What follows belongs to an exercise in optimizing a design on an open flow for small area; a production flow would make more cautious choices.
At most, simulation tests tie the RTL to the original design; equivalence was not proved.
The series may have gaps, and a smaller design here may also do less where the tests do not look.
Function not checked in runs 2 to 4: the RTL went through the layout flow alone.
Power is estimated from default activity; no workload was simulated.

**Run 1: routing view**

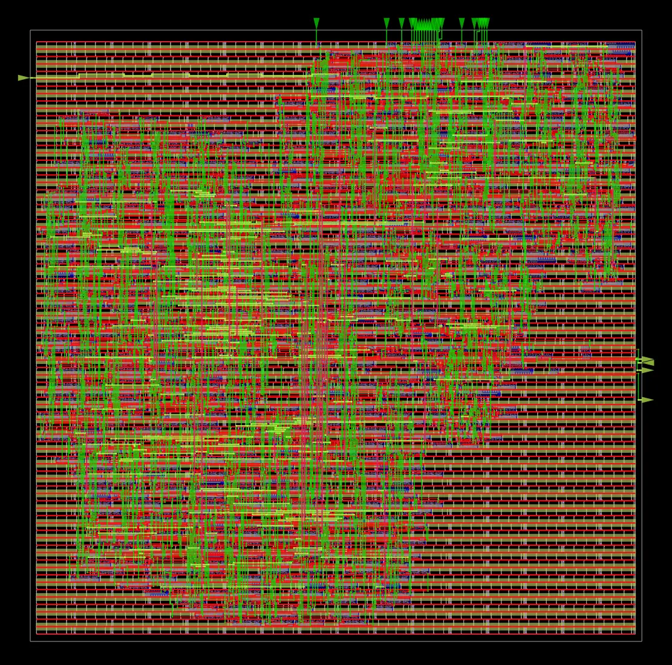
**Run 1: met3 routing**

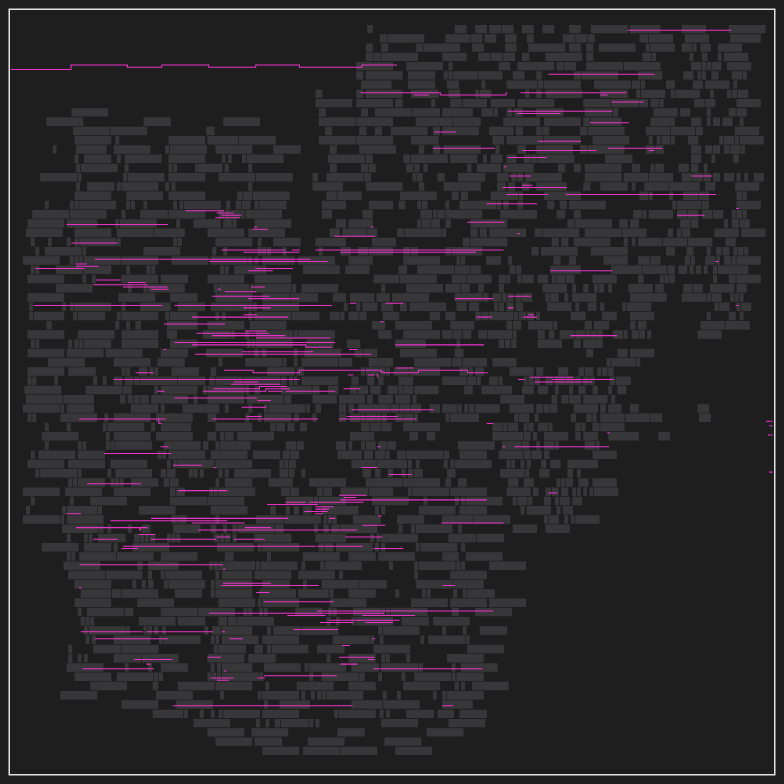
**Run 1: metal layers overlaid**

The bar under the picture is 50 um long.
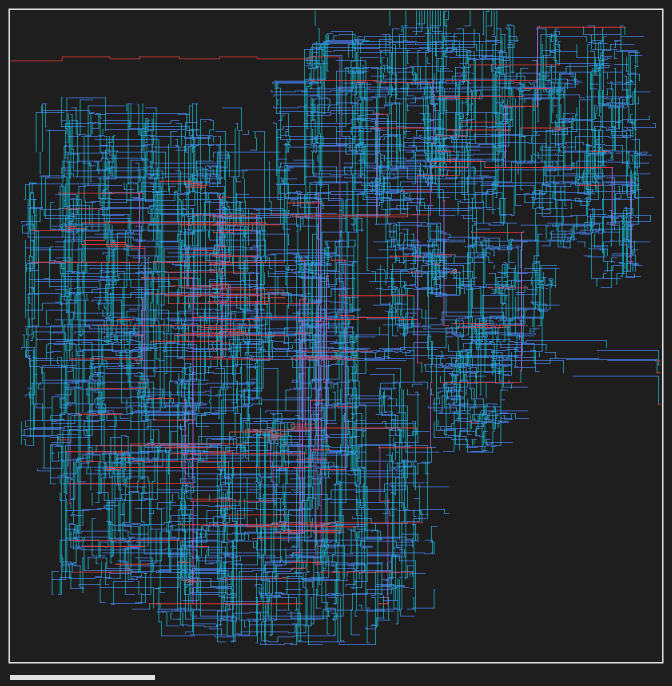
## flow/run.sh

```bash
#!/bin/bash
# synth_recipe.tcl (not shown) runs the flow's synth.tcl, then flattens the netlist and writes it again
# the make line also repeats each setting of config.mk as NAME=value (left out here)
make -C /OpenROAD-flow-scripts/flow DESIGN_CONFIG=/design/flow/config.mk WORK_HOME=/design/flow/orfs CLKGATE_MAP_FILE= SYNTH_SCRIPT=/design/flow/synth_recipe.tcl finish
```

## flow/config.mk

```make
export PLATFORM = sky130hd
export DESIGN_NAME = UART_Top_Module
export DESIGN_NICKNAME = UART_Top_Module
export VERILOG_FILES = /design/flow/design.v
export SDC_FILE = /design/flow/constraint.sdc
export NUM_CORES = 4
export LEC_CHECK = 0
export CAP_MARGIN = 20
export CORE_MARGIN = 2
export CORE_UTILIZATION = 40
export SLEW_MARGIN = 20
```

## flow/constraint.sdc

```tcl
create_clock -name core_clock -period 5.0 [get_ports {clk}]
set_input_delay 1.0000 -clock core_clock [delete_from_list [all_inputs] [get_ports {clk}]]
set_output_delay 1.0000 -clock core_clock [all_outputs]
set_load 0.01 [all_outputs]
```

## flow/design.v

```verilog
`timescale 1ns / 1ps
module fifo
(
 input we,  
 input re,
 input clk,
 input rst,
 input [7:0] data_in,
 output full,
 output reg [7:0] data_o,
 output  empty
);
integer i;
reg [4:0] pr,pw;
reg [7:0] mem [31:0];
assign empty = (pw == pr);
assign full  = ((pw + 5'd1) == pr);
 always@(posedge clk )
begin
 if(!rst)
  begin
   pr<=5'd1;
   pw<=5'd1;
   for(i=0;i<=31;i=i+1)
    begin
      mem[i]<=8'b0;
    end
  end
else
begin
  if(re&&!empty)
   begin
     data_o<=mem[pr];
     pr<=pr+5'd1;
   end
  if(we&&!full )
   begin
     mem[pw]<=data_in;
     pw<=pw+5'd1;
   end
end
end
endmodule
`timescale 1ns / 1ps
module UART_User_interface(
input [7:0]data_in,
input [2:0]addr,
input wr_en,
input rd_en,
input rst,
input clk,
input fifo_full,
output reg [7:0]AXI_data_out,
output reg [7:0]data_fifo,
output reg fifo_wr_en,
output     [7:0]reg_array0,
output     [7:0]reg_array1,
output     [7:0]reg_array3,
output     [7:0]reg_array4
    );
 reg [7:0] mem [0:7];
assign reg_array0=mem[0];    
assign reg_array1=mem[1];    
assign reg_array3=mem[3];    
assign reg_array4=mem[4];    
always @ (posedge clk) begin
 if (!rst) begin
   mem[0] <= 8'b0;
   mem[1] <= 8'b0;
   mem[2] <= 8'b0;
   mem[3] <= 8'b0;
   mem[4] <= 8'b0;
   mem[5] <= 8'b0;
   mem[6] <= 8'b0;
   mem[7] <= 8'b0;
   AXI_data_out <= 8'b0;
   data_fifo <= 8'b0;
   fifo_wr_en <= 1'b0;
    end
 else begin
   if (wr_en) 
      begin
       mem[addr] <= data_in;
       AXI_data_out <= 0;
         if (addr== 3'b000&& !fifo_full && reg_array3[7] == 0)
         begin                              
            fifo_wr_en <= 1'b1;             
            data_fifo <= data_in;
            mem[5] <= 8'b11111101;
         end 
         else 
         begin
            mem[5]<= 8'b11111111;
            fifo_wr_en <= 1'b0;
            data_fifo <= 8'b0;
         end  
   end	  
   else if (rd_en) begin
	       AXI_data_out <= mem[addr];
	       fifo_wr_en <= 1'b0;
   end
   else begin
	      AXI_data_out <= 0;
	      fifo_wr_en <= 1'b0;
	      mem[5]<= 8'b11111111;
   end	 
 end
end
endmodule
`timescale 1ns / 1ps
module c_div
(
input control,               
input clk_cpu,               
input rst,
input [7:0] tx,              
input [7:0] rate,            
output reg baud_clock,       
output reg baud_tick         
);
reg [15:0] value_rate;
reg  [22:0] int_counter;
reg generate_clk;
always @( posedge clk_cpu)
begin
	if (!rst)
		begin
         value_rate <=16'b0;
		 int_counter <= 0;
	     baud_clock <=1;
         generate_clk <= 0;
         baud_tick <= 0;
		end
    else if (control) begin
         value_rate <= {rate,tx};
         generate_clk <= 1;
         baud_tick <= 0;
    end
    else if (generate_clk) begin
	      if (int_counter == ((value_rate/2)))   
		     begin
		      int_counter <= 0;
		      baud_clock <= ~baud_clock;
		      baud_tick <= ~baud_clock;
		      end
	      else begin
		      int_counter <= int_counter + 1;
		      baud_tick <= 0;
	      end
          end
    else begin
             value_rate <= 16'b0;
		     int_counter <= 0;
	         baud_clock <=1;
	         baud_tick <= 0;
         end
end
endmodule
`timescale 1ns / 1ps
module Process(
    input LCR0,                            
    input LCR1,
    input LCR2,                            
    input LCR3,                            
    input LCR4,                           
    input LCR5,
    input [7:0] data_in,  
    input fifo_empty,                      
    input clk,
    input reset,
    input tx_ready,                       
    output reg  fifo_read,                
    output reg [8:0] data_out,  
    output reg  [3:0] data_length,
    output reg [1:0] num_stop_bit,     
    output reg data_out_active         
    );
 reg  [3:0] data_in_length ;
 reg [7:0] data;
 reg [2:0] state;
 reg [2:0] next_state;
 reg parity;
 parameter  IDLE = 1'b0;
 parameter  data_processing = 1'b1;
always @(posedge clk)
begin
  if (reset==0)  state<= IDLE;
  else           state<= next_state;
end
always @*
 begin
   data_out_active =  0;
   data_out =0;
   num_stop_bit =0;
   data_length =0;
   fifo_read = 0;
   data = 0;
   data_in_length = 0;
   parity = 0;
   next_state = IDLE;
   case (state)
   IDLE:
     begin
    if ( fifo_empty == 0 && tx_ready)   
       begin                            
      fifo_read = 1;                     
     next_state = data_processing ;
       end
 end
data_processing:
    begin
    data_out_active=1;
 case({LCR0,LCR1})               
      2'b00:   begin data_in_length =5; data = {3'b000, data_in[4:0]}; end
      2'b01:   begin data_in_length =6; data = {2'b00,  data_in[5:0]}; end
      2'b10:   begin data_in_length =7; data = {1'b0,   data_in[6:0]}; end
      default: begin data_in_length =8; data = data_in;               end
 endcase
 parity = (^data) ^ LCR5;
     if (LCR3==1)
 begin
      data_length = data_in_length + 4'd1 ;
      data_out = {1'b0,data} | ({8'b0,parity} << data_in_length) ;
     end
 else
      begin
      data_length =  data_in_length;
      data_out = {1'b0,data};
      end
 case (LCR2)                             
 1'b0:    num_stop_bit=2'b01;    
 default: begin
        case({LCR0,LCR1})
        2'b00:   num_stop_bit=2'b10 ;     
        default: num_stop_bit= 2'b11 ;    
        endcase
     end
endcase
    if(!tx_ready)
       next_state=  IDLE;
    else
       next_state=  data_processing ;
    end
 default: begin
    next_state = IDLE;
 end
endcase
 end
endmodule
`timescale 1ns / 1ps
module transmitter(
    input [8:0] data_in,           
    input [1:0] num_stop_bit,
    input reset,
    input [3:0] data_length,            
    input MCR1,                   
    input clk,                   
    input baud_tick,             
    input data_valid ,            
    input n_CTS ,
    output reg  serial_data_out,
    output reg  n_RTS,                       
    output reg  tx_done,          
    output tx_ready              
    );
  reg  [9:0] data;
  reg [13:0] clk_counter;
  reg [3:0] length;
  reg [3:0] bit_counter;  
  reg start_transmit;
  reg tx;
  assign tx_ready = !tx_done;
always @(posedge clk)
 begin
   if (!reset) begin
        data <= 0;
        length <= 0;
        clk_counter <=0;
        bit_counter <= 0;
        n_RTS <= 1;
        tx_done <=0;
        serial_data_out <= 1;
        tx <=1;
       end
   else if (!baud_tick) begin
   end
   else if (data_valid && MCR1 && tx && !n_CTS) begin
         data <= {data_in[8:0],1'b0};      
         length <= data_length;
         bit_counter <= 0;
         tx_done <= 0;
         n_RTS <= 1;    
         tx <=0;
   end 
  else if ( MCR1 && !tx)begin
    n_RTS <= 0;   
    if (bit_counter <= length) begin
       if (clk_counter == 15) begin              
          clk_counter <=  0;                     
          bit_counter <= bit_counter + 1;
          serial_data_out <= data[0];
          data <= {1'b0,data[9:1]};
          end
       else  begin
          serial_data_out <= data[0];
          clk_counter <= clk_counter +1;
        end      
     end
    else begin
     n_RTS <= 0;
        case (num_stop_bit)
      2'b01: begin
           if (clk_counter == 15)begin             
             clk_counter <=  0;
             tx_done <= 1;
             tx<=1;       
             serial_data_out <= 1;
              end
           else  begin
             serial_data_out <=1;
             clk_counter <= clk_counter +1;            
           end
       end
      2'b10:begin                         
           if (clk_counter == 23)begin            
             clk_counter <=  0;
             tx_done <= 1;
             tx<=1;     
             serial_data_out <=1;
              end
           else  begin
             clk_counter <= clk_counter +1;
              serial_data_out <=1;              
              end         
       end
    2'b11:begin
           if (clk_counter == 31)begin             
             clk_counter <=  0;
             tx_done <= 1;
             tx<=1;      
             serial_data_out <=1;
              end
           else  begin
             clk_counter <= clk_counter +1;
             serial_data_out <=1;             
              end         
      end
    default begin
           if (clk_counter == 15)begin             
             clk_counter <=  0;
             tx_done <= 1;
             tx<=1;         
             serial_data_out <=1;
              end
           else  begin
             clk_counter <= clk_counter +1; 
             serial_data_out <=1;            
              end       
     end
     endcase
    end    
 end
 else begin
       data <= 0;
       length <= 0;
       clk_counter <=0;
       bit_counter <= 0;
       n_RTS <= 1;
       tx_done <=0;
       serial_data_out <= 1;
       tx <= 1;
 end 
end
endmodule
`timescale 1ns / 1ps
module UART_Top_Module(
input clk,                      
input rst,                      
input [7:0] data_in,            
input wr_en,rd_en,              
input [2:0] address,            
output  [7:0]data_o,            
output  serial_data_out,        
output  n_RTS,                  
output  tx_done,                
input   n_CTS                 
);
wire b1;
wire [7:0]b2;
wire b3;
wire [7:0]ar0;
wire [7:0]ar1;
wire [7:0]ar3;
wire [7:0]ar4;
wire e1, e2;
wire [8:0]e3;
wire [1:0]e4;
wire [3:0]e5;
wire e6;
wire c1, c3;
wire [7:0]c2;
wire  d1, d2;
assign tx_done = e6;
 UART_User_interface UI1 ( .clk(clk), .rst(rst),
  .wr_en(wr_en), .rd_en(rd_en), .data_in(data_in)
  , .addr(address), .fifo_full(b1),
  .data_fifo(b2), .fifo_wr_en(b3), .AXI_data_out(data_o),
  .reg_array0(ar0), .reg_array1(ar1), .reg_array3(ar3)
  , .reg_array4(ar4)
  );
  fifo F1( .clk(clk), .rst(rst),
  .we(b3), .data_in(b2), .re(c1),
  .full(b1), .data_o(c2), .empty(c3));
  c_div CD1( .rst(rst),
  .clk_cpu(clk), .tx(ar0), .rate(ar1), .control(ar3[7]),
  .baud_clock(d1), .baud_tick(d2));
  Process pr(
  .clk(clk), 
  .reset(rst),
  .data_in(c2), 
  .fifo_empty(c3), 
  .tx_ready(e1),
  .LCR0(ar3[0]), 
  .LCR1(ar3[1]),
  .LCR2(ar3[2]),
  .LCR3(ar3[3]),
  .LCR4(ar3[4]),
  .LCR5(ar3[5]),
  .fifo_read(c1), 
  .data_out_active(e2),
  .data_out(e3), 
  .num_stop_bit(e4),
  .data_length(e5));
  transmitter TX(  .reset(rst),
  .data_valid(e2), .data_in(e3), .num_stop_bit(e4), .data_length(e5), .MCR1(ar4[1]), .clk(clk), .baud_tick(d2),
  .serial_data_out(serial_data_out), .n_RTS(n_RTS), .tx_done(e6),.tx_ready(e1),.n_CTS(n_CTS));
 endmodule
```

==> results.yml, run 1 <==
floorplanning:
  boundaryPins: 27
  fp.dieW_um: 224.6
  die-area_mm2: 0.05044
hold_path:
  hold_depth: 1
  hold_class: "reg -> reg"
detailed_routing:
  drt_iter0_markers: 1089
clock_network:
  htreeDepth: 2
  path_clk_slew_ns: 0.06
  insertion_delay_ns: 0.58
critical_path:
  cpMostUsedCell: "buf_4"
  cp.buffers_inverters: 2
  path_max_fanout: 17
placed_design:
  hpwl_um: 30010
synthesis:
  synth_top_area_cell: "edfxtp_1"
  synth_adder_area_share_pct: 1.029
  yosysSeqAreaShare_pct: 61.41
  synth_common_cells: "nor2_1 (360), edfxtp_1 (328), nand2_1 (109), dfxtp_1 (105), mux4_2 (96)"
  syn_nets: 1574
  synthMuxAreaShare_pct: 12.14
global_route:
  met1_usage_pct: 25.29
  grt_max_degree: 69
sta:
  setup_viol: 0
  whs_ns: 0.4422
power_and_ir_drop:
  ir_worst_vdd_v: 0.0002682
run_status:
  status: "finished clean"
final_layout:
  drive_above_1_share_pct: 15.15
-- 'routing view' (at the start) --
Routed WL: 46160 um
DR vias: 12140
Routed met2 length: 22110 um
M1 WL: 19490 um
routed wl met3: 2967 um

-- 'met3 routing' (at the start) --
wire length on this layer	2970 um
nets with wire on the layer	117
main direction	horizontal
met3 usage: 3.344%

-- 'metal layers overlaid' (at the start) --
layer	color	wire length
met2	cyan	22.1 mm
met3	red	2970 um
met4	purple	1580 um
met1	blue	19500 um
Total GRT Usage: 18.77%
drt wl/cell: 20.80 um

==> run 1: how the worst max path moves through the flow <==
stage / to / slack [ns] / cells after the start
detailed placement: UI1.mem[1][6] / 1.38 / 5
CTS: F1.mem[3][4] / 1.48 / 5
floorplan: F1.mem[16][0] / 2.02 / 5
finish: F1.mem[30][0] / 1.48 / 7
global route: F1.mem[30][3] / 1.22 / 6
global placement: UI1.mem[4][0] / 1.49 / 4
==> run 1: power by group through the flow <==
stage          Combinational [uW]  Clock [uW]  Sequential, uW
5_1_grt                      1160        3750            4110
3_3_place_gp                 1090           0            4170
6_report                     1090        3550            4100
3_5_place_dp                 1090           0            4170
2_1_floorplan                 795           0            4130
4_1_cts                      1090        3610            4100
==> run 1: logic make-up (layout without fill, tap and decap cells) <==
| kind of cell | Yosys count | count (layout) |
|---|---|---|
| adder cells (fa/ha/maj) | 16 | 16 |
| flip-flops | 433 | 433 |
| multiplexers | 115 | 115 |
| AND/OR/NAND/NOR | 649 | 649 |
| AO/OA/AOI/OAI | 134 | 134 |
| buffers and inverters | 121 | 183 |
| XOR/XNOR | 74 | 74 |
==> run 1: registers in the layout, summed over array words and instances, names as in the netlist <==
name	flops
CD1.baud_clock	1
CD1.baud_tick	1
CD1.generate_clk	1
CD1.int_counter	23
CD1.value_rate	15
F1.data_o	8
F1.mem	256
F1.pr	5
F1.pw	5
TX.bit_counter	4
TX.clk_counter	14
TX.data	10
TX.length	4
TX.n_RTS	1
TX.serial_data_out	1
TX.tx	1
TX.tx_done	1
UI1.AXI_data_out	8
UI1.data_fifo	8
UI1.fifo_wr_en	1
UI1.mem	64
pr.state	1
==> run 1: metal layers <==
metal | wire length [um] | vias up
met3 | 2967 | 82
met1 | 19490 | 6031
met5 | 0 | -
met4 | 1582 | 0
li1 | - | 5635
met2 | 22110 | 393
==> run 1: area by class of cell <==
type,count,area [um2]
Fill cell,4286,25820
Sequential cell,433,11960
Multi-Input combinational cell,988,6994
Clock buffer,53,1250
Tap cell,615,769.5
Timing Repair Buffer,78,655.6
Clock inverter,35,336.6
Inverter,17,63.81
==> run 1: through the flow <==
stage	total power [uW]	instance area, um2	std cells
6_report	8734	22030	2219
5_1_grt	9017	22030	2219
4_1_cts	8804	22020	2218
3_5_place_dp	5261	20430	2130
3_3_place_gp	5257	20430	2130
2_1_floorplan	4929	19460	1542
**Run 1: sequential cells grouped by signal name**

The bar under the picture is 50 um long.
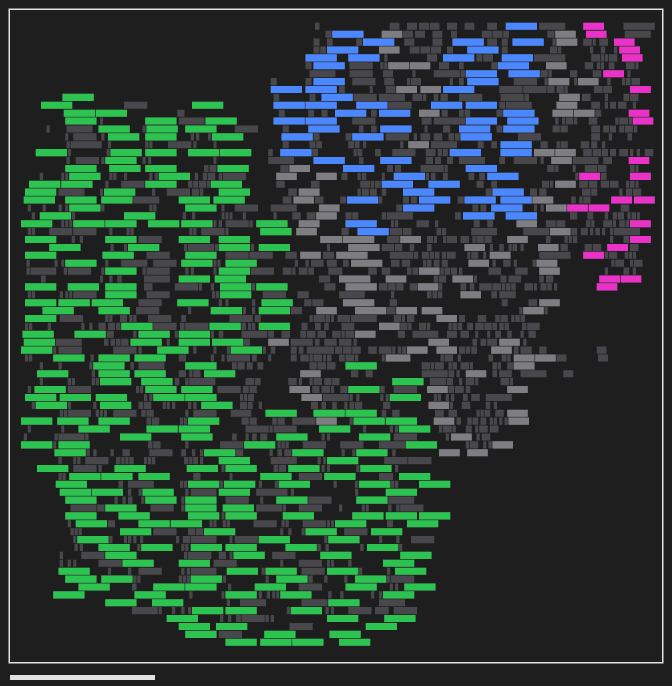

## Run 2: what changed since run 1
==> flow/design.v (replaced) <==
`timescale 1ns / 1ps
module UART_Top_Module(
input clk,
input rst,
input [7:0] data_in,
input wr_en, rd_en,
input [2:0] address,
output [7:0] data_o,
output serial_data_out,
output n_RTS,
output tx_done,
input n_CTS
);
reg [7:0] r0, r1, r2, r3, r4, r6, r7;
reg m5z, m5b;               
reg rv;                     
reg [2:0] ra;               
wire full, fifo_read;
wire push = wr_en && address == 3'd0 && !full && !r3[7];
wire [7:0] r5 = {{6{m5z}}, m5b, m5z};
always @(posedge clk) begin
  if (!rst) begin
    r0 <= 0; r1 <= 0; r2 <= 0; r3 <= 0; r4 <= 0; r6 <= 0; r7 <= 0;
    m5z <= 0; m5b <= 0; rv <= 0;
  end else begin
    if (wr_en) begin
      case (address)
        3'd0: r0 <= data_in;
        3'd1: r1 <= data_in;
        3'd2: r2 <= data_in;
        3'd3: r3 <= data_in;
        3'd4: r4 <= data_in;
        3'd6: r6 <= data_in;
        3'd7: r7 <= data_in;
        default: ;
      endcase
      m5z <= 1; m5b <= !push;
    end else if (!rd_en) begin
      m5z <= 1; m5b <= 1;
    end
    rv <= rd_en && !wr_en;
  end
end
always @(posedge clk)
  ra <= address;
reg [7:0] rdata;
always @* begin
  case (ra)
    3'd0: rdata = r0;
    3'd1: rdata = r1;
    3'd2: rdata = r2;
    3'd3: rdata = r3;
    3'd4: rdata = r4;
    3'd5: rdata = r5;
    3'd6: rdata = r6;
    default: rdata = r7;
  endcase
end
assign data_o = rv ? rdata : 8'd0;
reg [7:0] slot [0:31];
reg [4:0] nc;
reg pend;
reg st;                     
wire tx_ready;
wire empty = (nc == {4'd0, pend});
assign full = !pend && nc == 5'd31;
assign fifo_read = !st && !empty && tx_ready;
wire acc = push && (nc != 5'd31 || fifo_read);
always @(posedge clk) begin
  if (!rst) begin
    nc <= 0; pend <= 0; st <= 0;
  end else begin
    nc <= nc + {4'd0, acc} - {4'd0, fifo_read};
    pend <= acc;
    st <= tx_ready && (st || !empty);
  end
end
integer i;
always @(posedge clk)
  if (acc) begin
    slot[0] <= data_in;
    for (i = 1; i < 32; i = i + 1) slot[i] <= slot[i-1];
  end
wire [7:0] c2 = slot[nc];
reg [14:0] vr;              
reg [22:0] ic;
reg bclk, btick, gen;
always @(posedge clk) begin
  if (!rst) begin
    ic <= 0; bclk <= 1; btick <= 0; gen <= 0;
  end else if (r3[7]) begin
    gen <= 1; btick <= 0;
  end else if (gen) begin
    if (ic == {8'd0, vr}) begin
      ic <= 0; bclk <= ~bclk; btick <= ~bclk;
    end else begin
      ic <= ic + 23'd1; btick <= 0;
    end
  end
end
always @(posedge clk)
  if (r3[7]) vr <= {r1, r0[7:1]};
reg tx;                     
reg S;                      
reg [13:0] K;               
reg [1:0] L;                
reg P;                      
reg par;                    
reg sdo, nrts;
assign tx_done = tx & S;
assign tx_ready = !tx_done;
assign serial_data_out = sdo;
assign n_RTS = nrts;
wire [3:0] b = K[7:4];
wire [3:0] lend = 4'd5 + {2'd0, L};
wire [3:0] len = lend + {3'd0, P};
wire [7:0] c2r = {c2[6:0], c2[7]};
wire dbit = c2r[b[2:0]];
wire fb = (b == 4'd0) ? 1'b0 : (b <= lend) ? dbit : par;
wire [4:0] T = !r3[2] ? 5'd15 : (r3[1:0] == 2'b00) ? 5'd23 : 5'd31;
wire kend = S ? (K == {9'd0, T}) : (K[3:0] == 4'hf && b == len);
wire load = st && r4[1] && tx && !n_CTS;
wire run = r4[1] && !tx;
always @(posedge clk) begin
  if (!rst) begin
    tx <= 1; S <= 0; K <= 0; sdo <= 1; nrts <= 1;
  end else if (btick) begin
    if (load) begin
      tx <= 0; S <= 0; nrts <= 1;
    end else if (run) begin
      nrts <= 0;
      sdo <= S ? 1'b1 : fb;
      if (kend) begin
        K <= 0;
        if (S) tx <= 1;
        S <= 1;
      end else
        K <= K + 14'd1;
    end else begin
      tx <= 1; S <= 0; K <= 0; sdo <= 1; nrts <= 1;
    end
  end
end
always @(posedge clk) begin
  if (btick && load) begin
    L <= {r3[0], r3[1]}; P <= r3[3]; par <= r3[5];
  end else if (btick && run && !S && K[3:0] == 4'hf && b != 4'd0 && b <= lend)
    par <= par ^ dbit;
end
endmodule
--- a/flow/config.mk
+++ b/flow/config.mk
@@ -7,5 +7,7 @@
 export LEC_CHECK = 0
 export CAP_MARGIN = 20
 export CORE_MARGIN = 2
-export CORE_UTILIZATION = 40
+export CORE_UTILIZATION = 60
+export CTS_BUF_LIST = sky130_fd_sc_hd__clkbuf_8
+export CTS_CLUSTER_SIZE = 30
 export SLEW_MARGIN = 20
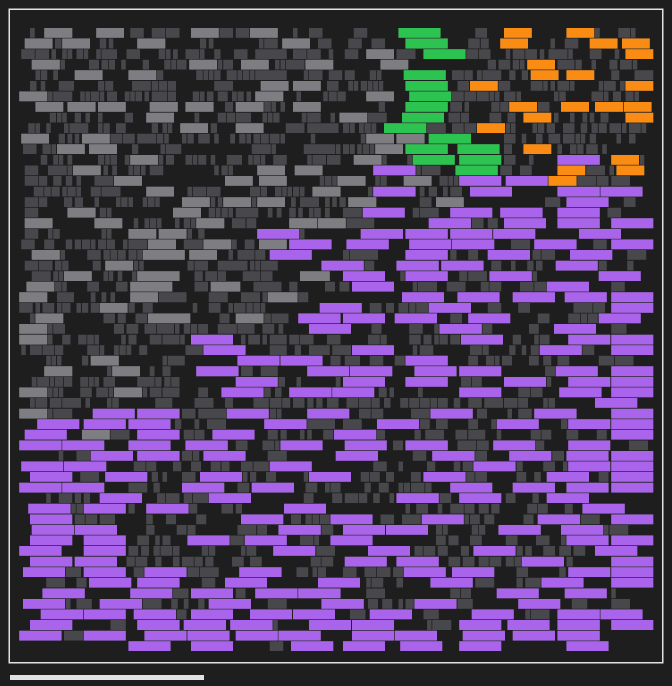
**Above:** run 2 (sequential cells grouped by signal name).
The bar under the picture is 50 um long.
signal	color	sequential cells
`ic`	orange	23
`vr`	green	15
`slot`	purple	256
not colored	94
Reg area: 0.01052 mm2
Seq area share: 58.66%
post-layout util: 68.46%
Seq power: 3650 uW

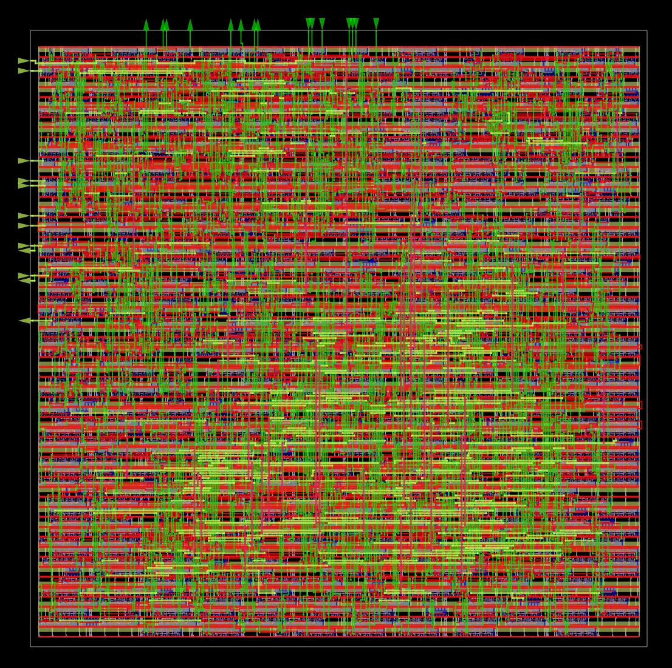
**Above:** run 2 (routing view).
Routed met2 length: 17530 um
top layer in use: met4
Routed WL: 41010 um
DR vias: 11050

==> results.yml, run 2 <==
final_layout:
  largest_reg_flops: 256
  largest_register: "slot"
  top_regs: "slot x256, ic x23, vr x15"
  fill_cells: 1910
  num_antenna_cells: 0
  stdcell_count: 1730
  area_delta_synth_final_pct: 11.52
  drive_above_1_share_pct: 11.83
synthesis:
  syn_nets: 1325
  synth_cell_types: 76
  synth_top_area_cell: "edfxtp_1"
  synth_common_cells: "edfxtp_1 (275), nand2_1 (165), dfxtp_1 (113), nor2_1 (89), a21oi_1 (66)"
  yosysSeqAreaShare_pct: 65.40
global_route:
  grtUsageTotal_pct: 29.28
  antenna_found_initial: 1
  met1_usage_pct: 45.11
  grt_max_degree: 52
critical_path:
  path_max_fanout: 25
  cp.buffers_inverters: 1
  cp.arrival_ns: 2.97
  required_ns: 4.00
  cp-start-kind: "flop"
  slowest_stage: "dfxtp_1"
clock_network:
  insertion_delay_ns: 0.60
  path_clk_slew_ns: 0.06
  cts.sinks: 388
  htreeDepth: 2
detailed_routing:
  drt_iter0_markers: 1439
  avgRoutedWirePerCell_um: 23.70
floorplanning:
  fp.dieW_um: 167.7
  die-area_mm2: 0.02814
  die_h_um: 167.7
  boundaryPins: 27
power_and_ir_drop:
  p_int_uw: 5298
  switching_share_pct: 31.58
  p_total_uw: 7743
  ir_worst_vdd_v: 0.0002837
  p_per_area_mw_per_mm2: 431.6
run_status:
  status: "finished clean"
placed_design:
  hpwl_um: 27080
  dp_cells: 1619
  io_buffers: 26
sta:
  setup_viol: 0
  finalHoldViolCount: 0
  tns_ns: 0
  whs_ns: 0.4409
  fin_crit_sh_pct: 79.31
hold_path:
  hold_class: "reg -> reg"
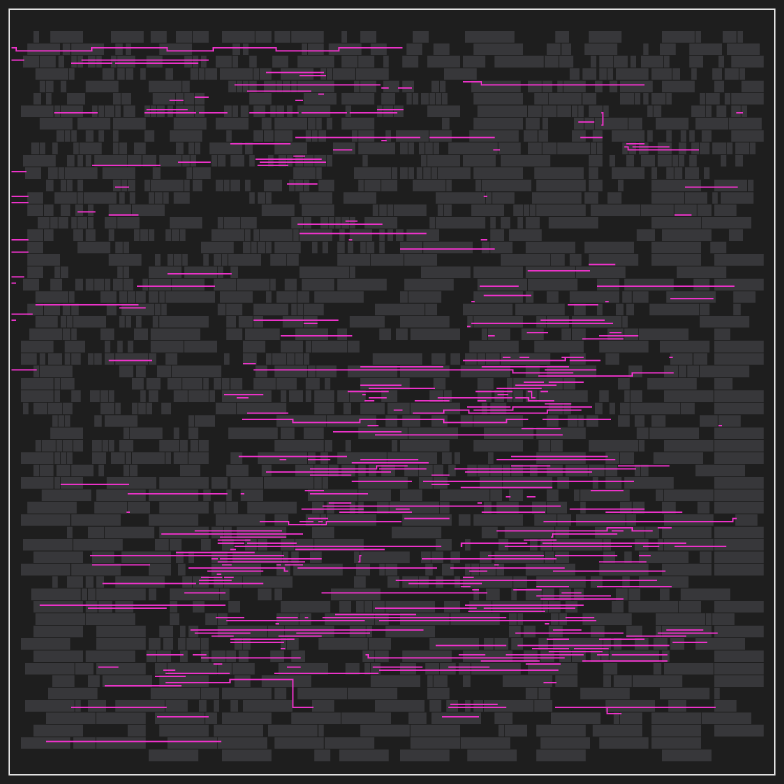
**Above:** run 2 (met3 routing).
nets with wire on the layer	190
longest straight run	57.0 um
met3 usage: 6.523%

[run 2: path summary, 6_finish.rpt]
check	endpoint	depth (start not counted)	startpoint	slack (ns)
worst max register to register	par	11	nc[2]	1.15
worst min register to register	slot[27][7]	0	slot[26][7]	0.44
worst min-delay path	slot[27][7]	0	slot[26][7]	0.44
worst max-delay path	data_o[1]	5	ra[2]	1.03
[run 2: layout make-up]
class / instances / area, um2 / share of cell area (%)
Clock buffer: 65 / 894.6 / 4.987
Clock inverter: 46 / 200.2 / 1.116
Inverter: 18 / 71.32 / 0.3975
Multi-Input combinational cell: 815 / 5243 / 29.22
Sequential cell: 388 / 10520 / 58.66
Tap cell: 335 / 419.2 / 2.336
Timing Repair Buffer: 63 / 588.1 / 3.278
[run 2: power by group through the flow]
stage | Sequential, uW | Clock (uW) | Combinational (uW)
after floorplan | 3600 | 0 | 1180
after global placement | 3710 | 0 | 1600
after detailed placement | 3720 | 0 | 1620
after CTS | 3650 | 2460 | 1620
after global routing | 3660 | 2610 | 1770
final | 3650 | 2420 | 1670
[run 2: cell families (layout without fill, tap and decap cells)]
group | Yosys count | in the layout | share of synthesized area, %
and+or+nand+nor | 431 | 431 | 12.83
DFF | 388 | 388 | 65.40
AOI/OAI and AO/OA | 262 | 262 | 11.37
buffers and inverters | 88 | 192 | 2.427
xor gates and xnor gates | 58 | 58 | 3.158
muxes | 46 | 46 | 3.321
adders and majority gates | 18 | 18 | 1.493
[run 2: metal layers]
metal / wire length (um) / share of wire [%] / vias to the layer above
met5: 0 / 0 / -
li1: - / - / 4988
met4: 1058 / 2.6 / 0
met1: 18470 / 45 / 5382
met3: 3950 / 9.6 / 82
met2: 17530 / 43 / 594
[run 2: through the flow]
stage | cell area (um2) | util, %
finish | 17940 | 68.46
floorplan | 16200 | -
global route | 17940 | 68.46
detailed placement | 16840 | 64.28
global placement | 16840 | 64.28
CTS | 17940 | 68.46
**Run 2: gate-type map**

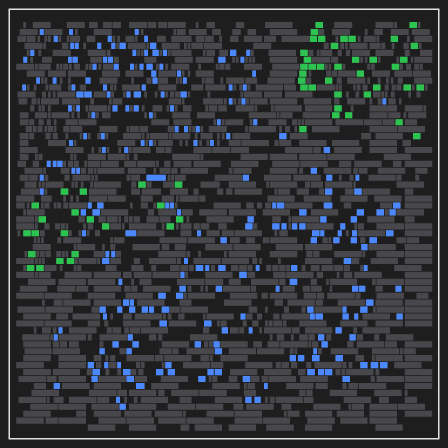

## Run 3: what changed since run 2
--- a/flow/config.mk
+++ b/flow/config.mk
@@ -8,6 +8,5 @@
 export CAP_MARGIN = 20
 export CORE_MARGIN = 2
 export CORE_UTILIZATION = 60
-export CTS_BUF_LIST = sky130_fd_sc_hd__clkbuf_8
-export CTS_CLUSTER_SIZE = 30
+export CTS_BUF_LIST = sky130_fd_sc_hd__clkbuf_4
 export SLEW_MARGIN = 20
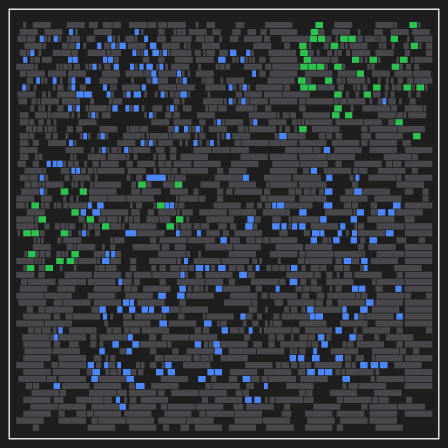
**Above:** run 3 (gate-type map).
family	color	cells	most used
XOR/XNOR gates	green	58	xor2_1
inverting AOI/OAI gates	blue	226	a21oi_1
Finished Layout Cells: 1798
fraction of area in multi-input gates: 28.79%
commonest non-fill, non-tap cell in the layout: edfxtp_1

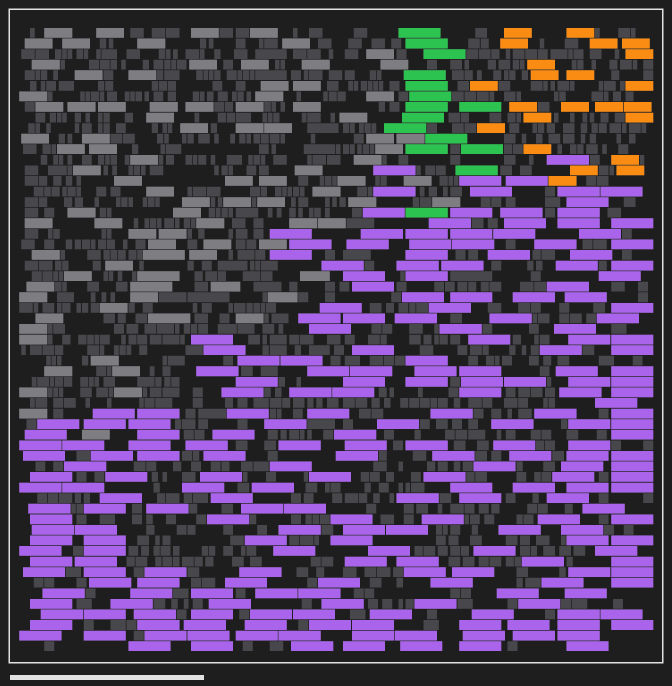
**Above:** run 3 (sequential cells grouped by signal name).
The bar under the picture is 50 um long.
signal	color	sequential cells
`vr`	green	15
`slot`	purple	256
`ic`	orange	23
not colored	94
post-layout util: 69.49%
Seq area share: 57.79%

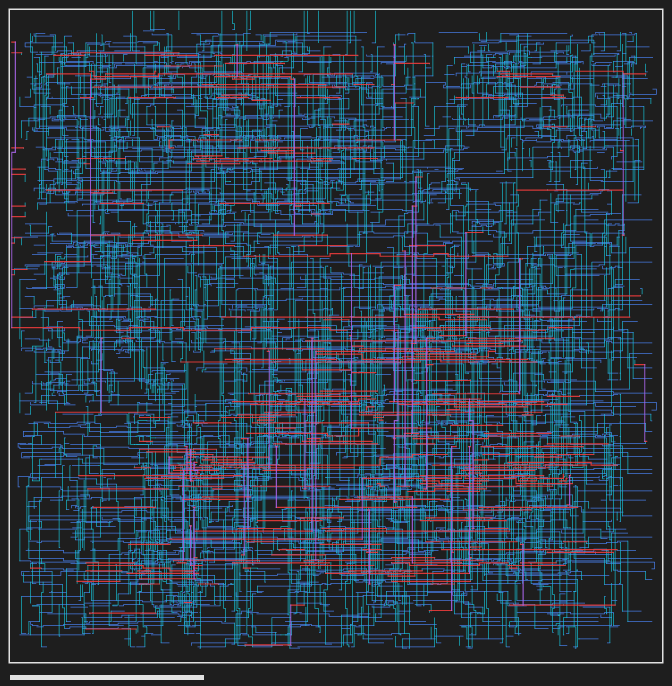
**Above:** run 3 (metal layers overlaid).
The bar under the picture is 50 um long.
layer	color	wire length
met2	cyan	17900 um
met4	purple	1140 um
met3	red	4290 um
met1	blue	18300 um
DR vias: 11350
drt wl/cell: 23.15 um

==> results.yml, run 3 <==
detailed_routing:
  top_layer_used: "met4"
  wl_met3_um: 4285
  drt_iter0_markers: 1474
  met2WireLength_um: 17930
  detail-route-antenna-nets: 0
  m1WireLength_um: 18270
  finalWirelength_um: 41630
critical_path:
  r2r_end: "par"
  cp-start-kind: "flop"
  reg2regPathDepth: 11
  path_max_fanout: 25
  slowest_stage: "dfxtp_1"
  cp.buffers_inverters: 1
  r2r_start: "nc[2]"
  required_ns: 4.00
sta:
  fin_crit_sh_pct: 80.99
  slew_headroom_pct: 30.74
  finalHoldViolCount: 0
  setup_viol: 0
hold_path:
  hold_class: "reg -> reg"
  holdPathEnd: "slot[20][5]"
  hp-start: "slot[19][5]"
  hold_depth: 0
global_route:
  met1_usage_pct: 44.19
  grtUsageTotal_pct: 29.82
  antenna_found_initial: 2
  use_met3_pct: 8.390
run_status:
  status: "finished clean"
final_layout:
  design_area_mm2: 0.01821
  largest_reg_flops: 256
  area_delta_synth_final_pct: 13.20
  top_regs: "slot x256, ic x23, vr x15"
  largest_register: "slot"
synthesis:
  synth_top_area_cell: "edfxtp_1"
  synth_common_cells: "edfxtp_1 (275), nand2_1 (165), dfxtp_1 (113), nor2_1 (89), a21oi_1 (66)"
  yosysSeqAreaShare_pct: 65.40
  syn_nets: 1325
clock_network:
  insertion_delay_ns: 0.72
  path_clk_slew_ns: 0.07
  cts.sinks: 388
  htreeDepth: 3
power_and_ir_drop:
  p_int_uw: 5698
  p_per_area_mw_per_mm2: 449.7
  ir_worst_vdd_v: 0.0003033
  switching_share_pct: 30.41
placed_design:
  io_buffers: 26
  hpwl_um: 27080
  dp_cells: 1619
floorplanning:
  die-area_mm2: 0.02814
[run 3: cell count changes in the layout (fill, tap and decap cells not counted), sizes merged]
cell and delta:
bufinv +2, clkbuf +103, clkinv -23, diode +3, inv -17
[run 3: worst reg2reg max path: stages, from the launching register on]
cell	delay [ns]
dfxtp_1	0.34
inv_1	0.12
ha_1	0.77
nor4bb_1	0.70
buf_4	0.30
a32oi_1	0.07
nand2_1	0.08
nor3_1	0.05
a2111oi_0	0.66
o32a_1	0.31
o21a_1	0.15
o31ai_2	0.07
[run 3: final cells by class]
| class | instances | area, um2 | share of cell area [%] |
|---|---|---|---|
| Inverter | 18 | 71.32 | 0.3916 |
| Sequential cell | 388 | 10520 | 57.79 |
| Antenna cell | 3 | 7.507 | 0.04123 |
| Clock buffer | 168 | 1261 | 6.926 |
| Tap cell | 335 | 419.2 | 2.302 |
| Timing Repair Buffer | 63 | 588.1 | 3.229 |
| Clock inverter | 8 | 96.34 | 0.5291 |
| Multi-Input combinational cell | 815 | 5243 | 28.79 |
[run 3: worst max path at each step]
stage	startpoint	cells past startpoint	endpoint	slack (ns)
floorplan	address[0]	6	slot[0][0]	-0.81
global placement	address[1]	13	nc[4]	0.90
detailed placement	wr_en	13	nc[4]	0.82
CTS	ra[2]	5	data_o[1]	0.97
global route	ra[2]	5	data_o[1]	0.74
finish	ra[2]	5	data_o[1]	0.95
[run 3: metrics by stage]
step | util, % | power (uW) | hold WS (ns) | setup WS, ns
floorplan | - | 4776 | 0.4176 | -0.8093
global placement | 64.28 | 5310 | 0.4201 | 0.8980
detailed placement | 64.28 | 5331 | 0.4299 | 0.8182
CTS | 69.46 | 8189 | 0.4266 | 0.9703
global route | 69.49 | 8507 | 0.4329 | 0.7402
finish | 69.49 | 8188 | 0.4408 | 0.9504
[run 3: cells by family after synthesis]
family | Yosys count | synth area share (%)
AOI/OAI and AO/OA | 262 | 11.37
xor gates and xnor gates | 58 | 3.158
adders and majority gates | 18 | 1.493
buffers and inverters | 88 | 2.427
DFF | 388 | 65.40
muxes | 46 | 3.321
and+or+nand+nor | 431 | 12.83
[run 3: power groups by stage]
stage	clock [uW]	combinational (uW)	sequential [uW]
3_5_place_dp	0	1620	3720
2_1_floorplan	0	1180	3600
3_3_place_gp	0	1600	3710
5_1_grt	3080	1770	3660
4_1_cts	2920	1620	3650
6_report	2860	1680	3650
**Run 3: routing view**

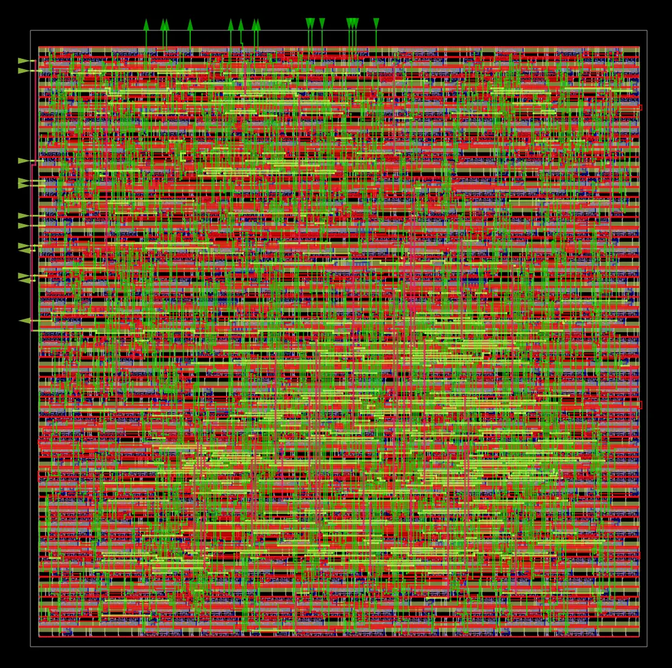

## Run 4: what changed since run 3
--- a/flow/design.v
+++ b/flow/design.v
@@ -58,30 +58,37 @@
 end
 assign data_o = rv ? rdata : 8'd0;
 reg [7:0] slot [0:31];
-reg [4:0] nc;
-reg pend;
+reg [4:0] n;
+reg sh, shn;                
+reg [7:0] dfifo;            
 reg st;                     
+reg [2:0] ph;
 wire tx_ready;
-wire empty = (nc == {4'd0, pend});
-assign full = !pend && nc == 5'd31;
+wire empty = (n == 5'd0);
+assign full = (n == 5'd31);
 assign fifo_read = !st && !empty && tx_ready;
-wire acc = push && (nc != 5'd31 || fifo_read);
+wire acc = push && !(n == 5'd30 && sh && !fifo_read);
 always @(posedge clk) begin
   if (!rst) begin
-    nc <= 0; pend <= 0; st <= 0;
+    n <= 0; sh <= 0; shn <= 1; st <= 0; ph <= 0;
   end else begin
-    nc <= nc + {4'd0, acc} - {4'd0, fifo_read};
-    pend <= acc;
+    n <= n + {4'd0, sh} - {4'd0, fifo_read};
+    sh <= acc;
+    shn <= !acc;
     st <= tx_ready && (st || !empty);
+    ph <= ph + 3'd1;
   end
 end
+always @(posedge clk)
+  dfifo <= data_in;
+wire [15:0] din2 = {dfifo, dfifo} >> (ph + 3'd1);
+wire [7:0] din_rot = din2[7:0] ^ {8{ph[0]}};
 integer i;
-always @(posedge clk)
-  if (acc) begin
-    slot[0] <= data_in;
-    for (i = 1; i < 32; i = i + 1) slot[i] <= slot[i-1];
-  end
-wire [7:0] c2 = slot[nc];
+always @(posedge clk) begin
+  slot[0] <= ~((din_rot | {8{shn}}) & ({slot[0][0], slot[0][7:1]} | {8{sh}}));
+  for (i = 1; i < 32; i = i + 1)
+    slot[i] <= ~(({slot[i-1][0], slot[i-1][7:1]} | {8{shn}}) & ({slot[i][0], slot[i][7:1]} | {8{sh}}));
+end
 reg [14:0] vr;              
 reg [22:0] ic;
 reg bclk, btick, gen;
@@ -106,6 +113,7 @@
 reg [1:0] L;                
 reg P;                      
 reg par;                    
+reg nxt;                    
 reg sdo, nrts;
 assign tx_done = tx & S;
 assign tx_ready = !tx_done;
@@ -114,9 +122,8 @@
 wire [3:0] b = K[7:4];
 wire [3:0] lend = 4'd5 + {2'd0, L};
 wire [3:0] len = lend + {3'd0, P};
-wire [7:0] c2r = {c2[6:0], c2[7]};
-wire dbit = c2r[b[2:0]];
-wire fb = (b == 4'd0) ? 1'b0 : (b <= lend) ? dbit : par;
+wire fb = (b == 4'd0) ? 1'b0 : (b <= lend) ? nxt : par;
+wire first = (K[3:0] == 4'd0);
 wire [4:0] T = !r3[2] ? 5'd15 : (r3[1:0] == 2'b00) ? 5'd23 : 5'd31;
 wire kend = S ? (K == {9'd0, T}) : (K[3:0] == 4'hf && b == len);
 wire load = st && r4[1] && tx && !n_CTS;
@@ -129,7 +136,8 @@
       tx <= 0; S <= 0; nrts <= 1;
     end else if (run) begin
       nrts <= 0;
-      sdo <= S ? 1'b1 : fb;
+      if (S) sdo <= 1'b1;
+      else if (first) sdo <= fb;
       if (kend) begin
         K <= 0;
         if (S) tx <= 1;
@@ -145,6 +153,9 @@
   if (btick && load) begin
     L <= {r3[0], r3[1]}; P <= r3[3]; par <= r3[5];
   end else if (btick && run && !S && K[3:0] == 4'hf && b != 4'd0 && b <= lend)
-    par <= par ^ dbit;
+    par <= par ^ sdo;
 end
+always @(posedge clk)
+  if (!tx && !S && !first && ph == b[2:0])
+    nxt <= slot[n][0] ^ ph[0];
 endmodule
--- a/flow/config.mk
+++ b/flow/config.mk
@@ -8,5 +8,7 @@
 export CAP_MARGIN = 20
 export CORE_MARGIN = 2
 export CORE_UTILIZATION = 60
-export CTS_BUF_LIST = sky130_fd_sc_hd__clkbuf_4
+export CTS_BUF_LIST = sky130_fd_sc_hd__clkbuf_16
+export CTS_CLUSTER_DIAMETER = 100
+export CTS_CLUSTER_SIZE = 30
 export SLEW_MARGIN = 20
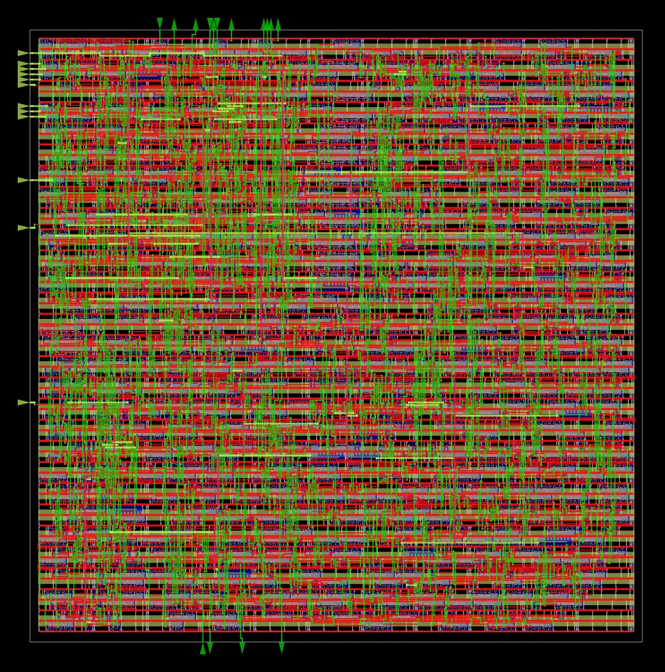
**Above:** run 4 (routing view).
Routed WL: 28080 um
DR vias: 9677
M1 WL: 13620 um
Routed met2 length: 13240 um

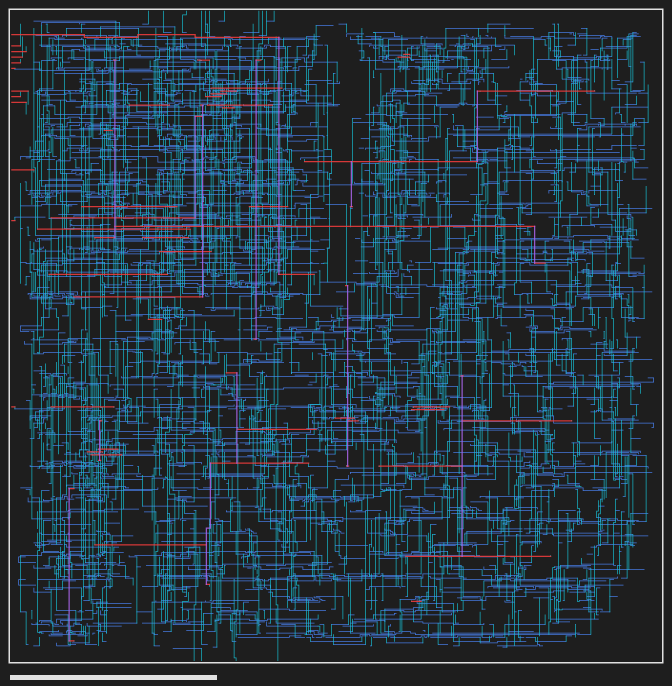
**Above:** run 4 (metal layers overlaid).
The bar under the picture is 50 um long.
layer	color	wire length
met2	cyan	13200 um
met4	purple	460 um
met3	red	753 um
met1	blue	13600 um
Total GRT Usage: 22.47%
drt wl/cell: 16.82 um

==> results.yml, run 4 <==
run_status:
  status: "finished clean"
critical_path:
  crit_cells: 5
  r2r_end: "n[4]"
  path_max_fanout: 26
  r2r_start: "sh"
  slowest_stage: "dfxtp_1"
  r2r_slack_ns: 2.28
  required_ns: 4.00
  cp-start-kind: "flop"
hold_path:
  hold_depth: 1
  hold_class: "reg -> reg"
  hp-start: "slot[31][4]"
synthesis:
  synth_common_cells: "dfxtp_1 (381), o22ai_1 (258), nand2_1 (135), nor2_1 (100), clkbuf_1 (77)"
  syn_nets: 1421
detailed_routing:
  drt_iter0_markers: 696
final_layout:
  top_regs: "slot x256, ic x23, vr x15"
  area_delta_synth_final_pct: 6.092
  num_antenna_cells: 0
  largest_reg_flops: 256
floorplanning:
  die-area_mm2: 0.02472
clock_network:
  insertion_delay_ns: 0.52
power_and_ir_drop:
  p_per_area_mw_per_mm2: 461.3
  p_int_uw: 5059
  ir_worst_vdd_v: 0.0002715
sta:
  finalHoldViolCount: 0
placed_design:
  hpwl_um: 18390
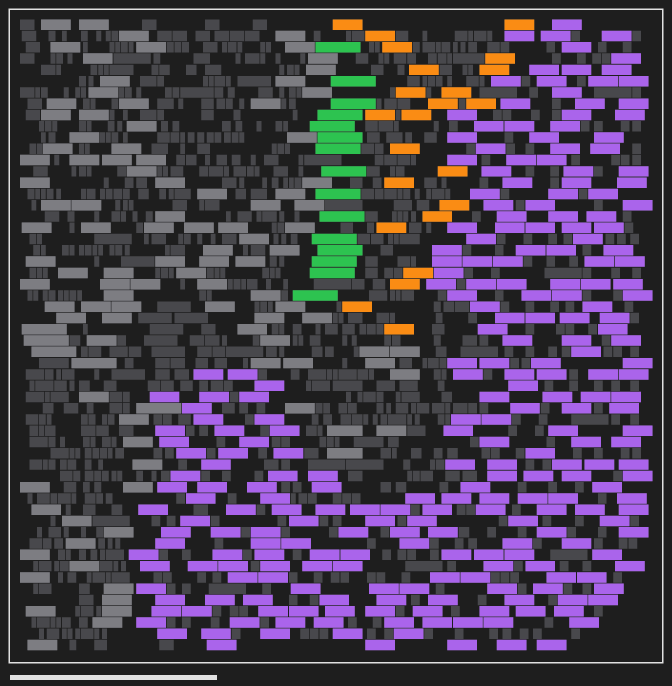
**Above:** run 4 (sequential cells grouped by signal name).
The bar under the picture is 50 um long.
signal	color	sequential cells
`slot`	purple	256
`vr`	green	15
`ic`	orange	23
not colored	107
Seq area share: 55.09%
Reg area: 0.008235 mm2
post-layout util: 64.26%
Seq power: 4310 uW

run 4: changes by cell type after synthesis, moves of 11 or more:
cell,before,now
buf_2,18,5
o22ai_1,11,258
xnor2_1,25,46
edfxtp_1,275,20
a32oi_1,27,1
dfxtp_1,113,381
nor2_1,89,100
clkbuf_1,41,77
a22oi_1,40,9
nand3_1,37,25
mux2_2,19,5
nand2_1,165,135
run 4: kinds of logic (layout without fill, tap and decap cells):
| logic type | after synthesis | in the layout | share of synthesized area [%] |
|---|---|---|---|
| buffers and inverters | 117 | 82 | 3.161 |
| and+or+nand+nor | 339 | 339 | 10.93 |
| AOI/OAI and AO/OA | 390 | 390 | 16.96 |
| DFF | 401 | 401 | 58.40 |
| xor gates and xnor gates | 73 | 73 | 4.538 |
| adders and majority gates | 20 | 20 | 1.883 |
| muxes | 45 | 45 | 4.129 |
run 4: per-layer routing:
metal  share of wire (%)  global-route usage [%]
met3                 2.7                   2.395
met5                   0                       0
met2                  47                   36.99
met1                  49                   32.32
met4                 1.6                   4.589
run 4: worst min path at each step:
stage	endpoint	slack, ns
2_1_floorplan	slot[31][0]	0.40
3_3_place_gp	slot[31][3]	0.41
3_5_place_dp	slot[31][3]	0.41
4_1_cts	slot[31][3]	0.42
5_1_grt	slot[31][2]	0.43
6_report	slot[31][3]	0.42
run 4: final cells by class:
type	instances	area, um2
multi-input cells	867	5416
repair buffers	34	332.8
clock buffers	17	425.4
inverters	24	90.09
fillers	1963	8314
flip-flops and latches	401	8235
clock inverters	7	48.80
well taps	319	399.1
run 4: metrics by stage:
step / util, % / worst slack [ns] / cells / hold slack, ns
floorplan: - / 2.353 / 1385 / 0.3993
global placement: 62.22 / 1.618 / 1645 / 0.4059
global route: 64.26 / 0.8431 / 1669 / 0.4313
detailed placement: 62.22 / 1.564 / 1645 / 0.4068
CTS: 64.26 / 1.018 / 1669 / 0.4220
finish: 64.26 / 0.9942 / 1669 / 0.4205
run 4: power by group through the flow:
stage | sequential, uW | clock, uW | combinational, uW
finish | 4310 | 1590 | 991
global route | 4400 | 1740 | 1120
CTS | 4320 | 1630 | 996
detailed placement | 4390 | 0 | 986
global placement | 4380 | 0 | 966
floorplan | 4220 | 0 | 836
**Run 4: gate-type map**

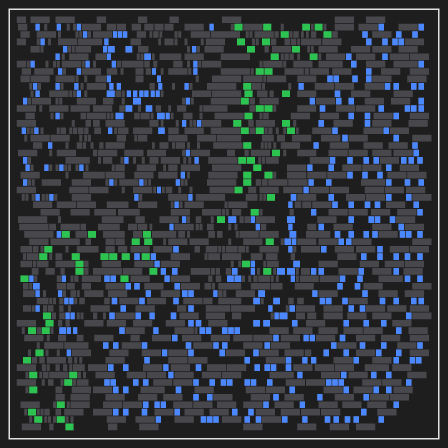

## Run 5: what changed since run 4
--- a/flow/design.v
+++ b/flow/design.v
@@ -18,22 +18,22 @@
 wire full, fifo_read;
 wire push = wr_en && address == 3'd0 && !full && !r3[7];
 wire [7:0] r5 = {{6{m5z}}, m5b, m5z};
+wire [7:0] wdata = data_in & {8{rst}};
+wire wr = wr_en || !rst;
+always @(posedge clk) begin
+  if (wr && (address == 3'd0 || !rst)) r0 <= wdata;
+  if (wr && (address == 3'd1 || !rst)) r1 <= wdata;
+  if (wr && (address == 3'd2 || !rst)) r2 <= wdata;
+  if (wr && (address == 3'd3 || !rst)) r3 <= wdata;
+  if (wr && (address == 3'd4 || !rst)) r4 <= wdata;
+  if (wr && (address == 3'd6 || !rst)) r6 <= wdata;
+  if (wr && (address == 3'd7 || !rst)) r7 <= wdata;
+end
 always @(posedge clk) begin
   if (!rst) begin
-    r0 <= 0; r1 <= 0; r2 <= 0; r3 <= 0; r4 <= 0; r6 <= 0; r7 <= 0;
     m5z <= 0; m5b <= 0; rv <= 0;
   end else begin
     if (wr_en) begin
-      case (address)
-        3'd0: r0 <= data_in;
-        3'd1: r1 <= data_in;
-        3'd2: r2 <= data_in;
-        3'd3: r3 <= data_in;
-        3'd4: r4 <= data_in;
-        3'd6: r6 <= data_in;
-        3'd7: r7 <= data_in;
-        default: ;
-      endcase
       m5z <= 1; m5b <= !push;
     end else if (!rd_en) begin
       m5z <= 1; m5b <= 1;
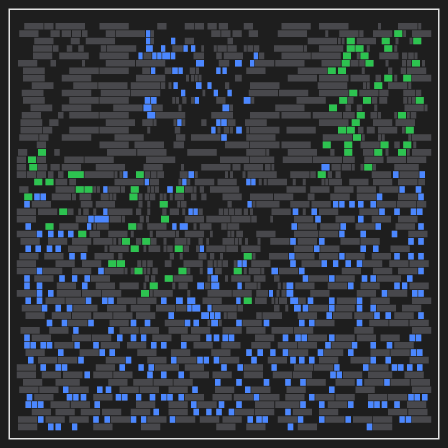
**Above:** run 5 (gate-type map).
family	color	cells	most used
XOR/XNOR gates	green	71	xnor2_1
inverting AOI/OAI gates	blue	338	o22ai_1
fraction of area in multi-input gates: 32.00%
commonest non-fill, non-tap cell in the layout: dfxtp_1

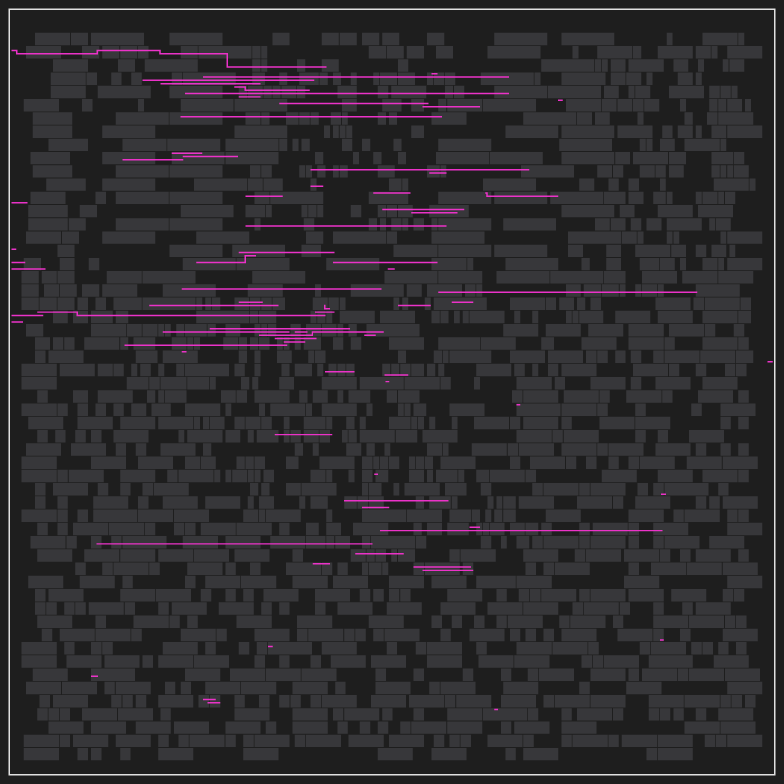
**Above:** run 5 (met3 routing).
share of all routed wire	4.3%
main direction	horizontal
wire length on this layer	1160 um
longest straight run	66.2 um
DR vias: 8951
Routed WL: 27090 um
met3 usage: 3.414%

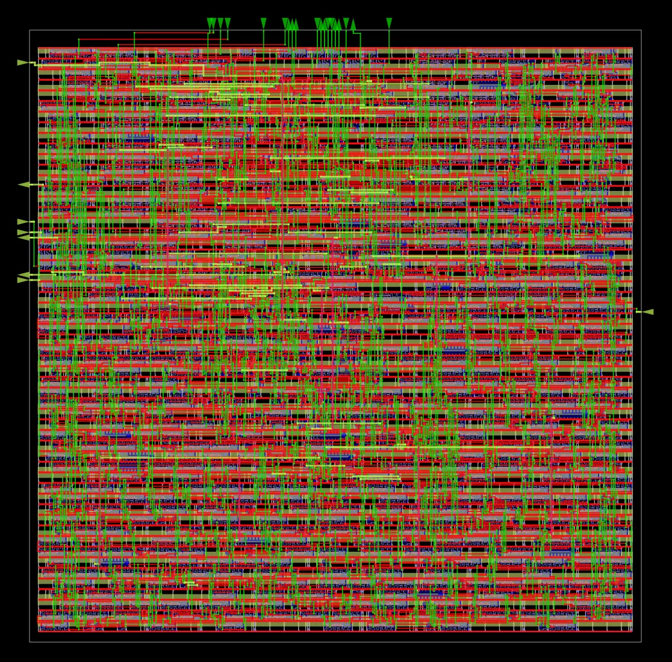
**Above:** run 5 (routing view).
Total GRT Usage: 22.07%
drt wl/cell: 18.03 um
Routed met2 length: 11850 um
M1 WL: 13720 um

==> results.yml, run 5 <==
sta:
  setup_viol: 0
  tns_ns: 0
floorplanning:
  die_h_um: 156.9
  die-area_mm2: 0.02462
synthesis:
  synth_top_family_by_area: "compound AO/OA/AOI/OAI gates"
  yosysSeqAreaShare_pct: 62.65
  synth_common_cells: "dfxtp_1 (325), o22ai_1 (260), edfxtp_1 (76), nor2_1 (73), clkbuf_1 (64)"
hold_path:
  hold_depth: 1
  hp-start: "slot[31][6]"
  hold_class: "reg -> reg"
critical_path:
  cp-start-kind: "flop"
  r2r_end: "n[4]"
placed_design:
  io_buffers: 26
final_layout:
  drive_above_1_share_pct: 5.046
  multi_input_area_mm2: 0.004742
  num_antenna_cells: 0
  area_delta_synth_final_pct: 5.628
  stdcell_count: 1502
  largest_reg_flops: 256
clock_network:
  insertion_delay_ns: 0.52
  path_clk_slew_ns: 0.11
  cts.sinks: 401
  htreeDepth: 1
power_and_ir_drop:
  p_per_area_mw_per_mm2: 460.9
global_route:
  antenna_found_initial: 0
run_status:
  status: "finished clean"
run 5: cell count changes in the layout (fill, tap and decap cells not counted), sizes merged, moves of 11 or more:
| cell | delta |
|---|---|
| edfxtp | +56 |
| dfxtp | -56 |
| nor2 | -28 |
| and2 | +11 |
| nand2 | -85 |
| mux2i | -17 |
| a21oi | -51 |
run 5: worst max-delay path: stages, from the launching register on:
cell             delay (ns)
dfxtp_1                1.00
mux2_2                 0.41
a221oi_1               0.28
a31oi_1                0.07
a21oi_1                0.18
nor2_1                 0.08
clkdlybuf4s50_1        0.48
run 5: metal layers:
layer	global-route usage, %	vias to the layer above	routed length, um
met5	0	-	0
met4	4.325	0	357
met3	3.414	23	1160
met2	33.69	131	11850
met1	33.62	4329	13720
li1	-	4468	-
run 5: worst max-delay path by stage:
stage          startpoint   endpoint  slack [ns]  depth (start not counted)
2_1_floorplan          sh       n[4]        2.46                         14
3_3_place_gp        ra[1]  data_o[5]        1.54                          6
3_5_place_dp        ra[1]  data_o[5]        1.55                          6
4_1_cts             ra[1]  data_o[5]        0.97                          6
5_1_grt             ra[1]  data_o[2]        0.81                          7
6_report            ra[1]  data_o[5]        0.98                          6
run 5: power groups by stage:
| stage | clock network, uW | logic, uW | registers (uW) |
|---|---|---|---|
| floorplan | 0 | 804 | 4220 |
| global placement | 0 | 892 | 4410 |
| detailed placement | 0 | 915 | 4410 |
| CTS | 1620 | 923 | 4330 |
| global route | 1730 | 1030 | 4410 |
| finish | 1580 | 919 | 4330 |
run 5: per-stage QoR:
stage / hold slack, ns / util [%]
3_3_place_gp: 0.4038 / 62.98
2_1_floorplan: 0.3993 / -
5_1_grt: 0.4343 / 65.05
6_report: 0.4169 / 65.05
3_5_place_dp: 0.4051 / 62.98
4_1_cts: 0.4206 / 65.05
run 5: logic make-up after synthesis:
family / after synthesis
DFF: 401
AOI/OAI and AO/OA: 348
adders and majority gates: 20
muxes: 29
xor gates and xnor gates: 71
buffers and inverters: 117
and+or+nand+nor: 238
run 5: final cells by class:
cell class / instances / area share (%)
Clock buffer: 17 / 2.871
Tap cell: 313 / 2.643
Inverter: 26 / 0.6586
Clock inverter: 7 / 0.3209
Multi-Input combinational cell: 706 / 32.00
Sequential cell: 401 / 59.36
Timing Repair Buffer: 32 / 2.145
**Run 5: metal layers overlaid**

The bar under the picture is 50 um long.
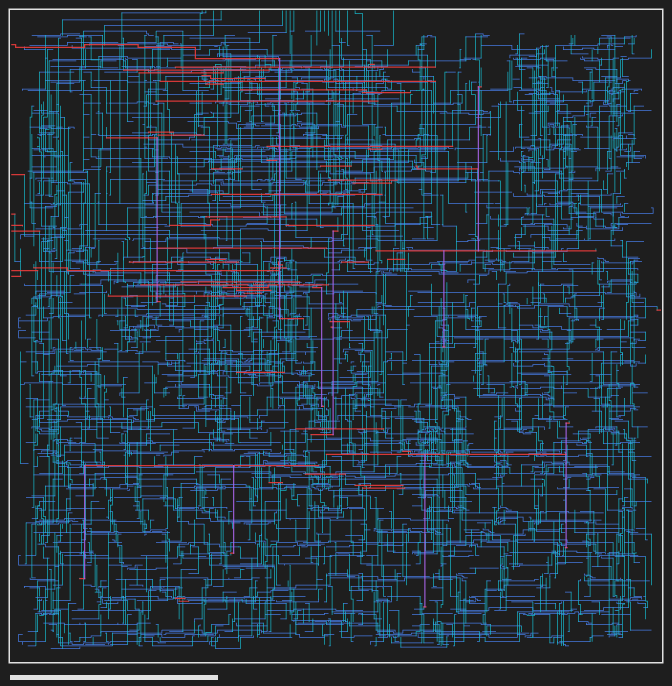

## Run 6: what changed since run 5
==> flow/flow/run.sh (new file) <==
#!/bin/bash
# Standard layout with two changes: the clock tree uses only clkbuf_16 cells in
# clusters of up to 30 registers and no dummy loads, and the ports are buffered
# with buf_1 cells. Every tool's output goes to orfs/logs and to standard.log.
set -euo pipefail
export CTS_ARGS="-sink_clustering_enable -repair_clock_nets -dont_use_dummy_load -buf_list sky130_fd_sc_hd__clkbuf_16 -sink_clustering_size 30 -sink_clustering_max_diameter 100"
export BUFFER_PORTS_ARGS="-buffer_cell sky130_fd_sc_hd__buf_1"
bash standard.sh > standard.log 2>&1
==> flow/standard.sh (new file) <==
#!/bin/bash
# synth_recipe.tcl (not shown) runs the flow's synth.tcl, then flattens the netlist and writes it again
# the make line also repeats each setting of config.mk as NAME=value (left out here)
make -C /OpenROAD-flow-scripts/flow DESIGN_CONFIG=/design/flow/config.mk WORK_HOME=/design/flow/orfs CLKGATE_MAP_FILE= SYNTH_SCRIPT=/design/flow/synth_recipe.tcl "${@:-finish}"
removed: flow/run.sh
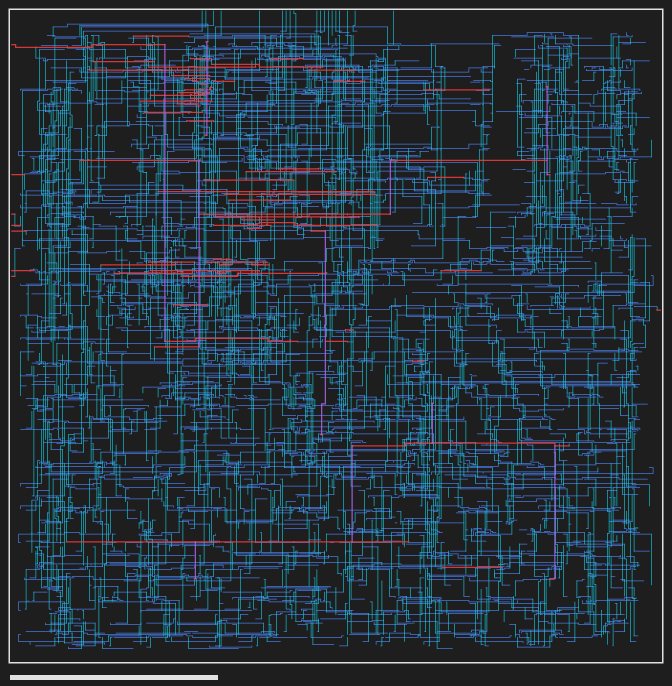
**Above:** run 6 (metal layers overlaid).
The bar under the picture is 50 um long.
layer	color	wire length
met3	red	1040 um
met4	purple	296 um
met1	blue	13900 um
met2	cyan	11800 um
drt wl/cell: 18.05 um
DR vias: 8953
Routed WL: 27050 um
Total GRT Usage: 21.99%

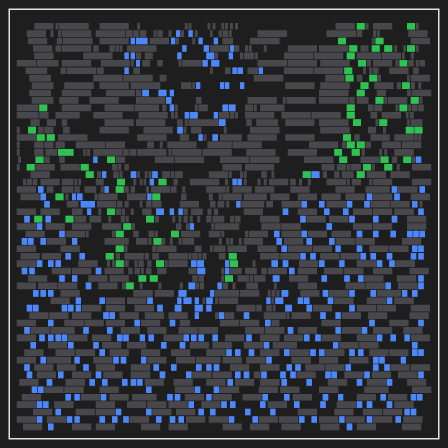
**Above:** run 6 (gate-type map).
family	color	cells	most used
inverting AOI/OAI gates	blue	338	o22ai_1
XOR/XNOR gates	green	71	xnor2_1
Finished Layout Cells: 1499
fraction of area in multi-input gates: 32.42%

==> results.yml, run 6 <==
run_status:
  status: "finished clean"
final_layout:
  largest_register: "slot"
  fin_util_pct: 64.28
  fill_cells: 1841
  largest_reg_flops: 256
  design_area_mm2: 0.01464
  num_antenna_cells: 0
  drive_above_1_share_pct: 5.312
  layout_commonest_cell: "dfxtp_1"
  area_delta_synth_final_pct: 4.379
  top_regs: "slot x256, ic x23, vr x15"
clock_network:
  cts.sinks: 401
  htreeDepth: 1
  insertion_delay_ns: 0.52
  path_clk_slew_ns: 0.11
  cts_resized: 0
floorplanning:
  boundaryPins: 27
  die_h_um: 156.9
  fp.dieW_um: 156.9
  die-area_mm2: 0.02462
global_route:
  grt_max_degree: 166
  met1_usage_pct: 34.10
  met2_usage_pct: 33.58
  antenna_found_initial: 0
  use_met3_pct: 2.781
  grt_most_used_layer: "met1"
placed_design:
  hpwl_um: 18230
  placed_area_mm2: 0.01422
  io_buffers: 26
  post-place-ws_ns: 1.877
power_and_ir_drop:
  ir_worst_vdd_v: 0.0003552
  p_total_uw: 6765
  p_per_area_mw_per_mm2: 462.0
critical_path:
  r2r_slack_ns: 2.39
  cp.arrival_ns: 2.65
  path_max_fanout: 29
  slowest_stage: "dfxtp_1"
  required_ns: 4.00
  cp_cell_sequence: "mux2_2, a221oi_1, a31oi_1, a21oi_1, nor2_1, buf_1"
  worst_path_largest_cell_delay_ns: 1.00
  cp-start-kind: "flop"
run:
  max-cap-violations: 0
sta:
  tightest_slew_ns: 1.048
  slew_headroom_pct: 30.11
  tns_ns: 0
  setup_slack_ns: 1.352
  setup_viol: 0
  timing.fmax_mhz: 274.1
  finClkSkew_ns: 0.04378
  finalHoldViolCount: 0
  fin_crit_sh_pct: 72.96
detailed_routing:
  detail-route-antenna-nets: 0
  drt_iter0_markers: 805
hold_path:
  hold_class: "reg -> reg"
synthesis:
  synth_cell_types: 65
  synth_common_cells: "dfxtp_1 (325), o22ai_1 (260), edfxtp_1 (76), nor2_1 (73), clkbuf_1 (64)"
  syn_nets: 1260
  yosysSeqAreaShare_pct: 62.65
  syn_inst: 1224
  synth_top_area_cell: "dfxtp_1"
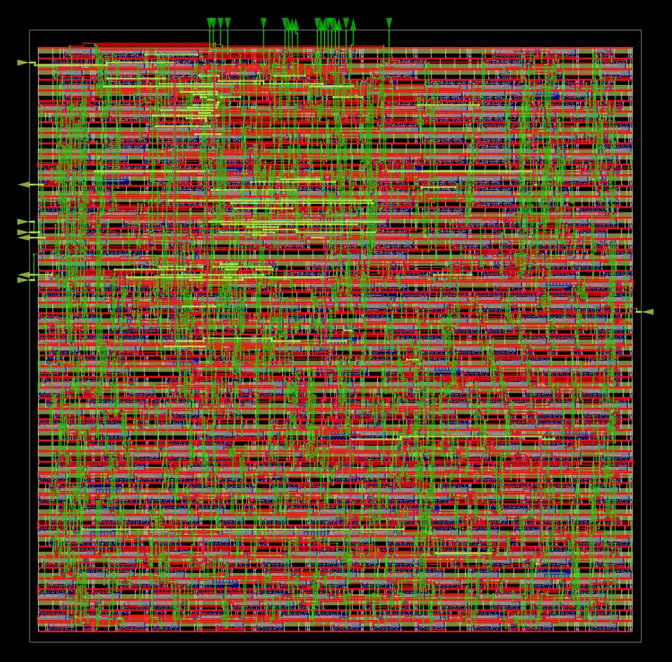
**Above:** run 6 (routing view).
M1 WL: 13870 um
Routed met2 length: 11850 um
routed wl met3: 1038 um

run 6: cell counts after synthesis:
No cell type changed its count.
run 6: cell families after synthesis:
group                    Yosys count  share of synthesized area, %
multiplexers                      29                         3.095
adder cells (fa/ha/maj)           20                         1.891
buffers and inverters            117                         3.550
flip-flops                       401                         62.65
AO/OA/AOI/OAI                    348                         15.68
AND/OR/NAND/NOR                  238                         8.652
XOR/XNOR                          71                         4.486
run 6: critical path, delay by kind of cell, from the launching register on:
kind            cells  cell delay [ns]
mux                 1             0.43
buf+inv             1             0.13
flops               1             1.00
simple gates        1             0.07
compound gates      3             0.52
run 6: stage by stage:
step	instances	hold WS, ns
after floorplan	1224	0.3993
after CTS	1499	0.3958
after global placement	1482	0.4046
after detailed placement	1482	0.4053
final	1499	0.3941
after global routing	1499	0.4150
run 6: worst paths after layout:
path	startpoint	end	cells after the start
worst max-delay path	ra[1]	data_o[5]	6
worst min-delay path	slot[8][3]	slot[8][2]	1
worst max register to register	n[2]	n[4]	15
worst min register to register	slot[8][3]	slot[8][2]	1
run 6: metal layers:
layer	up-vias	wire length, um
met3	23	1038
met5	-	0
li1	4461	-
met4	0	296
met2	136	11850
met1	4333	13870
run 6: cell type report:
cell class / count / area [um2] / area share, %
flip-flops and latches: 401 / 8796 / 60.07
multi-input cells: 706 / 4747 / 32.42
clock buffers: 17 / 425.4 / 2.905
well taps: 313 / 391.6 / 2.675
repair buffers: 36 / 185.2 / 1.265
inverters: 26 / 97.59 / 0.6665
run 6: report_power, final:
part           total [uW]  switching (uW)  internal (uW)
clock network        1520             903            617
registers            4330             418           3910
logic                 914             420            494
**Run 6: met3 routing**

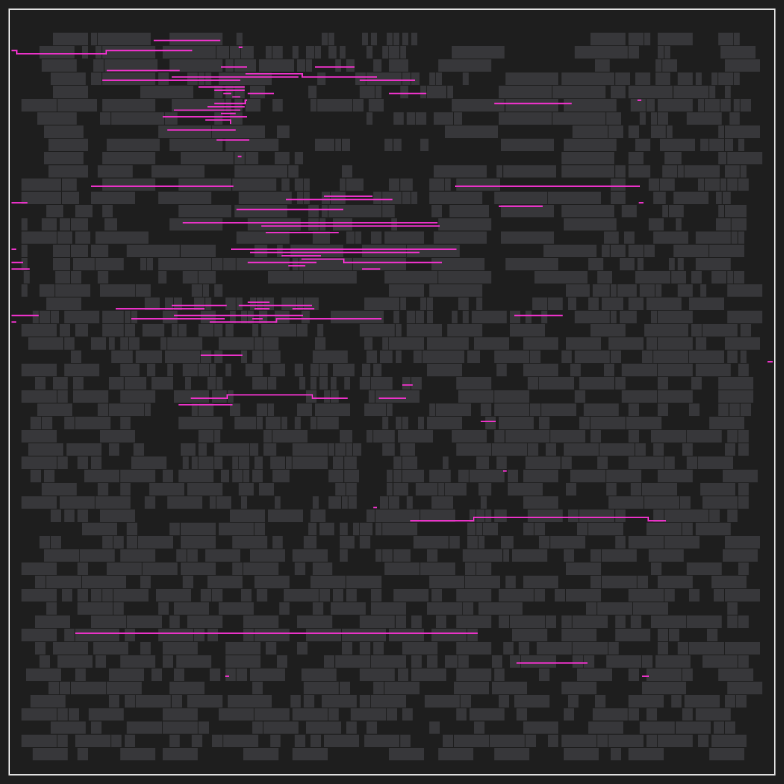

## Run 7: what changed since run 6
==> flow/flow/run.sh (replaced) <==
#!/bin/bash
# Standard layout with two changes: the clock tree uses clkbuf_8 and clkbuf_16 cells in
# clusters of up to 24 registers and no dummy loads, and the ports are buffered
# with buf_1 cells. Every tool's output goes to orfs/logs and to standard.log.
set -euo pipefail
export CTS_ARGS="-sink_clustering_enable -repair_clock_nets -dont_use_dummy_load -buf_list {sky130_fd_sc_hd__clkbuf_8 sky130_fd_sc_hd__clkbuf_16} -sink_clustering_size 24 -sink_clustering_max_diameter 90"
export BUFFER_PORTS_ARGS="-buffer_cell sky130_fd_sc_hd__buf_1"
bash standard.sh > standard.log 2>&1
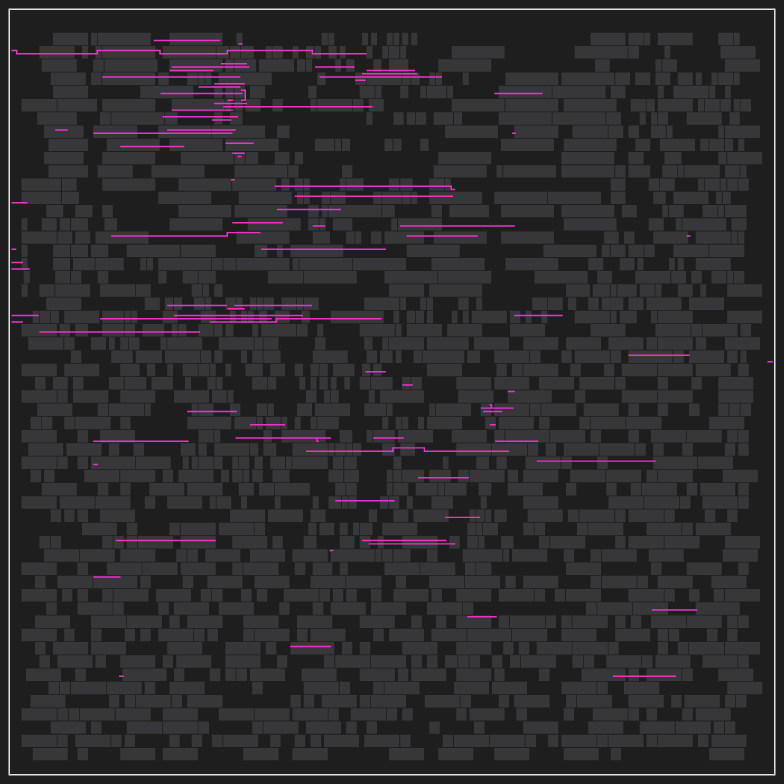
**Above:** run 7 (met3 routing).
main direction	horizontal
wire length on this layer	1050 um
longest straight run	36.1 um
nets with wire on the layer	62
Routed WL: 27240 um
met3 usage: 2.808%

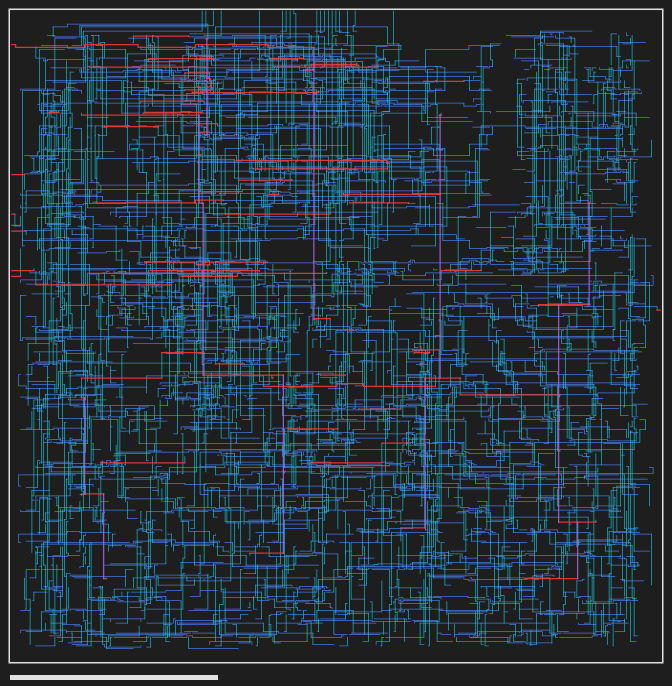
**Above:** run 7 (metal layers overlaid).
The bar under the picture is 50 um long.
layer	color	wire length
met4	purple	428 um
met2	cyan	12000 um
met3	red	1050 um
met1	blue	13800 um
DR vias: 9020
drt wl/cell: 18.13 um
Total GRT Usage: 22.06%

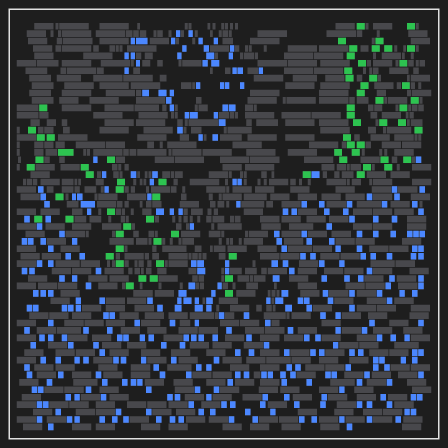
**Above:** run 7 (gate-type map).
family	color	cells	most used
inverting AOI/OAI gates	blue	338	o22ai_1
XOR/XNOR gates	green	71	xnor2_1
fraction of area in multi-input gates: 32.25%
Finished Layout Cells: 1502

==> results.yml, run 7 <==
run_status:
  status: "finished clean"
power_and_ir_drop:
  pwr-share-comb_pct: 13.3
  switching_share_pct: 25.71
  clock_power_share_pct: 23.9
  p_per_area_mw_per_mm2: 468.7
  seq_power_share_pct: 62.8
  p_switching_uw: 1773
final_layout:
  layout_commonest_cell: "dfxtp_1"
  num_antenna_cells: 0
  largest_register: "slot"
  top_regs: "slot x256, ic x23, vr x15"
  area_delta_synth_final_pct: 4.915
  largest_reg_flops: 256
critical_path:
  slowest_stage: "dfxtp_1"
  required_ns: 4.00
  cp_cell_sequence: "mux2_2, a221oi_1, a31oi_1, a21oi_1, nor2_1, buf_1"
synthesis:
  syn_inst: 1224
  synth_common_cells: "dfxtp_1 (325), o22ai_1 (260), edfxtp_1 (76), nor2_1 (73), clkbuf_1 (64)"
  yosysSeqAreaShare_pct: 62.65
global_route:
  grt_max_degree: 166
clock_network:
  cts.sinks: 401
  path_clk_slew_ns: 0.09
floorplanning:
  boundaryPins: 27
  fp.dieW_um: 156.9
sta:
  finalHoldViolCount: 0
  whs_ns: 0.4092
run:
  max-cap-violations: 0
hold_path:
  hold_class: "reg -> reg"
detailed_routing:
  detail-route-antenna-nets: 0
## run 7: cell counts after synthesis
Identical to the previous run, type by type.
## run 7: per-layer routing
| layer | routed length (um) | part of all wire (%) | global-route usage, % |
|---|---|---|---|
| met3 | 1051 | 3.9 | 2.808 |
| met2 | 11970 | 44 | 33.83 |
| met1 | 13790 | 51 | 33.95 |
| met4 | 427 | 1.6 | 4.107 |
| met5 | 0 | 0 | 0 |
## run 7: cells by family after synthesis
| logic type | after synthesis | synth area share, % |
|---|---|---|
| fa+ha+maj | 20 | 1.891 |
| simple gates | 238 | 8.652 |
| mux | 29 | 3.095 |
| buf+inv | 117 | 3.550 |
| flops | 401 | 62.65 |
| compound gates | 348 | 15.68 |
| xor+xnor | 71 | 4.486 |
## run 7: worst max-delay path: cells and delay by family (launching register included)
kind	cells	cell delay (ns)
buffers and inverters	1	0.13
AOI/OAI and AO/OA	3	0.52
DFF	1	1.00
and+or+nand+nor	1	0.07
muxes	1	0.43
## run 7: stage by stage
step	std cells	total power [uW]
3_5_place_dp	1482	5318
5_1_grt	1502	7232
4_1_cts	1502	6941
3_3_place_gp	1482	5295
6_report	1502	6898
2_1_floorplan	1224	5028
## run 7: layout make-up
class	count	area, um2	share of cell area (%)
clock buffers	20	500.5	3.400
inverters	26	97.59	0.6631
multi-input cells	706	4747	32.25
flip-flops and latches	401	8796	59.76
well taps	313	391.6	2.661
repair buffers	36	185.2	1.258
## run 7: power groups by stage
stage / sequential (uW) / combinational [uW] / clock (uW)
after detailed placement: 4410 / 911 / 0
after floorplan: 4220 / 804 / 0
after global routing: 4410 / 1030 / 1790
final: 4340 / 914 / 1650
after CTS: 4340 / 918 / 1690
after global placement: 4400 / 891 / 0
## run 7: worst paths after layout
path                    start           to  slack (ns)  cells past startpoint
hold reg to reg   slot[31][7]  slot[31][6]        0.41                      1
setup reg to reg         n[2]         n[4]        2.37                     15
setup / recovery        ra[1]    data_o[5]        1.33                      6
hold / removal    slot[31][7]  slot[31][6]        0.41                      1
**Run 7: routing view**

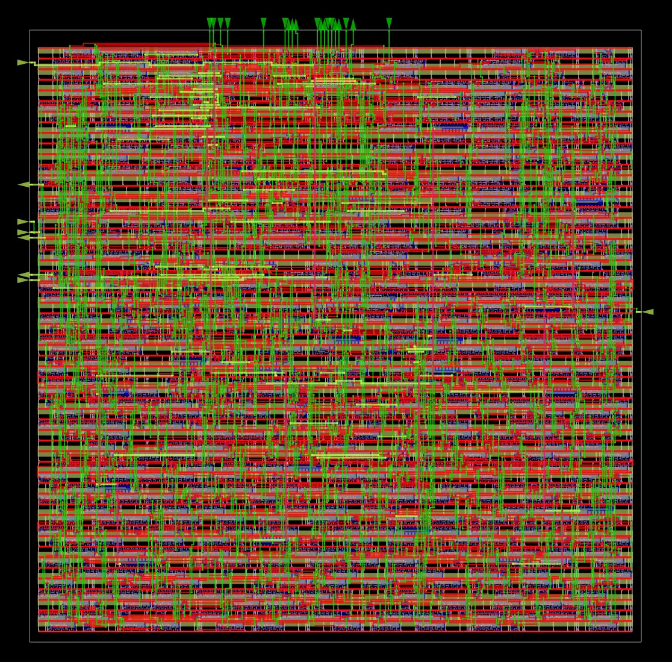

## Run 8: what changed since run 7
--- a/flow/design.v
+++ b/flow/design.v
@@ -114,28 +114,27 @@
 reg P;                      
 reg par;                    
 reg nxt;                    
-reg sdo, nrts;
+reg sdo;
 assign tx_done = tx & S;
 assign tx_ready = !tx_done;
 assign serial_data_out = sdo;
-assign n_RTS = nrts;
 wire [3:0] b = K[7:4];
 wire [3:0] lend = 4'd5 + {2'd0, L};
 wire [3:0] len = lend + {3'd0, P};
-wire fb = (b == 4'd0) ? 1'b0 : (b <= lend) ? nxt : par;
+wire fb = (b <= lend) ? nxt : par;
 wire first = (K[3:0] == 4'd0);
+assign n_RTS = !S && (tx || (first && b == 4'd0));
 wire [4:0] T = !r3[2] ? 5'd15 : (r3[1:0] == 2'b00) ? 5'd23 : 5'd31;
 wire kend = S ? (K == {9'd0, T}) : (K[3:0] == 4'hf && b == len);
 wire load = st && r4[1] && tx && !n_CTS;
 wire run = r4[1] && !tx;
 always @(posedge clk) begin
   if (!rst) begin
-    tx <= 1; S <= 0; K <= 0; sdo <= 1; nrts <= 1;
+    tx <= 1; S <= 0; K <= 0; sdo <= 1;
   end else if (btick) begin
     if (load) begin
-      tx <= 0; S <= 0; nrts <= 1;
+      tx <= 0; S <= 0;
     end else if (run) begin
-      nrts <= 0;
       if (S) sdo <= 1'b1;
       else if (first) sdo <= fb;
       if (kend) begin
@@ -145,17 +144,19 @@
       end else
         K <= K + 14'd1;
     end else begin
-      tx <= 1; S <= 0; K <= 0; sdo <= 1; nrts <= 1;
+      tx <= 1; S <= 0; K <= 0; sdo <= 1;
     end
   end
 end
 always @(posedge clk) begin
   if (btick && load) begin
     L <= {r3[0], r3[1]}; P <= r3[3]; par <= r3[5];
-  end else if (btick && run && !S && K[3:0] == 4'hf && b != 4'd0 && b <= lend)
-    par <= par ^ sdo;
+  end else if (btick && run && !S && K[3:0] == 4'hf)
+    par <= par ^ sdo;       
 end
 always @(posedge clk)
-  if (!tx && !S && !first && ph == b[2:0])
+  if (btick && load)
+    nxt <= 1'b0;
+  else if (!tx && !S && !first && ph == b[2:0])
     nxt <= slot[n][0] ^ ph[0];
 endmodule
==> flow/flow/run.sh (replaced) <==
#!/bin/bash
# Standard layout with two changes: the clock tree uses only clkbuf_16 cells in
# clusters of up to 30 registers and no dummy loads, and the ports are buffered
# with buf_1 cells. Every tool's output goes to orfs/logs and to standard.log.
set -euo pipefail
export CTS_ARGS="-sink_clustering_enable -repair_clock_nets -dont_use_dummy_load -buf_list sky130_fd_sc_hd__clkbuf_16 -sink_clustering_size 30 -sink_clustering_max_diameter 100"
export BUFFER_PORTS_ARGS="-buffer_cell sky130_fd_sc_hd__buf_1"
bash standard.sh > standard.log 2>&1
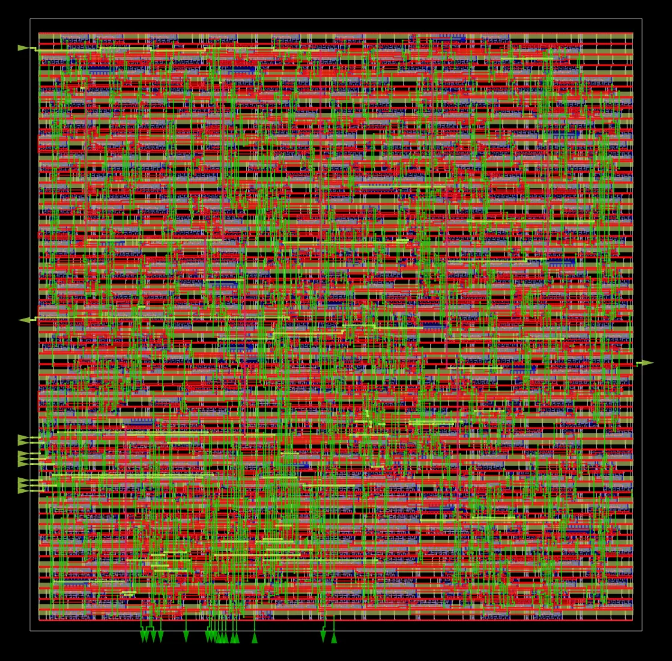
**Above:** run 8 (routing view).
M1 WL: 13230 um
drt wl/cell: 17.88 um
Total GRT Usage: 21.10%
routed wl met3: 874 um
DR vias: 8793

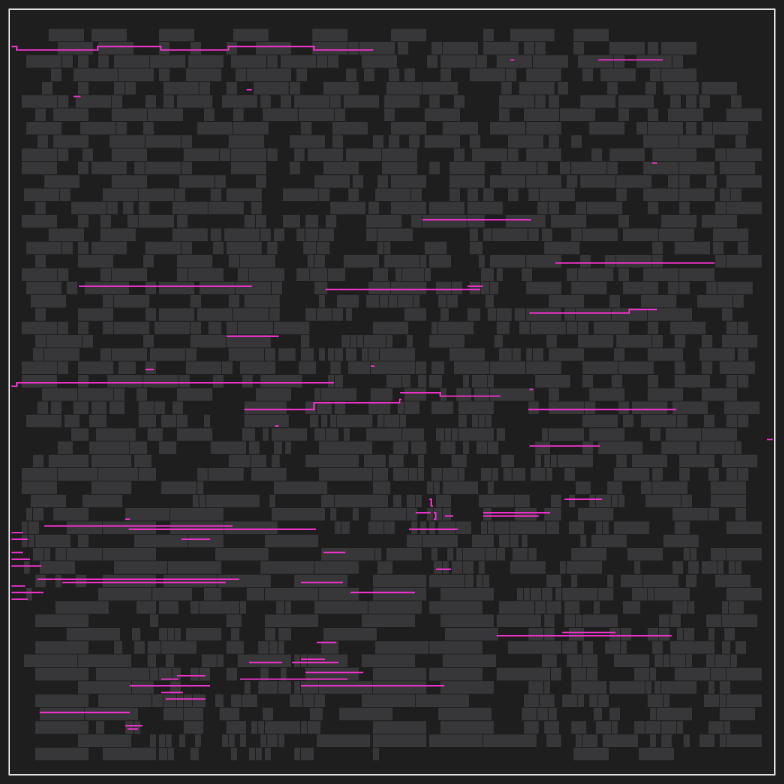
**Above:** run 8 (met3 routing).
main direction	horizontal
wire length on this layer	874 um
longest straight run	64.6 um
nets with wire on the layer	44
met3 usage: 2.750%
Routed WL: 25860 um

==> results.yml, run 8 <==
final_layout:
  largest_register: "slot"
  num_antenna_cells: 0
  fill_cells: 1844
  largest_reg_flops: 256
clock_network:
  insertion_delay_ns: 0.52
  cts_resized: 0
  path_clk_slew_ns: 0.11
  htreeDepth: 1
  cts.sinks: 400
placed_design:
  hpwl_um: 16590
  io_buffers: 26
  dp_cells: 1428
critical_path:
  r2r_start: "r3[7]"
  worst_path_largest_cell_delay_ns: 0.58
  crit_end: "data_o[5]"
  cp.arrival_ns: 2.51
  cp.buffers_inverters: 2
  slowest_stage: "dfxtp_1"
  cp_cell_sequence: "buf_4, mux2_2, a221oi_1, a31oi_1, o221a_2, buf_1"
  r2r_end: "ic[15]"
  path_max_fanout: 18
  required_ns: 4.00
run_status:
  status: "finished clean"
synthesis:
  yosysSeqAreaShare_pct: 63.14
  synth_cell_types: 57
  synth_common_cells: "dfxtp_1 (325), o22ai_1 (258), nor2_1 (79), clkbuf_1 (76), edfxtp_1 (75)"
  synth_top_area_cell: "dfxtp_1"
  syn_nets: 1234
global_route:
  grt_max_degree: 164
sta:
  finClkSkew_ns: 0.02180
  finalHoldViolCount: 0
  timing.fmax_mhz: 285.1
  setup_viol: 0
  tns_ns: 0
  whs_ns: 0.4142
floorplanning:
  die_h_um: 156.1
  fp.dieW_um: 156.1
  die-area_mm2: 0.02435
detailed_routing:
  drt_iter0_markers: 748
power_and_ir_drop:
  ir_worst_vdd_v: 0.0003628
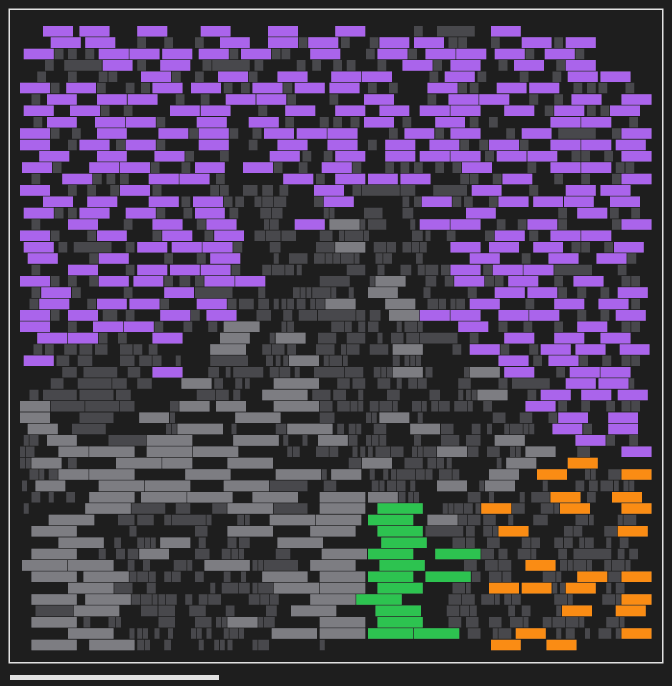
**Above:** run 8 (sequential cells grouped by signal name).
The bar under the picture is 50 um long.
signal	color	sequential cells
`vr`	green	15
`ic`	orange	23
`slot`	purple	256
Seq power: 4320 uW
post-layout util: 63.94%

## run 8: cell count changes after synthesis, sizes merged, moves of 7 or more
cell / before / now
a21oi: 21 / 14
buf: 27 / 11
clkbuf: 64 / 76
nand2: 50 / 35
nand3: 25 / 17
xnor2: 44 / 34
xor2: 27 / 37
## run 8: power by group
part	switching, uW	internal (uW)
sequential	416	3900
combinational	395	478
clock	907	617
total	1720	4990
## run 8: metrics by stage
step / area [um2] / total power [uW] / worst slack, ns
after floorplan: 13870 / 4979 / 2.381
after global placement: 14040 / 5232 / 2.070
after detailed placement: 14050 / 5259 / 2.048
after CTS: 14470 / 6759 / 1.476
after global routing: 14480 / 7061 / 1.321
final: 14480 / 6713 / 1.493
## run 8: area by class of cell
cell class	count	area [um2]	share of cell area, %
Inverter	23	86.33	0.5964
Sequential cell	400	8766	60.55
Multi-Input combinational cell	688	4682	32.34
Tap cell	285	356.6	2.463
Timing Repair Buffer	33	160.2	1.106
Clock buffer	17	425.4	2.939
## run 8: kinds of logic after synthesis
logic type,synth area share (%)
compound gates,15.46
simple gates,8.127
mux,3.734
flops,63.14
buf+inv,3.148
xor+xnor,4.483
fa+ha+maj,1.912
## run 8: worst min-delay path by stage
stage / cells after the start / slack, ns / end
after floorplan: 1 / 0.40 / slot[31][0]
after CTS: 1 / 0.42 / slot[31][3]
after global placement: 1 / 0.40 / slot[31][2]
after detailed placement: 1 / 0.41 / slot[31][3]
final: 1 / 0.41 / slot[31][3]
after global routing: 1 / 0.44 / slot[31][1]
## run 8: metal layers
metal  vias up  GRT usage [%]  routed length, um
li1       4389              -                  -
met1      4265          32.58              13230
met2       115          32.41              11380
met3        24          2.750                874
met4         0          3.670                380
met5         -              0                  0
**Run 8: metal layers overlaid**

The bar under the picture is 50 um long.
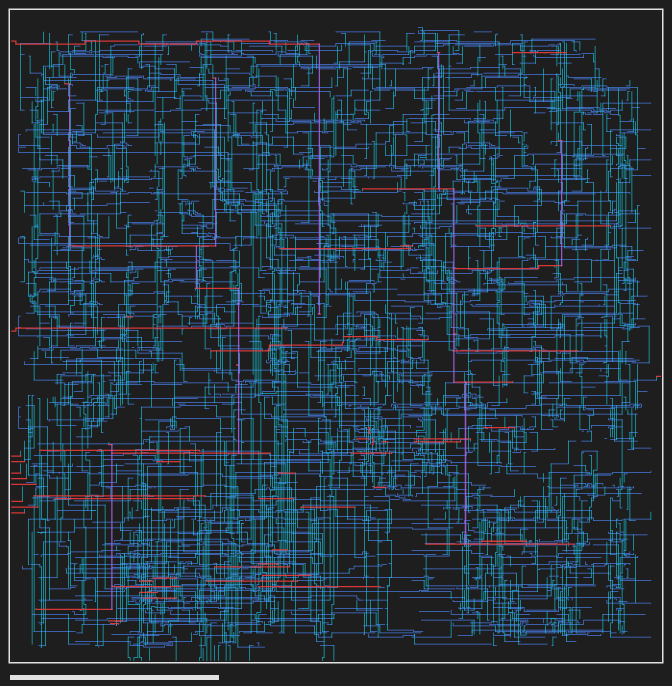

## Run 9: what changed since run 8
==> flow/flow/run.sh (replaced) <==
#!/bin/bash
# Standard layout with two changes: the clock tree uses only clkbuf_16 cells in
# clusters of up to 34 registers and no dummy loads, and the ports are buffered
# with buf_1 cells. Every tool's output goes to orfs/logs and to standard.log.
set -euo pipefail
export CTS_ARGS="-sink_clustering_enable -repair_clock_nets -dont_use_dummy_load -buf_list sky130_fd_sc_hd__clkbuf_16 -sink_clustering_size 34 -sink_clustering_max_diameter 70"
export BUFFER_PORTS_ARGS="-buffer_cell sky130_fd_sc_hd__buf_1"
bash standard.sh > standard.log 2>&1
--- a/flow/config.mk
+++ b/flow/config.mk
@@ -7,8 +7,9 @@
 export LEC_CHECK = 0
 export CAP_MARGIN = 20
 export CORE_MARGIN = 2
-export CORE_UTILIZATION = 60
+export CORE_UTILIZATION = 80
 export CTS_BUF_LIST = sky130_fd_sc_hd__clkbuf_16
 export CTS_CLUSTER_DIAMETER = 100
 export CTS_CLUSTER_SIZE = 30
+export PLACE_DENSITY = 0.85
 export SLEW_MARGIN = 20
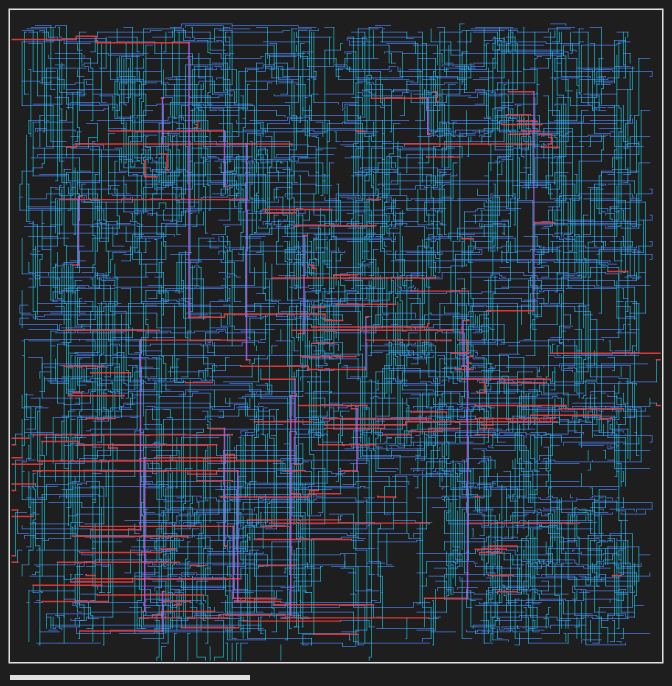
**Above:** run 9 (metal layers overlaid).
The bar under the picture is 50 um long.
layer	color	wire length
met3	red	1750 um
met1	blue	12400 um
met4	purple	504 um
met2	cyan	13200 um
Routed WL: 27810 um
drt wl/cell: 20.05 um
DR vias: 9227
Total GRT Usage: 29.49%

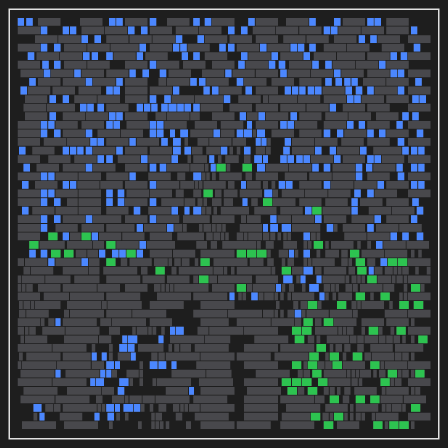
**Above:** run 9 (gate-type map).
family	color	cells	most used
inverting AOI/OAI gates	blue	326	o22ai_1
XOR/XNOR gates	green	71	xor2_1
fraction of area in multi-input gates: 32.55%
Finished Layout Cells: 1387

==> results.yml, run 9 <==
detailed_routing:
  detail-route-antenna-nets: 0
  dr.pass1.iters: 5
  remaining_drc_errors: 0
  drt_iter0_markers: 953
synthesis:
  yosysSeqAreaShare_pct: 63.14
  syn_inst: 1198
  synth_common_cells: "dfxtp_1 (325), o22ai_1 (258), nor2_1 (79), clkbuf_1 (76), edfxtp_1 (75)"
  ys_top_cells_by_area: "dfxtp_1 (47%), edfxtp_1 (16%), o22ai_1 (12%)"
  syn_nets: 1234
  synth_top_area_cell: "dfxtp_1"
sta:
  drv_slew: 0
  fin_crit_sh_pct: 74.90
  slew_headroom_pct: 26.54
  tightest_slew_ns: 1.100
  finClkSkew_ns: 0.04053
  finalHoldViolCount: 0
  setup_viol: 0
  tns_ns: 0
  timing.fmax_mhz: 267.0
run:
  max-cap-violations: 0
hold_path:
  hold_class: "reg -> reg"
  hp-start: "slot[31][4]"
global_route:
  antenna_found_initial: 1
  grt_most_used_layer: "met2"
  met1_usage_pct: 43.50
  grt_max_degree: 110
  met2_usage_pct: 47.33
final_layout:
  largest_reg_flops: 256
  design_area_mm2: 0.01437
  finalNetCount: 1199
  fill_cells: 910
  layout_commonest_cell: "dfxtp_1"
  largest_register: "slot"
  top_regs: "slot x256, ic x23, vr x15"
  area_delta_synth_final_pct: 3.572
placed_design:
  placed_area_mm2: 0.01395
  dp_cells: 1368
  io_buffers: 26
  hpwl_um: 18090
clock_network:
  cts_resized: 0
  htreeDepth: 1
  insertion_delay_ns: 0.51
  postCtsHoldBufs: 0
  path_clk_slew_ns: 0.11
  cts.sinks: 400
critical_path:
  cp-start-kind: "flop"
  path_max_fanout: 28
  cp.arrival_ns: 2.75
  startpoint: "ra[1]"
  r2r_start: "r3[7]"
floorplanning:
  die_h_um: 135.7
  fp.dieW_um: 135.7
  die-area_mm2: 0.01841
  boundaryPins: 27
power_and_ir_drop:
  p_per_area_mw_per_mm2: 468.3
  ir_worst_vdd_v: 0.0004716
run_status:
  status: "finished clean"
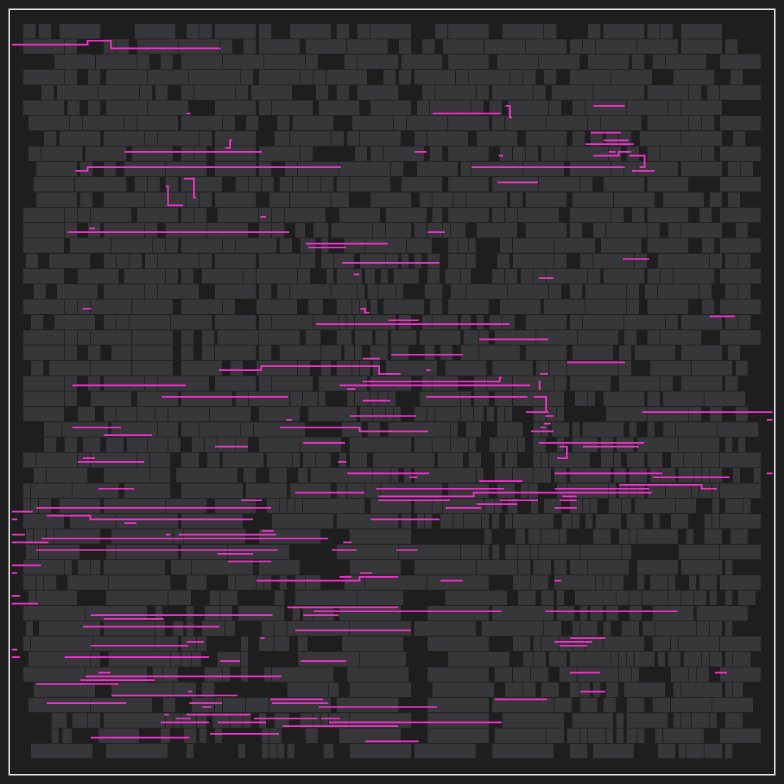
**Above:** run 9 (met3 routing).
wire length on this layer	1750 um
main direction	horizontal
longest straight run	50.6 um
share of all routed wire	6.3%
met3 usage: 4.153%

## run 9: worst paths after layout
| check | end | slack, ns | cells past startpoint |
|---|---|---|---|
| hold reg to reg | slot[31][3] | 0.42 | 1 |
| setup / recovery | data_o[5] | 1.25 | 5 |
| hold / removal | slot[31][3] | 0.42 | 1 |
| setup reg to reg | ic[15] | 2.17 | 6 |
## run 9: cell type report
type / count / area, um2 / area share (%)
clock buffers: 16 / 400.4 / 2.787
diodes: 1 / 2.502 / 0.01742
repair buffers: 34 / 153.9 / 1.071
inverters: 23 / 86.33 / 0.6009
well taps: 225 / 281.5 / 1.959
multi-input cells: 688 / 4677 / 32.55
flip-flops and latches: 400 / 8766 / 61.01
## run 9: layer usage
metal / share of wire, % / wire length (um) / up-vias
li1: - / - / 4399
met2: 47 / 13200 / 300
met3: 6.3 / 1750 / 45
met1: 44 / 12350 / 4483
met4: 1.8 / 503 / 0
met5: 0 / 0 / -
## run 9: cell families after synthesis
logic type,after synthesis,synth area share [%]
multiplexers,35,3.734
buffers and inverters,110,3.148
XOR/XNOR,71,4.483
adder cells (fa/ha/maj),20,1.912
flip-flops,400,63.14
AND/OR/NAND/NOR,225,8.127
AO/OA/AOI/OAI,337,15.46
## run 9: power by group
| group | internal [uW] | switching, uW |
|---|---|---|
| clock network | 582 | 877 |
| logic | 480 | 431 |
| registers | 3900 | 456 |
| total | 4960 | 1760 |
## run 9: critical path, cell delays in order (launching register included)
cell	delay, ns
dfxtp_1	1.06
mux2_2	0.42
a221oi_1	0.29
a31oi_1	0.07
o221a_2	0.26
buf_1	0.13
## run 9: per-stage QoR
step           hold WS, ns  setup WS, ns  total power [uW]  util, %
6_report            0.4225         1.255              6728    83.94
5_1_grt             0.4285         1.118              6987    83.93
4_1_cts             0.4232         1.265              6730    83.86
3_5_place_dp        0.4073         1.806              5293    81.52
3_3_place_gp        0.4016         1.843              5202    81.52
2_1_floorplan       0.3993         2.381              4979        -
**Run 9: placement view**

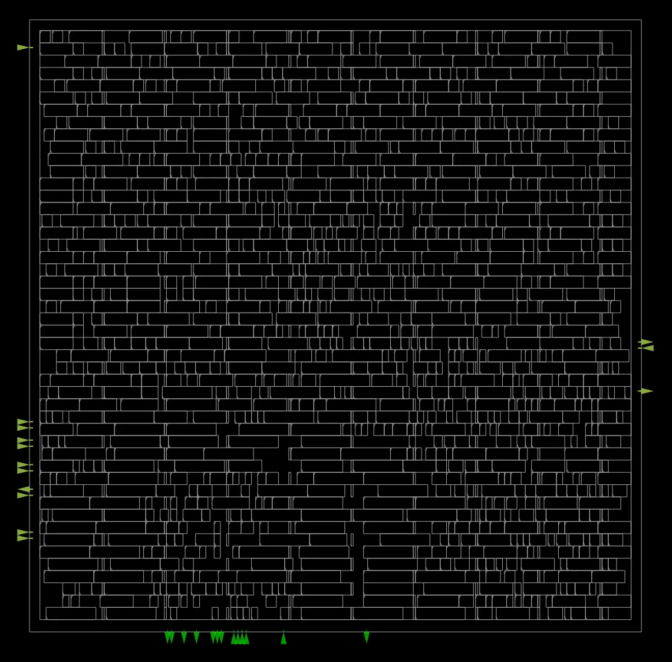

## Run 10: what changed since run 9
--- a/flow/design.v
+++ b/flow/design.v
@@ -60,7 +60,6 @@
 reg [7:0] slot [0:31];
 reg [4:0] n;
 reg sh, shn;                
-reg [7:0] dfifo;            
 reg st;                     
 reg [2:0] ph;
 wire tx_ready;
@@ -79,9 +78,7 @@
     ph <= ph + 3'd1;
   end
 end
-always @(posedge clk)
-  dfifo <= data_in;
-wire [15:0] din2 = {dfifo, dfifo} >> (ph + 3'd1);
+wire [15:0] din2 = {r0, r0} >> (ph + 3'd1);
 wire [7:0] din_rot = din2[7:0] ^ {8{ph[0]}};
 integer i;
 always @(posedge clk) begin
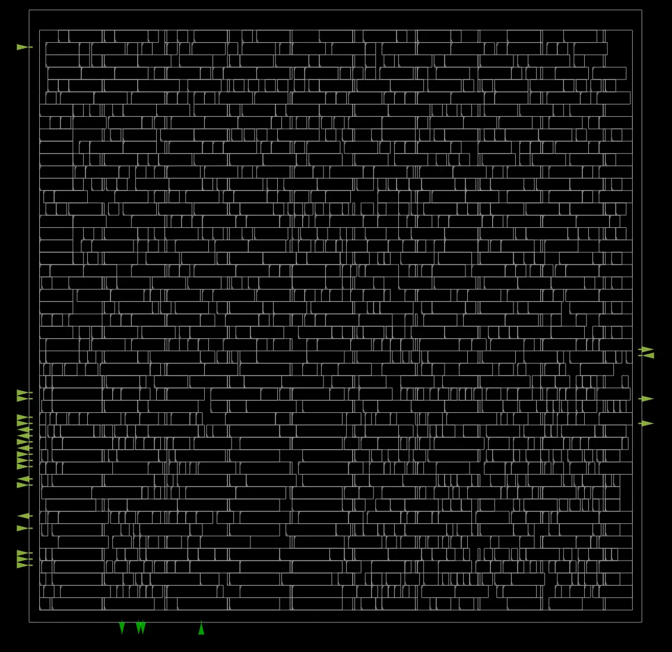
**Above:** run 10 (placement view).
Core ar.: 0.01670 mm2
Seq area share: 60.62%
# Taps: 220
post-layout util: 85.02%

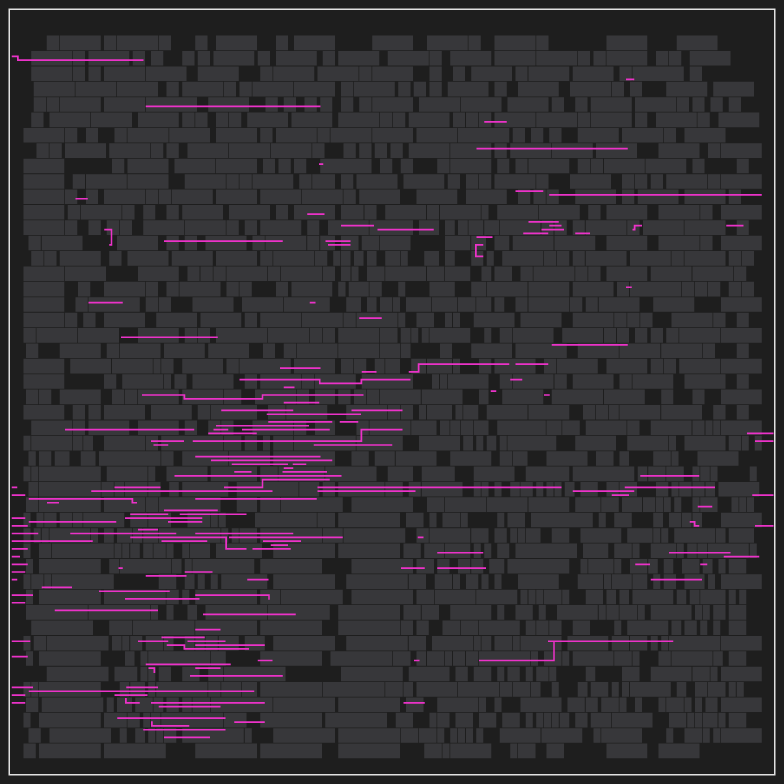
**Above:** run 10 (met3 routing).
nets with wire on the layer	113
wire length on this layer	1480 um
main direction	horizontal
longest straight run	42.8 um
DR vias: 9132
met3 usage: 4.167%
Routed WL: 26220 um

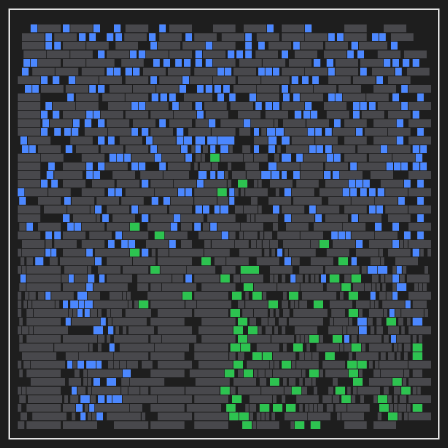
**Above:** run 10 (gate-type map).
family	color	cells	most used
XOR/XNOR gates	green	72	xor2_1
inverting AOI/OAI gates	blue	338	o22ai_1
Finished Layout Cells: 1380
fraction of area in multi-input gates: 32.98%

==> results.yml, run 10 <==
synthesis:
  syn_inst: 1199
  ys_top_cells_by_area: "dfxtp_1 (46%), edfxtp_1 (16%), o22ai_1 (12%)"
  synth_top_area_cell: "dfxtp_1"
  yosysSeqAreaShare_pct: 62.62
  synth_cell_types: 58
clock_network:
  htreeDepth: 1
  postCtsHoldBufs: 0
  path_clk_slew_ns: 0.11
  insertion_delay_ns: 0.51
  cts.sinks: 392
final_layout:
  largest_reg_flops: 256
  largest_register: "slot"
  drive_above_1_share_pct: 4.052
  num_antenna_cells: 0
  finalNetCount: 1198
  top_regs: "slot x256, ic x23, vr x15"
global_route:
  grtUsageTotal_pct: 28.54
  grt_max_degree: 180
  antenna_found_initial: 0
sta:
  slew_headroom_pct: 26.13
  finalHoldViolCount: 0
  timing.fmax_mhz: 266.5
  finClkSkew_ns: 0.04531
  tightest_slew_ns: 1.107
  tns_ns: 0
placed_design:
  io_buffers: 26
  hpwl_um: 16700
power_and_ir_drop:
  p_per_area_mw_per_mm2: 470.1
critical_path:
  reg2regPathDepth: 9
  cp-start-kind: "flop"
  r2r_start: "L[0]"
  crit_end: "data_o[3]"
  required_ns: 4.00
  r2r_slack_ns: 2.22
  startpoint: "ra[1]"
  cp.arrival_ns: 2.75
hold_path:
  hold_class: "reg -> reg"
run:
  max-cap-violations: 0
floorplanning:
  die_h_um: 135.0
run_status:
  status: "finished clean"
detailed_routing:
  avgRoutedWirePerCell_um: 19.00
  drt_iter0_markers: 979
  remaining_drc_errors: 0
## run 10: cell count changes in the layout (fill, tap and decap cells not counted), sizes merged, moves of 5 or more
cell | before | now
a221oi | 2 | 9
xnor2 | 34 | 28
nand2 | 35 | 46
and3 | 11 | 4
a21oi | 14 | 19
xor2 | 37 | 44
dfxtp | 325 | 317
## run 10: through the flow
| stage | area, um2 | worst slack [ns] | power (uW) |
|---|---|---|---|
| 6_report | 14200 | 1.247 | 6674 |
| 5_1_grt | 14200 | 1.116 | 6953 |
| 4_1_cts | 14200 | 1.320 | 6670 |
| 3_5_place_dp | 13800 | 1.925 | 5263 |
| 3_3_place_gp | 13800 | 1.991 | 5188 |
| 2_1_floorplan | 13730 | 2.477 | 4981 |
## run 10: cell type report
cell class / count / area (um2)
multi-input cells: 698 / 4682
fillers: 945 / 2502
clock buffers: 16 / 400.4
flip-flops and latches: 392 / 8607
well taps: 220 / 275.3
repair buffers: 31 / 147.6
inverters: 23 / 86.33
## run 10: routing by layer
layer	vias to the layer above	GRT usage (%)	wire length, um
li1	4373	-	-
met1	4447	41.65	11730
met2	277	46.36	12550
met3	35	4.167	1484
met4	0	5.903	451
met5	-	0	0
## run 10: where the power goes
| group | switching, uW | internal (uW) |
|---|---|---|
| sequential | 447 | 3830 |
| combinational | 450 | 507 |
| clock | 856 | 581 |
| total | 1750 | 4920 |
## run 10: critical path, stage by stage (launching register included)
cell and delay (ns):
dfxtp_1 1.06, mux2i_1 0.27, nor2_1 0.07, a311oi_1 0.35, a31oi_1 0.08, o221a_1 0.27
buf_1 0.13
## run 10: worst min path at each step
stage | from | endpoint | slack [ns] | cells past startpoint
after floorplan | slot[31][1] | slot[31][0] | 0.40 | 1
after global placement | slot[31][2] | slot[31][1] | 0.40 | 1
after detailed placement | slot[31][3] | slot[31][2] | 0.41 | 1
after CTS | slot[31][3] | slot[31][2] | 0.42 | 1
after global routing | slot[31][3] | slot[31][2] | 0.43 | 1
final | slot[31][3] | slot[31][2] | 0.42 | 1
## run 10: kinds of logic after synthesis
| kind of cell | count (synthesis) | share of synthesized area (%) |
|---|---|---|
| AOI/OAI and AO/OA | 345 | 15.99 |
| adders and majority gates | 20 | 1.932 |
| and+or+nand+nor | 227 | 8.082 |
| xor gates and xnor gates | 72 | 4.647 |
| DFF | 392 | 62.62 |
| buffers and inverters | 109 | 3.289 |
| muxes | 34 | 3.444 |
**Run 10: metal layers overlaid**

The bar under the picture is 50 um long.
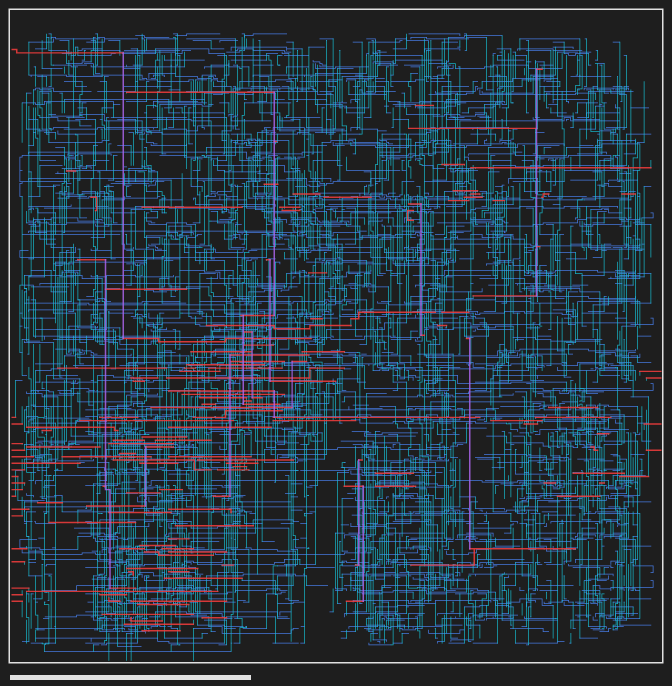

## Run 11: what changed since run 10
--- a/flow/design.v
+++ b/flow/design.v
@@ -116,13 +116,27 @@
 assign tx_ready = !tx_done;
 assign serial_data_out = sdo;
 wire [3:0] b = K[7:4];
-wire [3:0] lend = 4'd5 + {2'd0, L};
-wire [3:0] len = lend + {3'd0, P};
-wire fb = (b <= lend) ? nxt : par;
+reg bdata, blast;
+always @* begin
+  case (L)
+    2'd0: bdata = (b <= 4'd5);
+    2'd1: bdata = (b <= 4'd6);
+    2'd2: bdata = (b <= 4'd7);
+    default: bdata = (b <= 4'd8);
+  endcase
+  case ({L, P})
+    3'd0: blast = (b == 4'd5);
+    3'd1, 3'd2: blast = (b == 4'd6);
+    3'd3, 3'd4: blast = (b == 4'd7);
+    3'd5, 3'd6: blast = (b == 4'd8);
+    default: blast = (b == 4'd9);
+  endcase
+end
+wire fb = bdata ? nxt : par;
 wire first = (K[3:0] == 4'd0);
 assign n_RTS = !S && (tx || (first && b == 4'd0));
 wire [4:0] T = !r3[2] ? 5'd15 : (r3[1:0] == 2'b00) ? 5'd23 : 5'd31;
-wire kend = S ? (K == {9'd0, T}) : (K[3:0] == 4'hf && b == len);
+wire kend = S ? (K == {9'd0, T}) : (K[3:0] == 4'hf && blast);
 wire load = st && r4[1] && tx && !n_CTS;
 wire run = r4[1] && !tx;
 always @(posedge clk) begin
==> flow/flow/run.sh (replaced) <==
#!/bin/bash
# Standard layout (standard.sh) with three changes:
# - synthesis is the standard synthesis script, except that ABC maps the
#   logic with an area-oriented script (flow/abc_area.script, see synth_area.tcl);
# - the clock tree uses only clkbuf_16 cells in clusters of up to 34 registers
#   and no dummy loads;
# - the ports are buffered with buf_1 cells.
# Every tool's output goes to orfs/logs; make's output goes to standard.log.
set -euo pipefail
export FLOW_WORK="$(pwd)"
export CTS_ARGS="-sink_clustering_enable -repair_clock_nets -dont_use_dummy_load -buf_list sky130_fd_sc_hd__clkbuf_16 -sink_clustering_size 34 -sink_clustering_max_diameter 70"
export BUFFER_PORTS_ARGS="-buffer_cell sky130_fd_sc_hd__buf_1"
sed "s#SYNTH_SCRIPT=$FLOW_WORK/synth_recipe.tcl#SYNTH_SCRIPT=$FLOW_WORK/flow/synth_area.tcl#" standard.sh > standard_area.sh
grep -q "SYNTH_SCRIPT=$FLOW_WORK/flow/synth_area.tcl" standard_area.sh
bash standard_area.sh > standard.log 2>&1
==> flow/flow/abc_area.script (new file) <==
strash
&get -n
&fraig -x
&put
dc2
strash
&get -n
&dch -f
&nf -R 1000
&put
topo
stime -c
==> flow/flow/synth_area.tcl (new file) <==
# The standard synthesis (synth_recipe.tcl), with ABC run on an
# area-oriented script instead of ORFS's delay-oriented one. Only the ABC
# call changes, so the registers are the standard synthesis's.
proc abc {args} {
  set i [lsearch $args -script]
  lset args [expr {$i + 1}] $::env(FLOW_WORK)/flow/abc_area.script
  set j [lsearch $args -D]
  if {$j >= 0} {
    set args [lreplace $args $j [expr {$j + 1}]]
  }
  yosys abc {*}$args
}
source $::env(FLOW_WORK)/synth_recipe.tcl
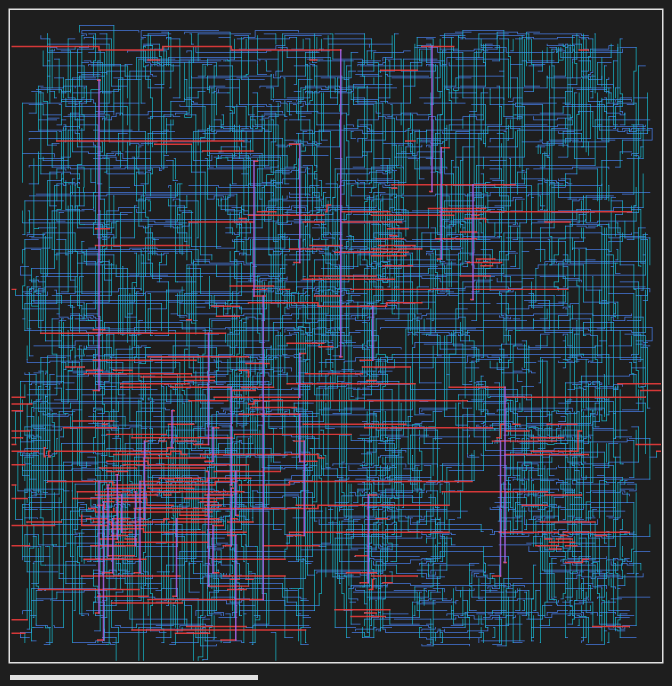
**Above:** run 11 (metal layers overlaid).
The bar under the picture is 50 um long.
layer	color	wire length
met4	purple	731 um
met2	cyan	14000 um
met3	red	2260 um
met1	blue	11700 um
drt wl/cell: 20.61 um
Total GRT Usage: 32.74%
DR vias: 9600
Routed WL: 28670 um

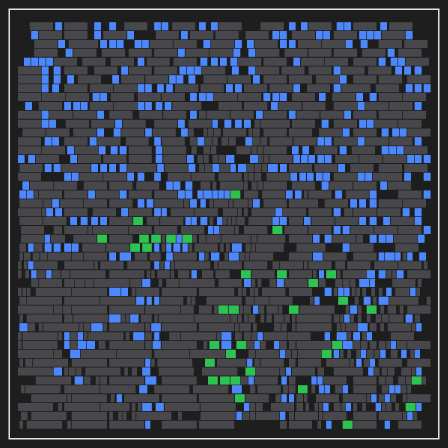
**Above:** run 11 (gate-type map).
family	color	cells	most used
XOR/XNOR gates	green	34	xor2_1
inverting AOI/OAI gates	blue	396	o22ai_1
Finished Layout Cells: 1391
fraction of area in multi-input gates: 31.15%

==> results.yml, run 11 <==
sta:
  whs_ns: 0.3844
final_layout:
  inv_count: 22
  nonClkBufAreaFrac_pct: 1.495
  multi_input_cells: 706
  layout_commonest_cell: "dfxtp_1"
run_status:
  status: "finished clean"
global_route:
  met2_usage_pct: 54.16
  grt_most_used_layer: "met2"
clock_network:
  cts_resized: 0
  cts.sinks: 392
power_and_ir_drop:
  p_switching_uw: 1774
detailed_routing:
  detail-route-antenna-nets: 0
  dr.pass1.iters: 6
hold_path:
  hold_depth: 1
  hold_class: "reg -> reg"
synthesis:
  syn_inst: 1120
critical_path:
  crit_end: "data_o[6]"
  r2r_end: "ic[21]"
  reg2regPathDepth: 14
placed_design:
  post-place-ws_ns: 1.900
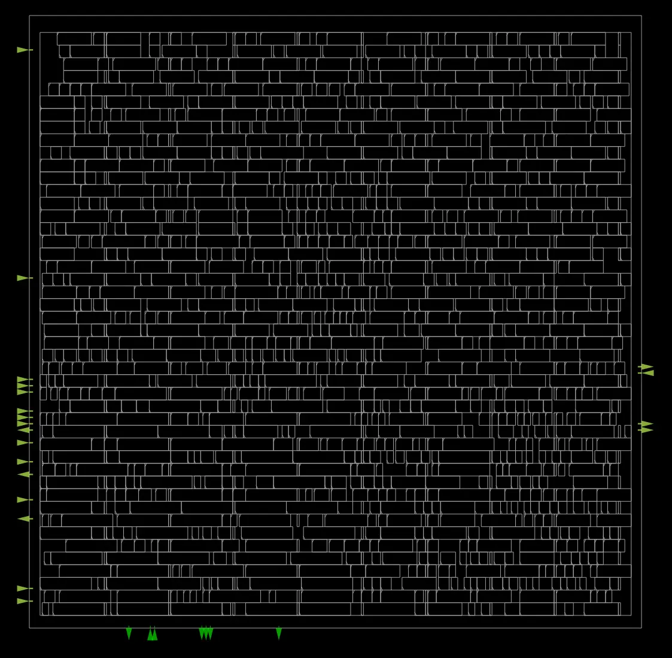
**Above:** run 11 (placement view).
Fillers: 781
Seq area share: 61.93%

## run 11: cell count changes in the layout (fill, tap and decap cells not counted), moves of 12 or more
cell / change
and2_0: +14
inv_1: -18
a21oi_1: +47
xnor2_1: -13
and2_1: -12
clkinv_1: +22
xor2_1: -24
nor2_1: -16
nor3_1: +18
o21ai_0: +12
and3_1: +24
## run 11: layer usage
layer  routed length [um]  vias up
met2                13970      471
met5                    0        -
met3                 2263       76
met1                11710     4563
met4                  731        0
li1                     -     4490

## Gallery

Sequential cells grouped by signal name.
The bar under the picture is 50 um long.
shot_01.png
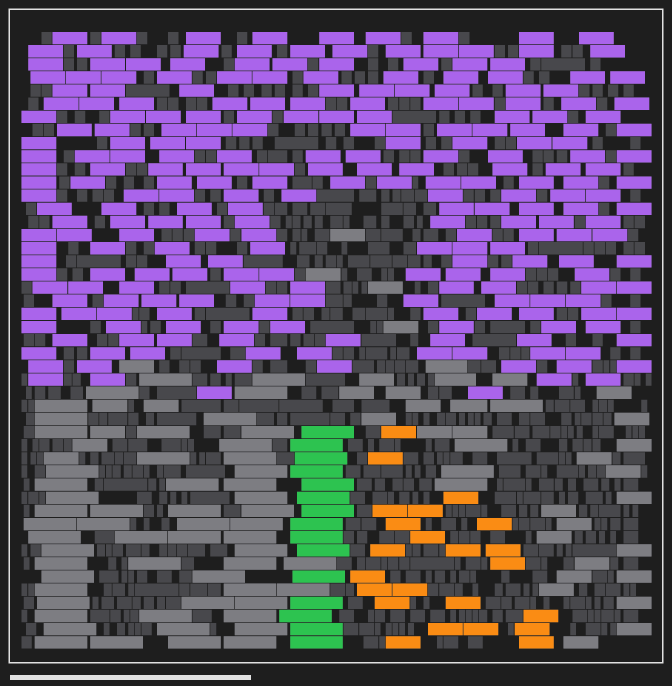
shot_02.png
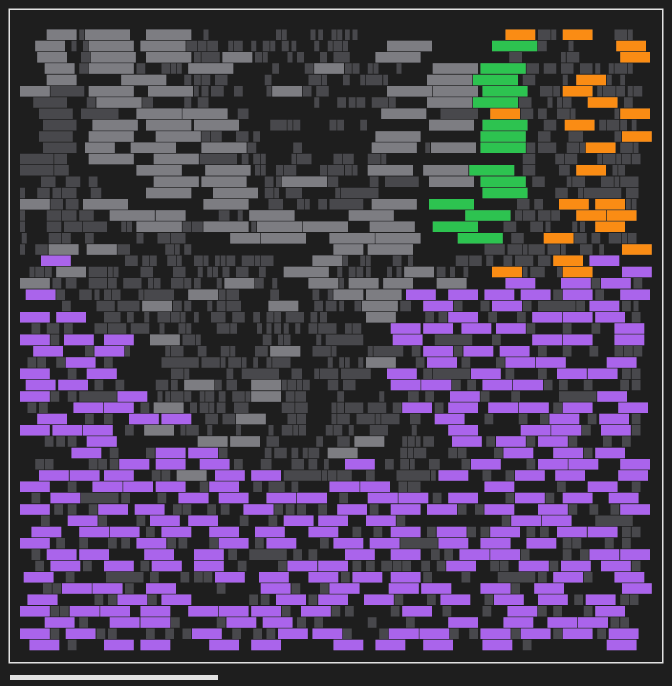
shot_03.png
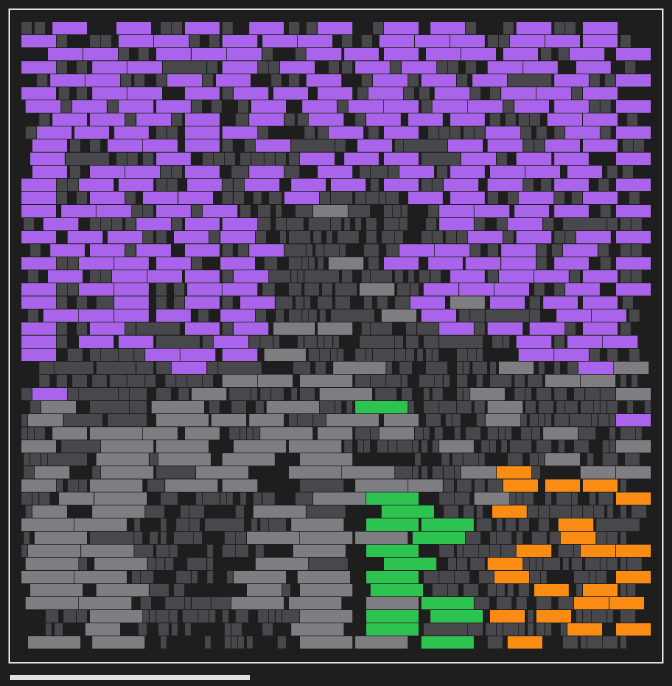
| from | picture |
|---|---|
| run 7 | shot_02.png |
| run 9 | shot_03.png |
| run 10 | shot_01.png |
Of these, largest die: shot_02.png

Key to shot_01.png:
signal	color	sequential cells
`vr`	green	15
`ic`	orange	23
`slot`	purple	256
not colored	98


## Gallery

Placement view.
panel A
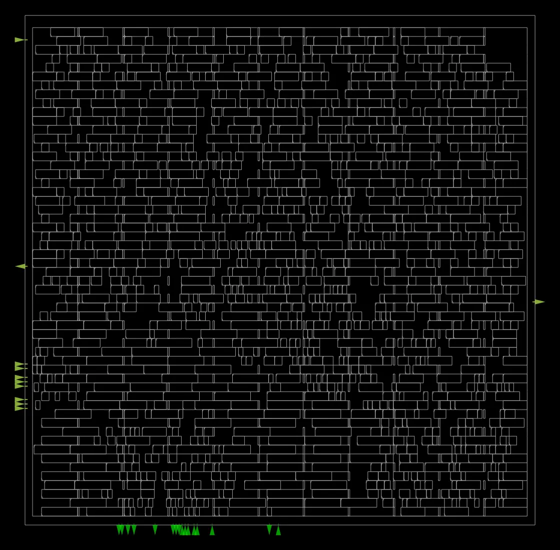
panel B
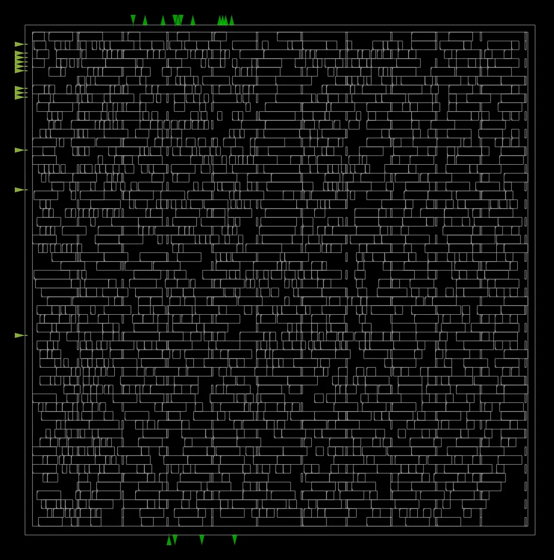
panel C
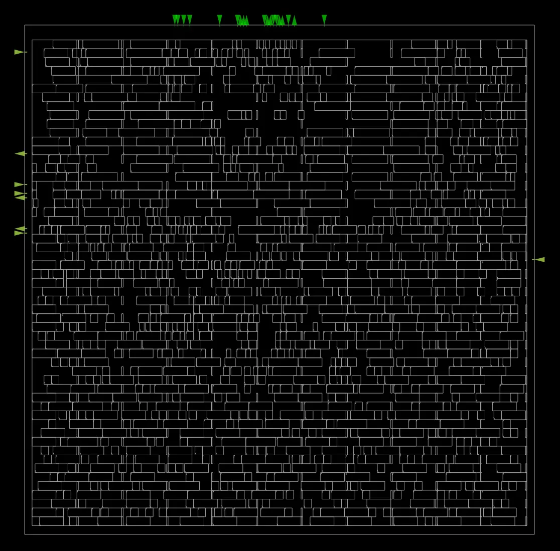
panel D
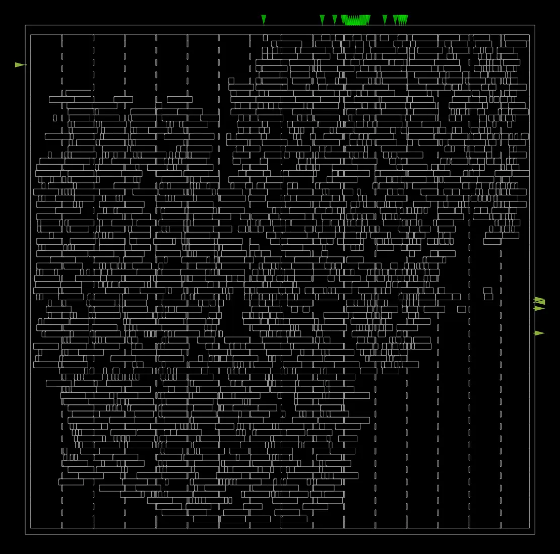
panel D -> run 1
panel C -> run 6
panel B -> run 4
panel A -> run 8
The one with the lowest utilization is panel D.
The one with the most cells is panel D.

-- port drivers added, routing unchanged --
No port has a modelled driver above. Below, the same layouts with a new extraction and two added sets of constraints.
Step 1 sets driving cells, clkbuf_16 on the clock port and buf_2 on the other inputs (assumed; they add their load-dependent delay and slew).
Step 2 also shifts input and output timing later by t, the mid clock arrival at the registers, as if the neighbouring blocks saw the same clock.
a / b / c = ideal ports / drivers / drivers and shift; a / b = the first two.
run	t (ns)	setup slack, ns
run 1	0.622	1.484 / 1.484 / 1.391
run 2	0.639	1.034 / 0.984 / 0.779
run 3	0.746	0.950 / 0.904 / 0.724
run 4	0.561	0.994 / 0.946 / 1.507
run 5	0.559	0.977 / 0.928 / 1.487
run 6	0.542	1.352 / 1.303 / 1.845
run 7	0.553	1.326 / 1.276 / 1.829
run 8	0.546	1.493 / 1.446 / 1.992
run 9	0.542	1.255 / 1.206 / 1.748
run 10	0.536	1.247 / 1.203 / 1.739
run 11	0.537	1.628 / 1.580 / 1.834
After both steps every run listed still meets setup and hold.
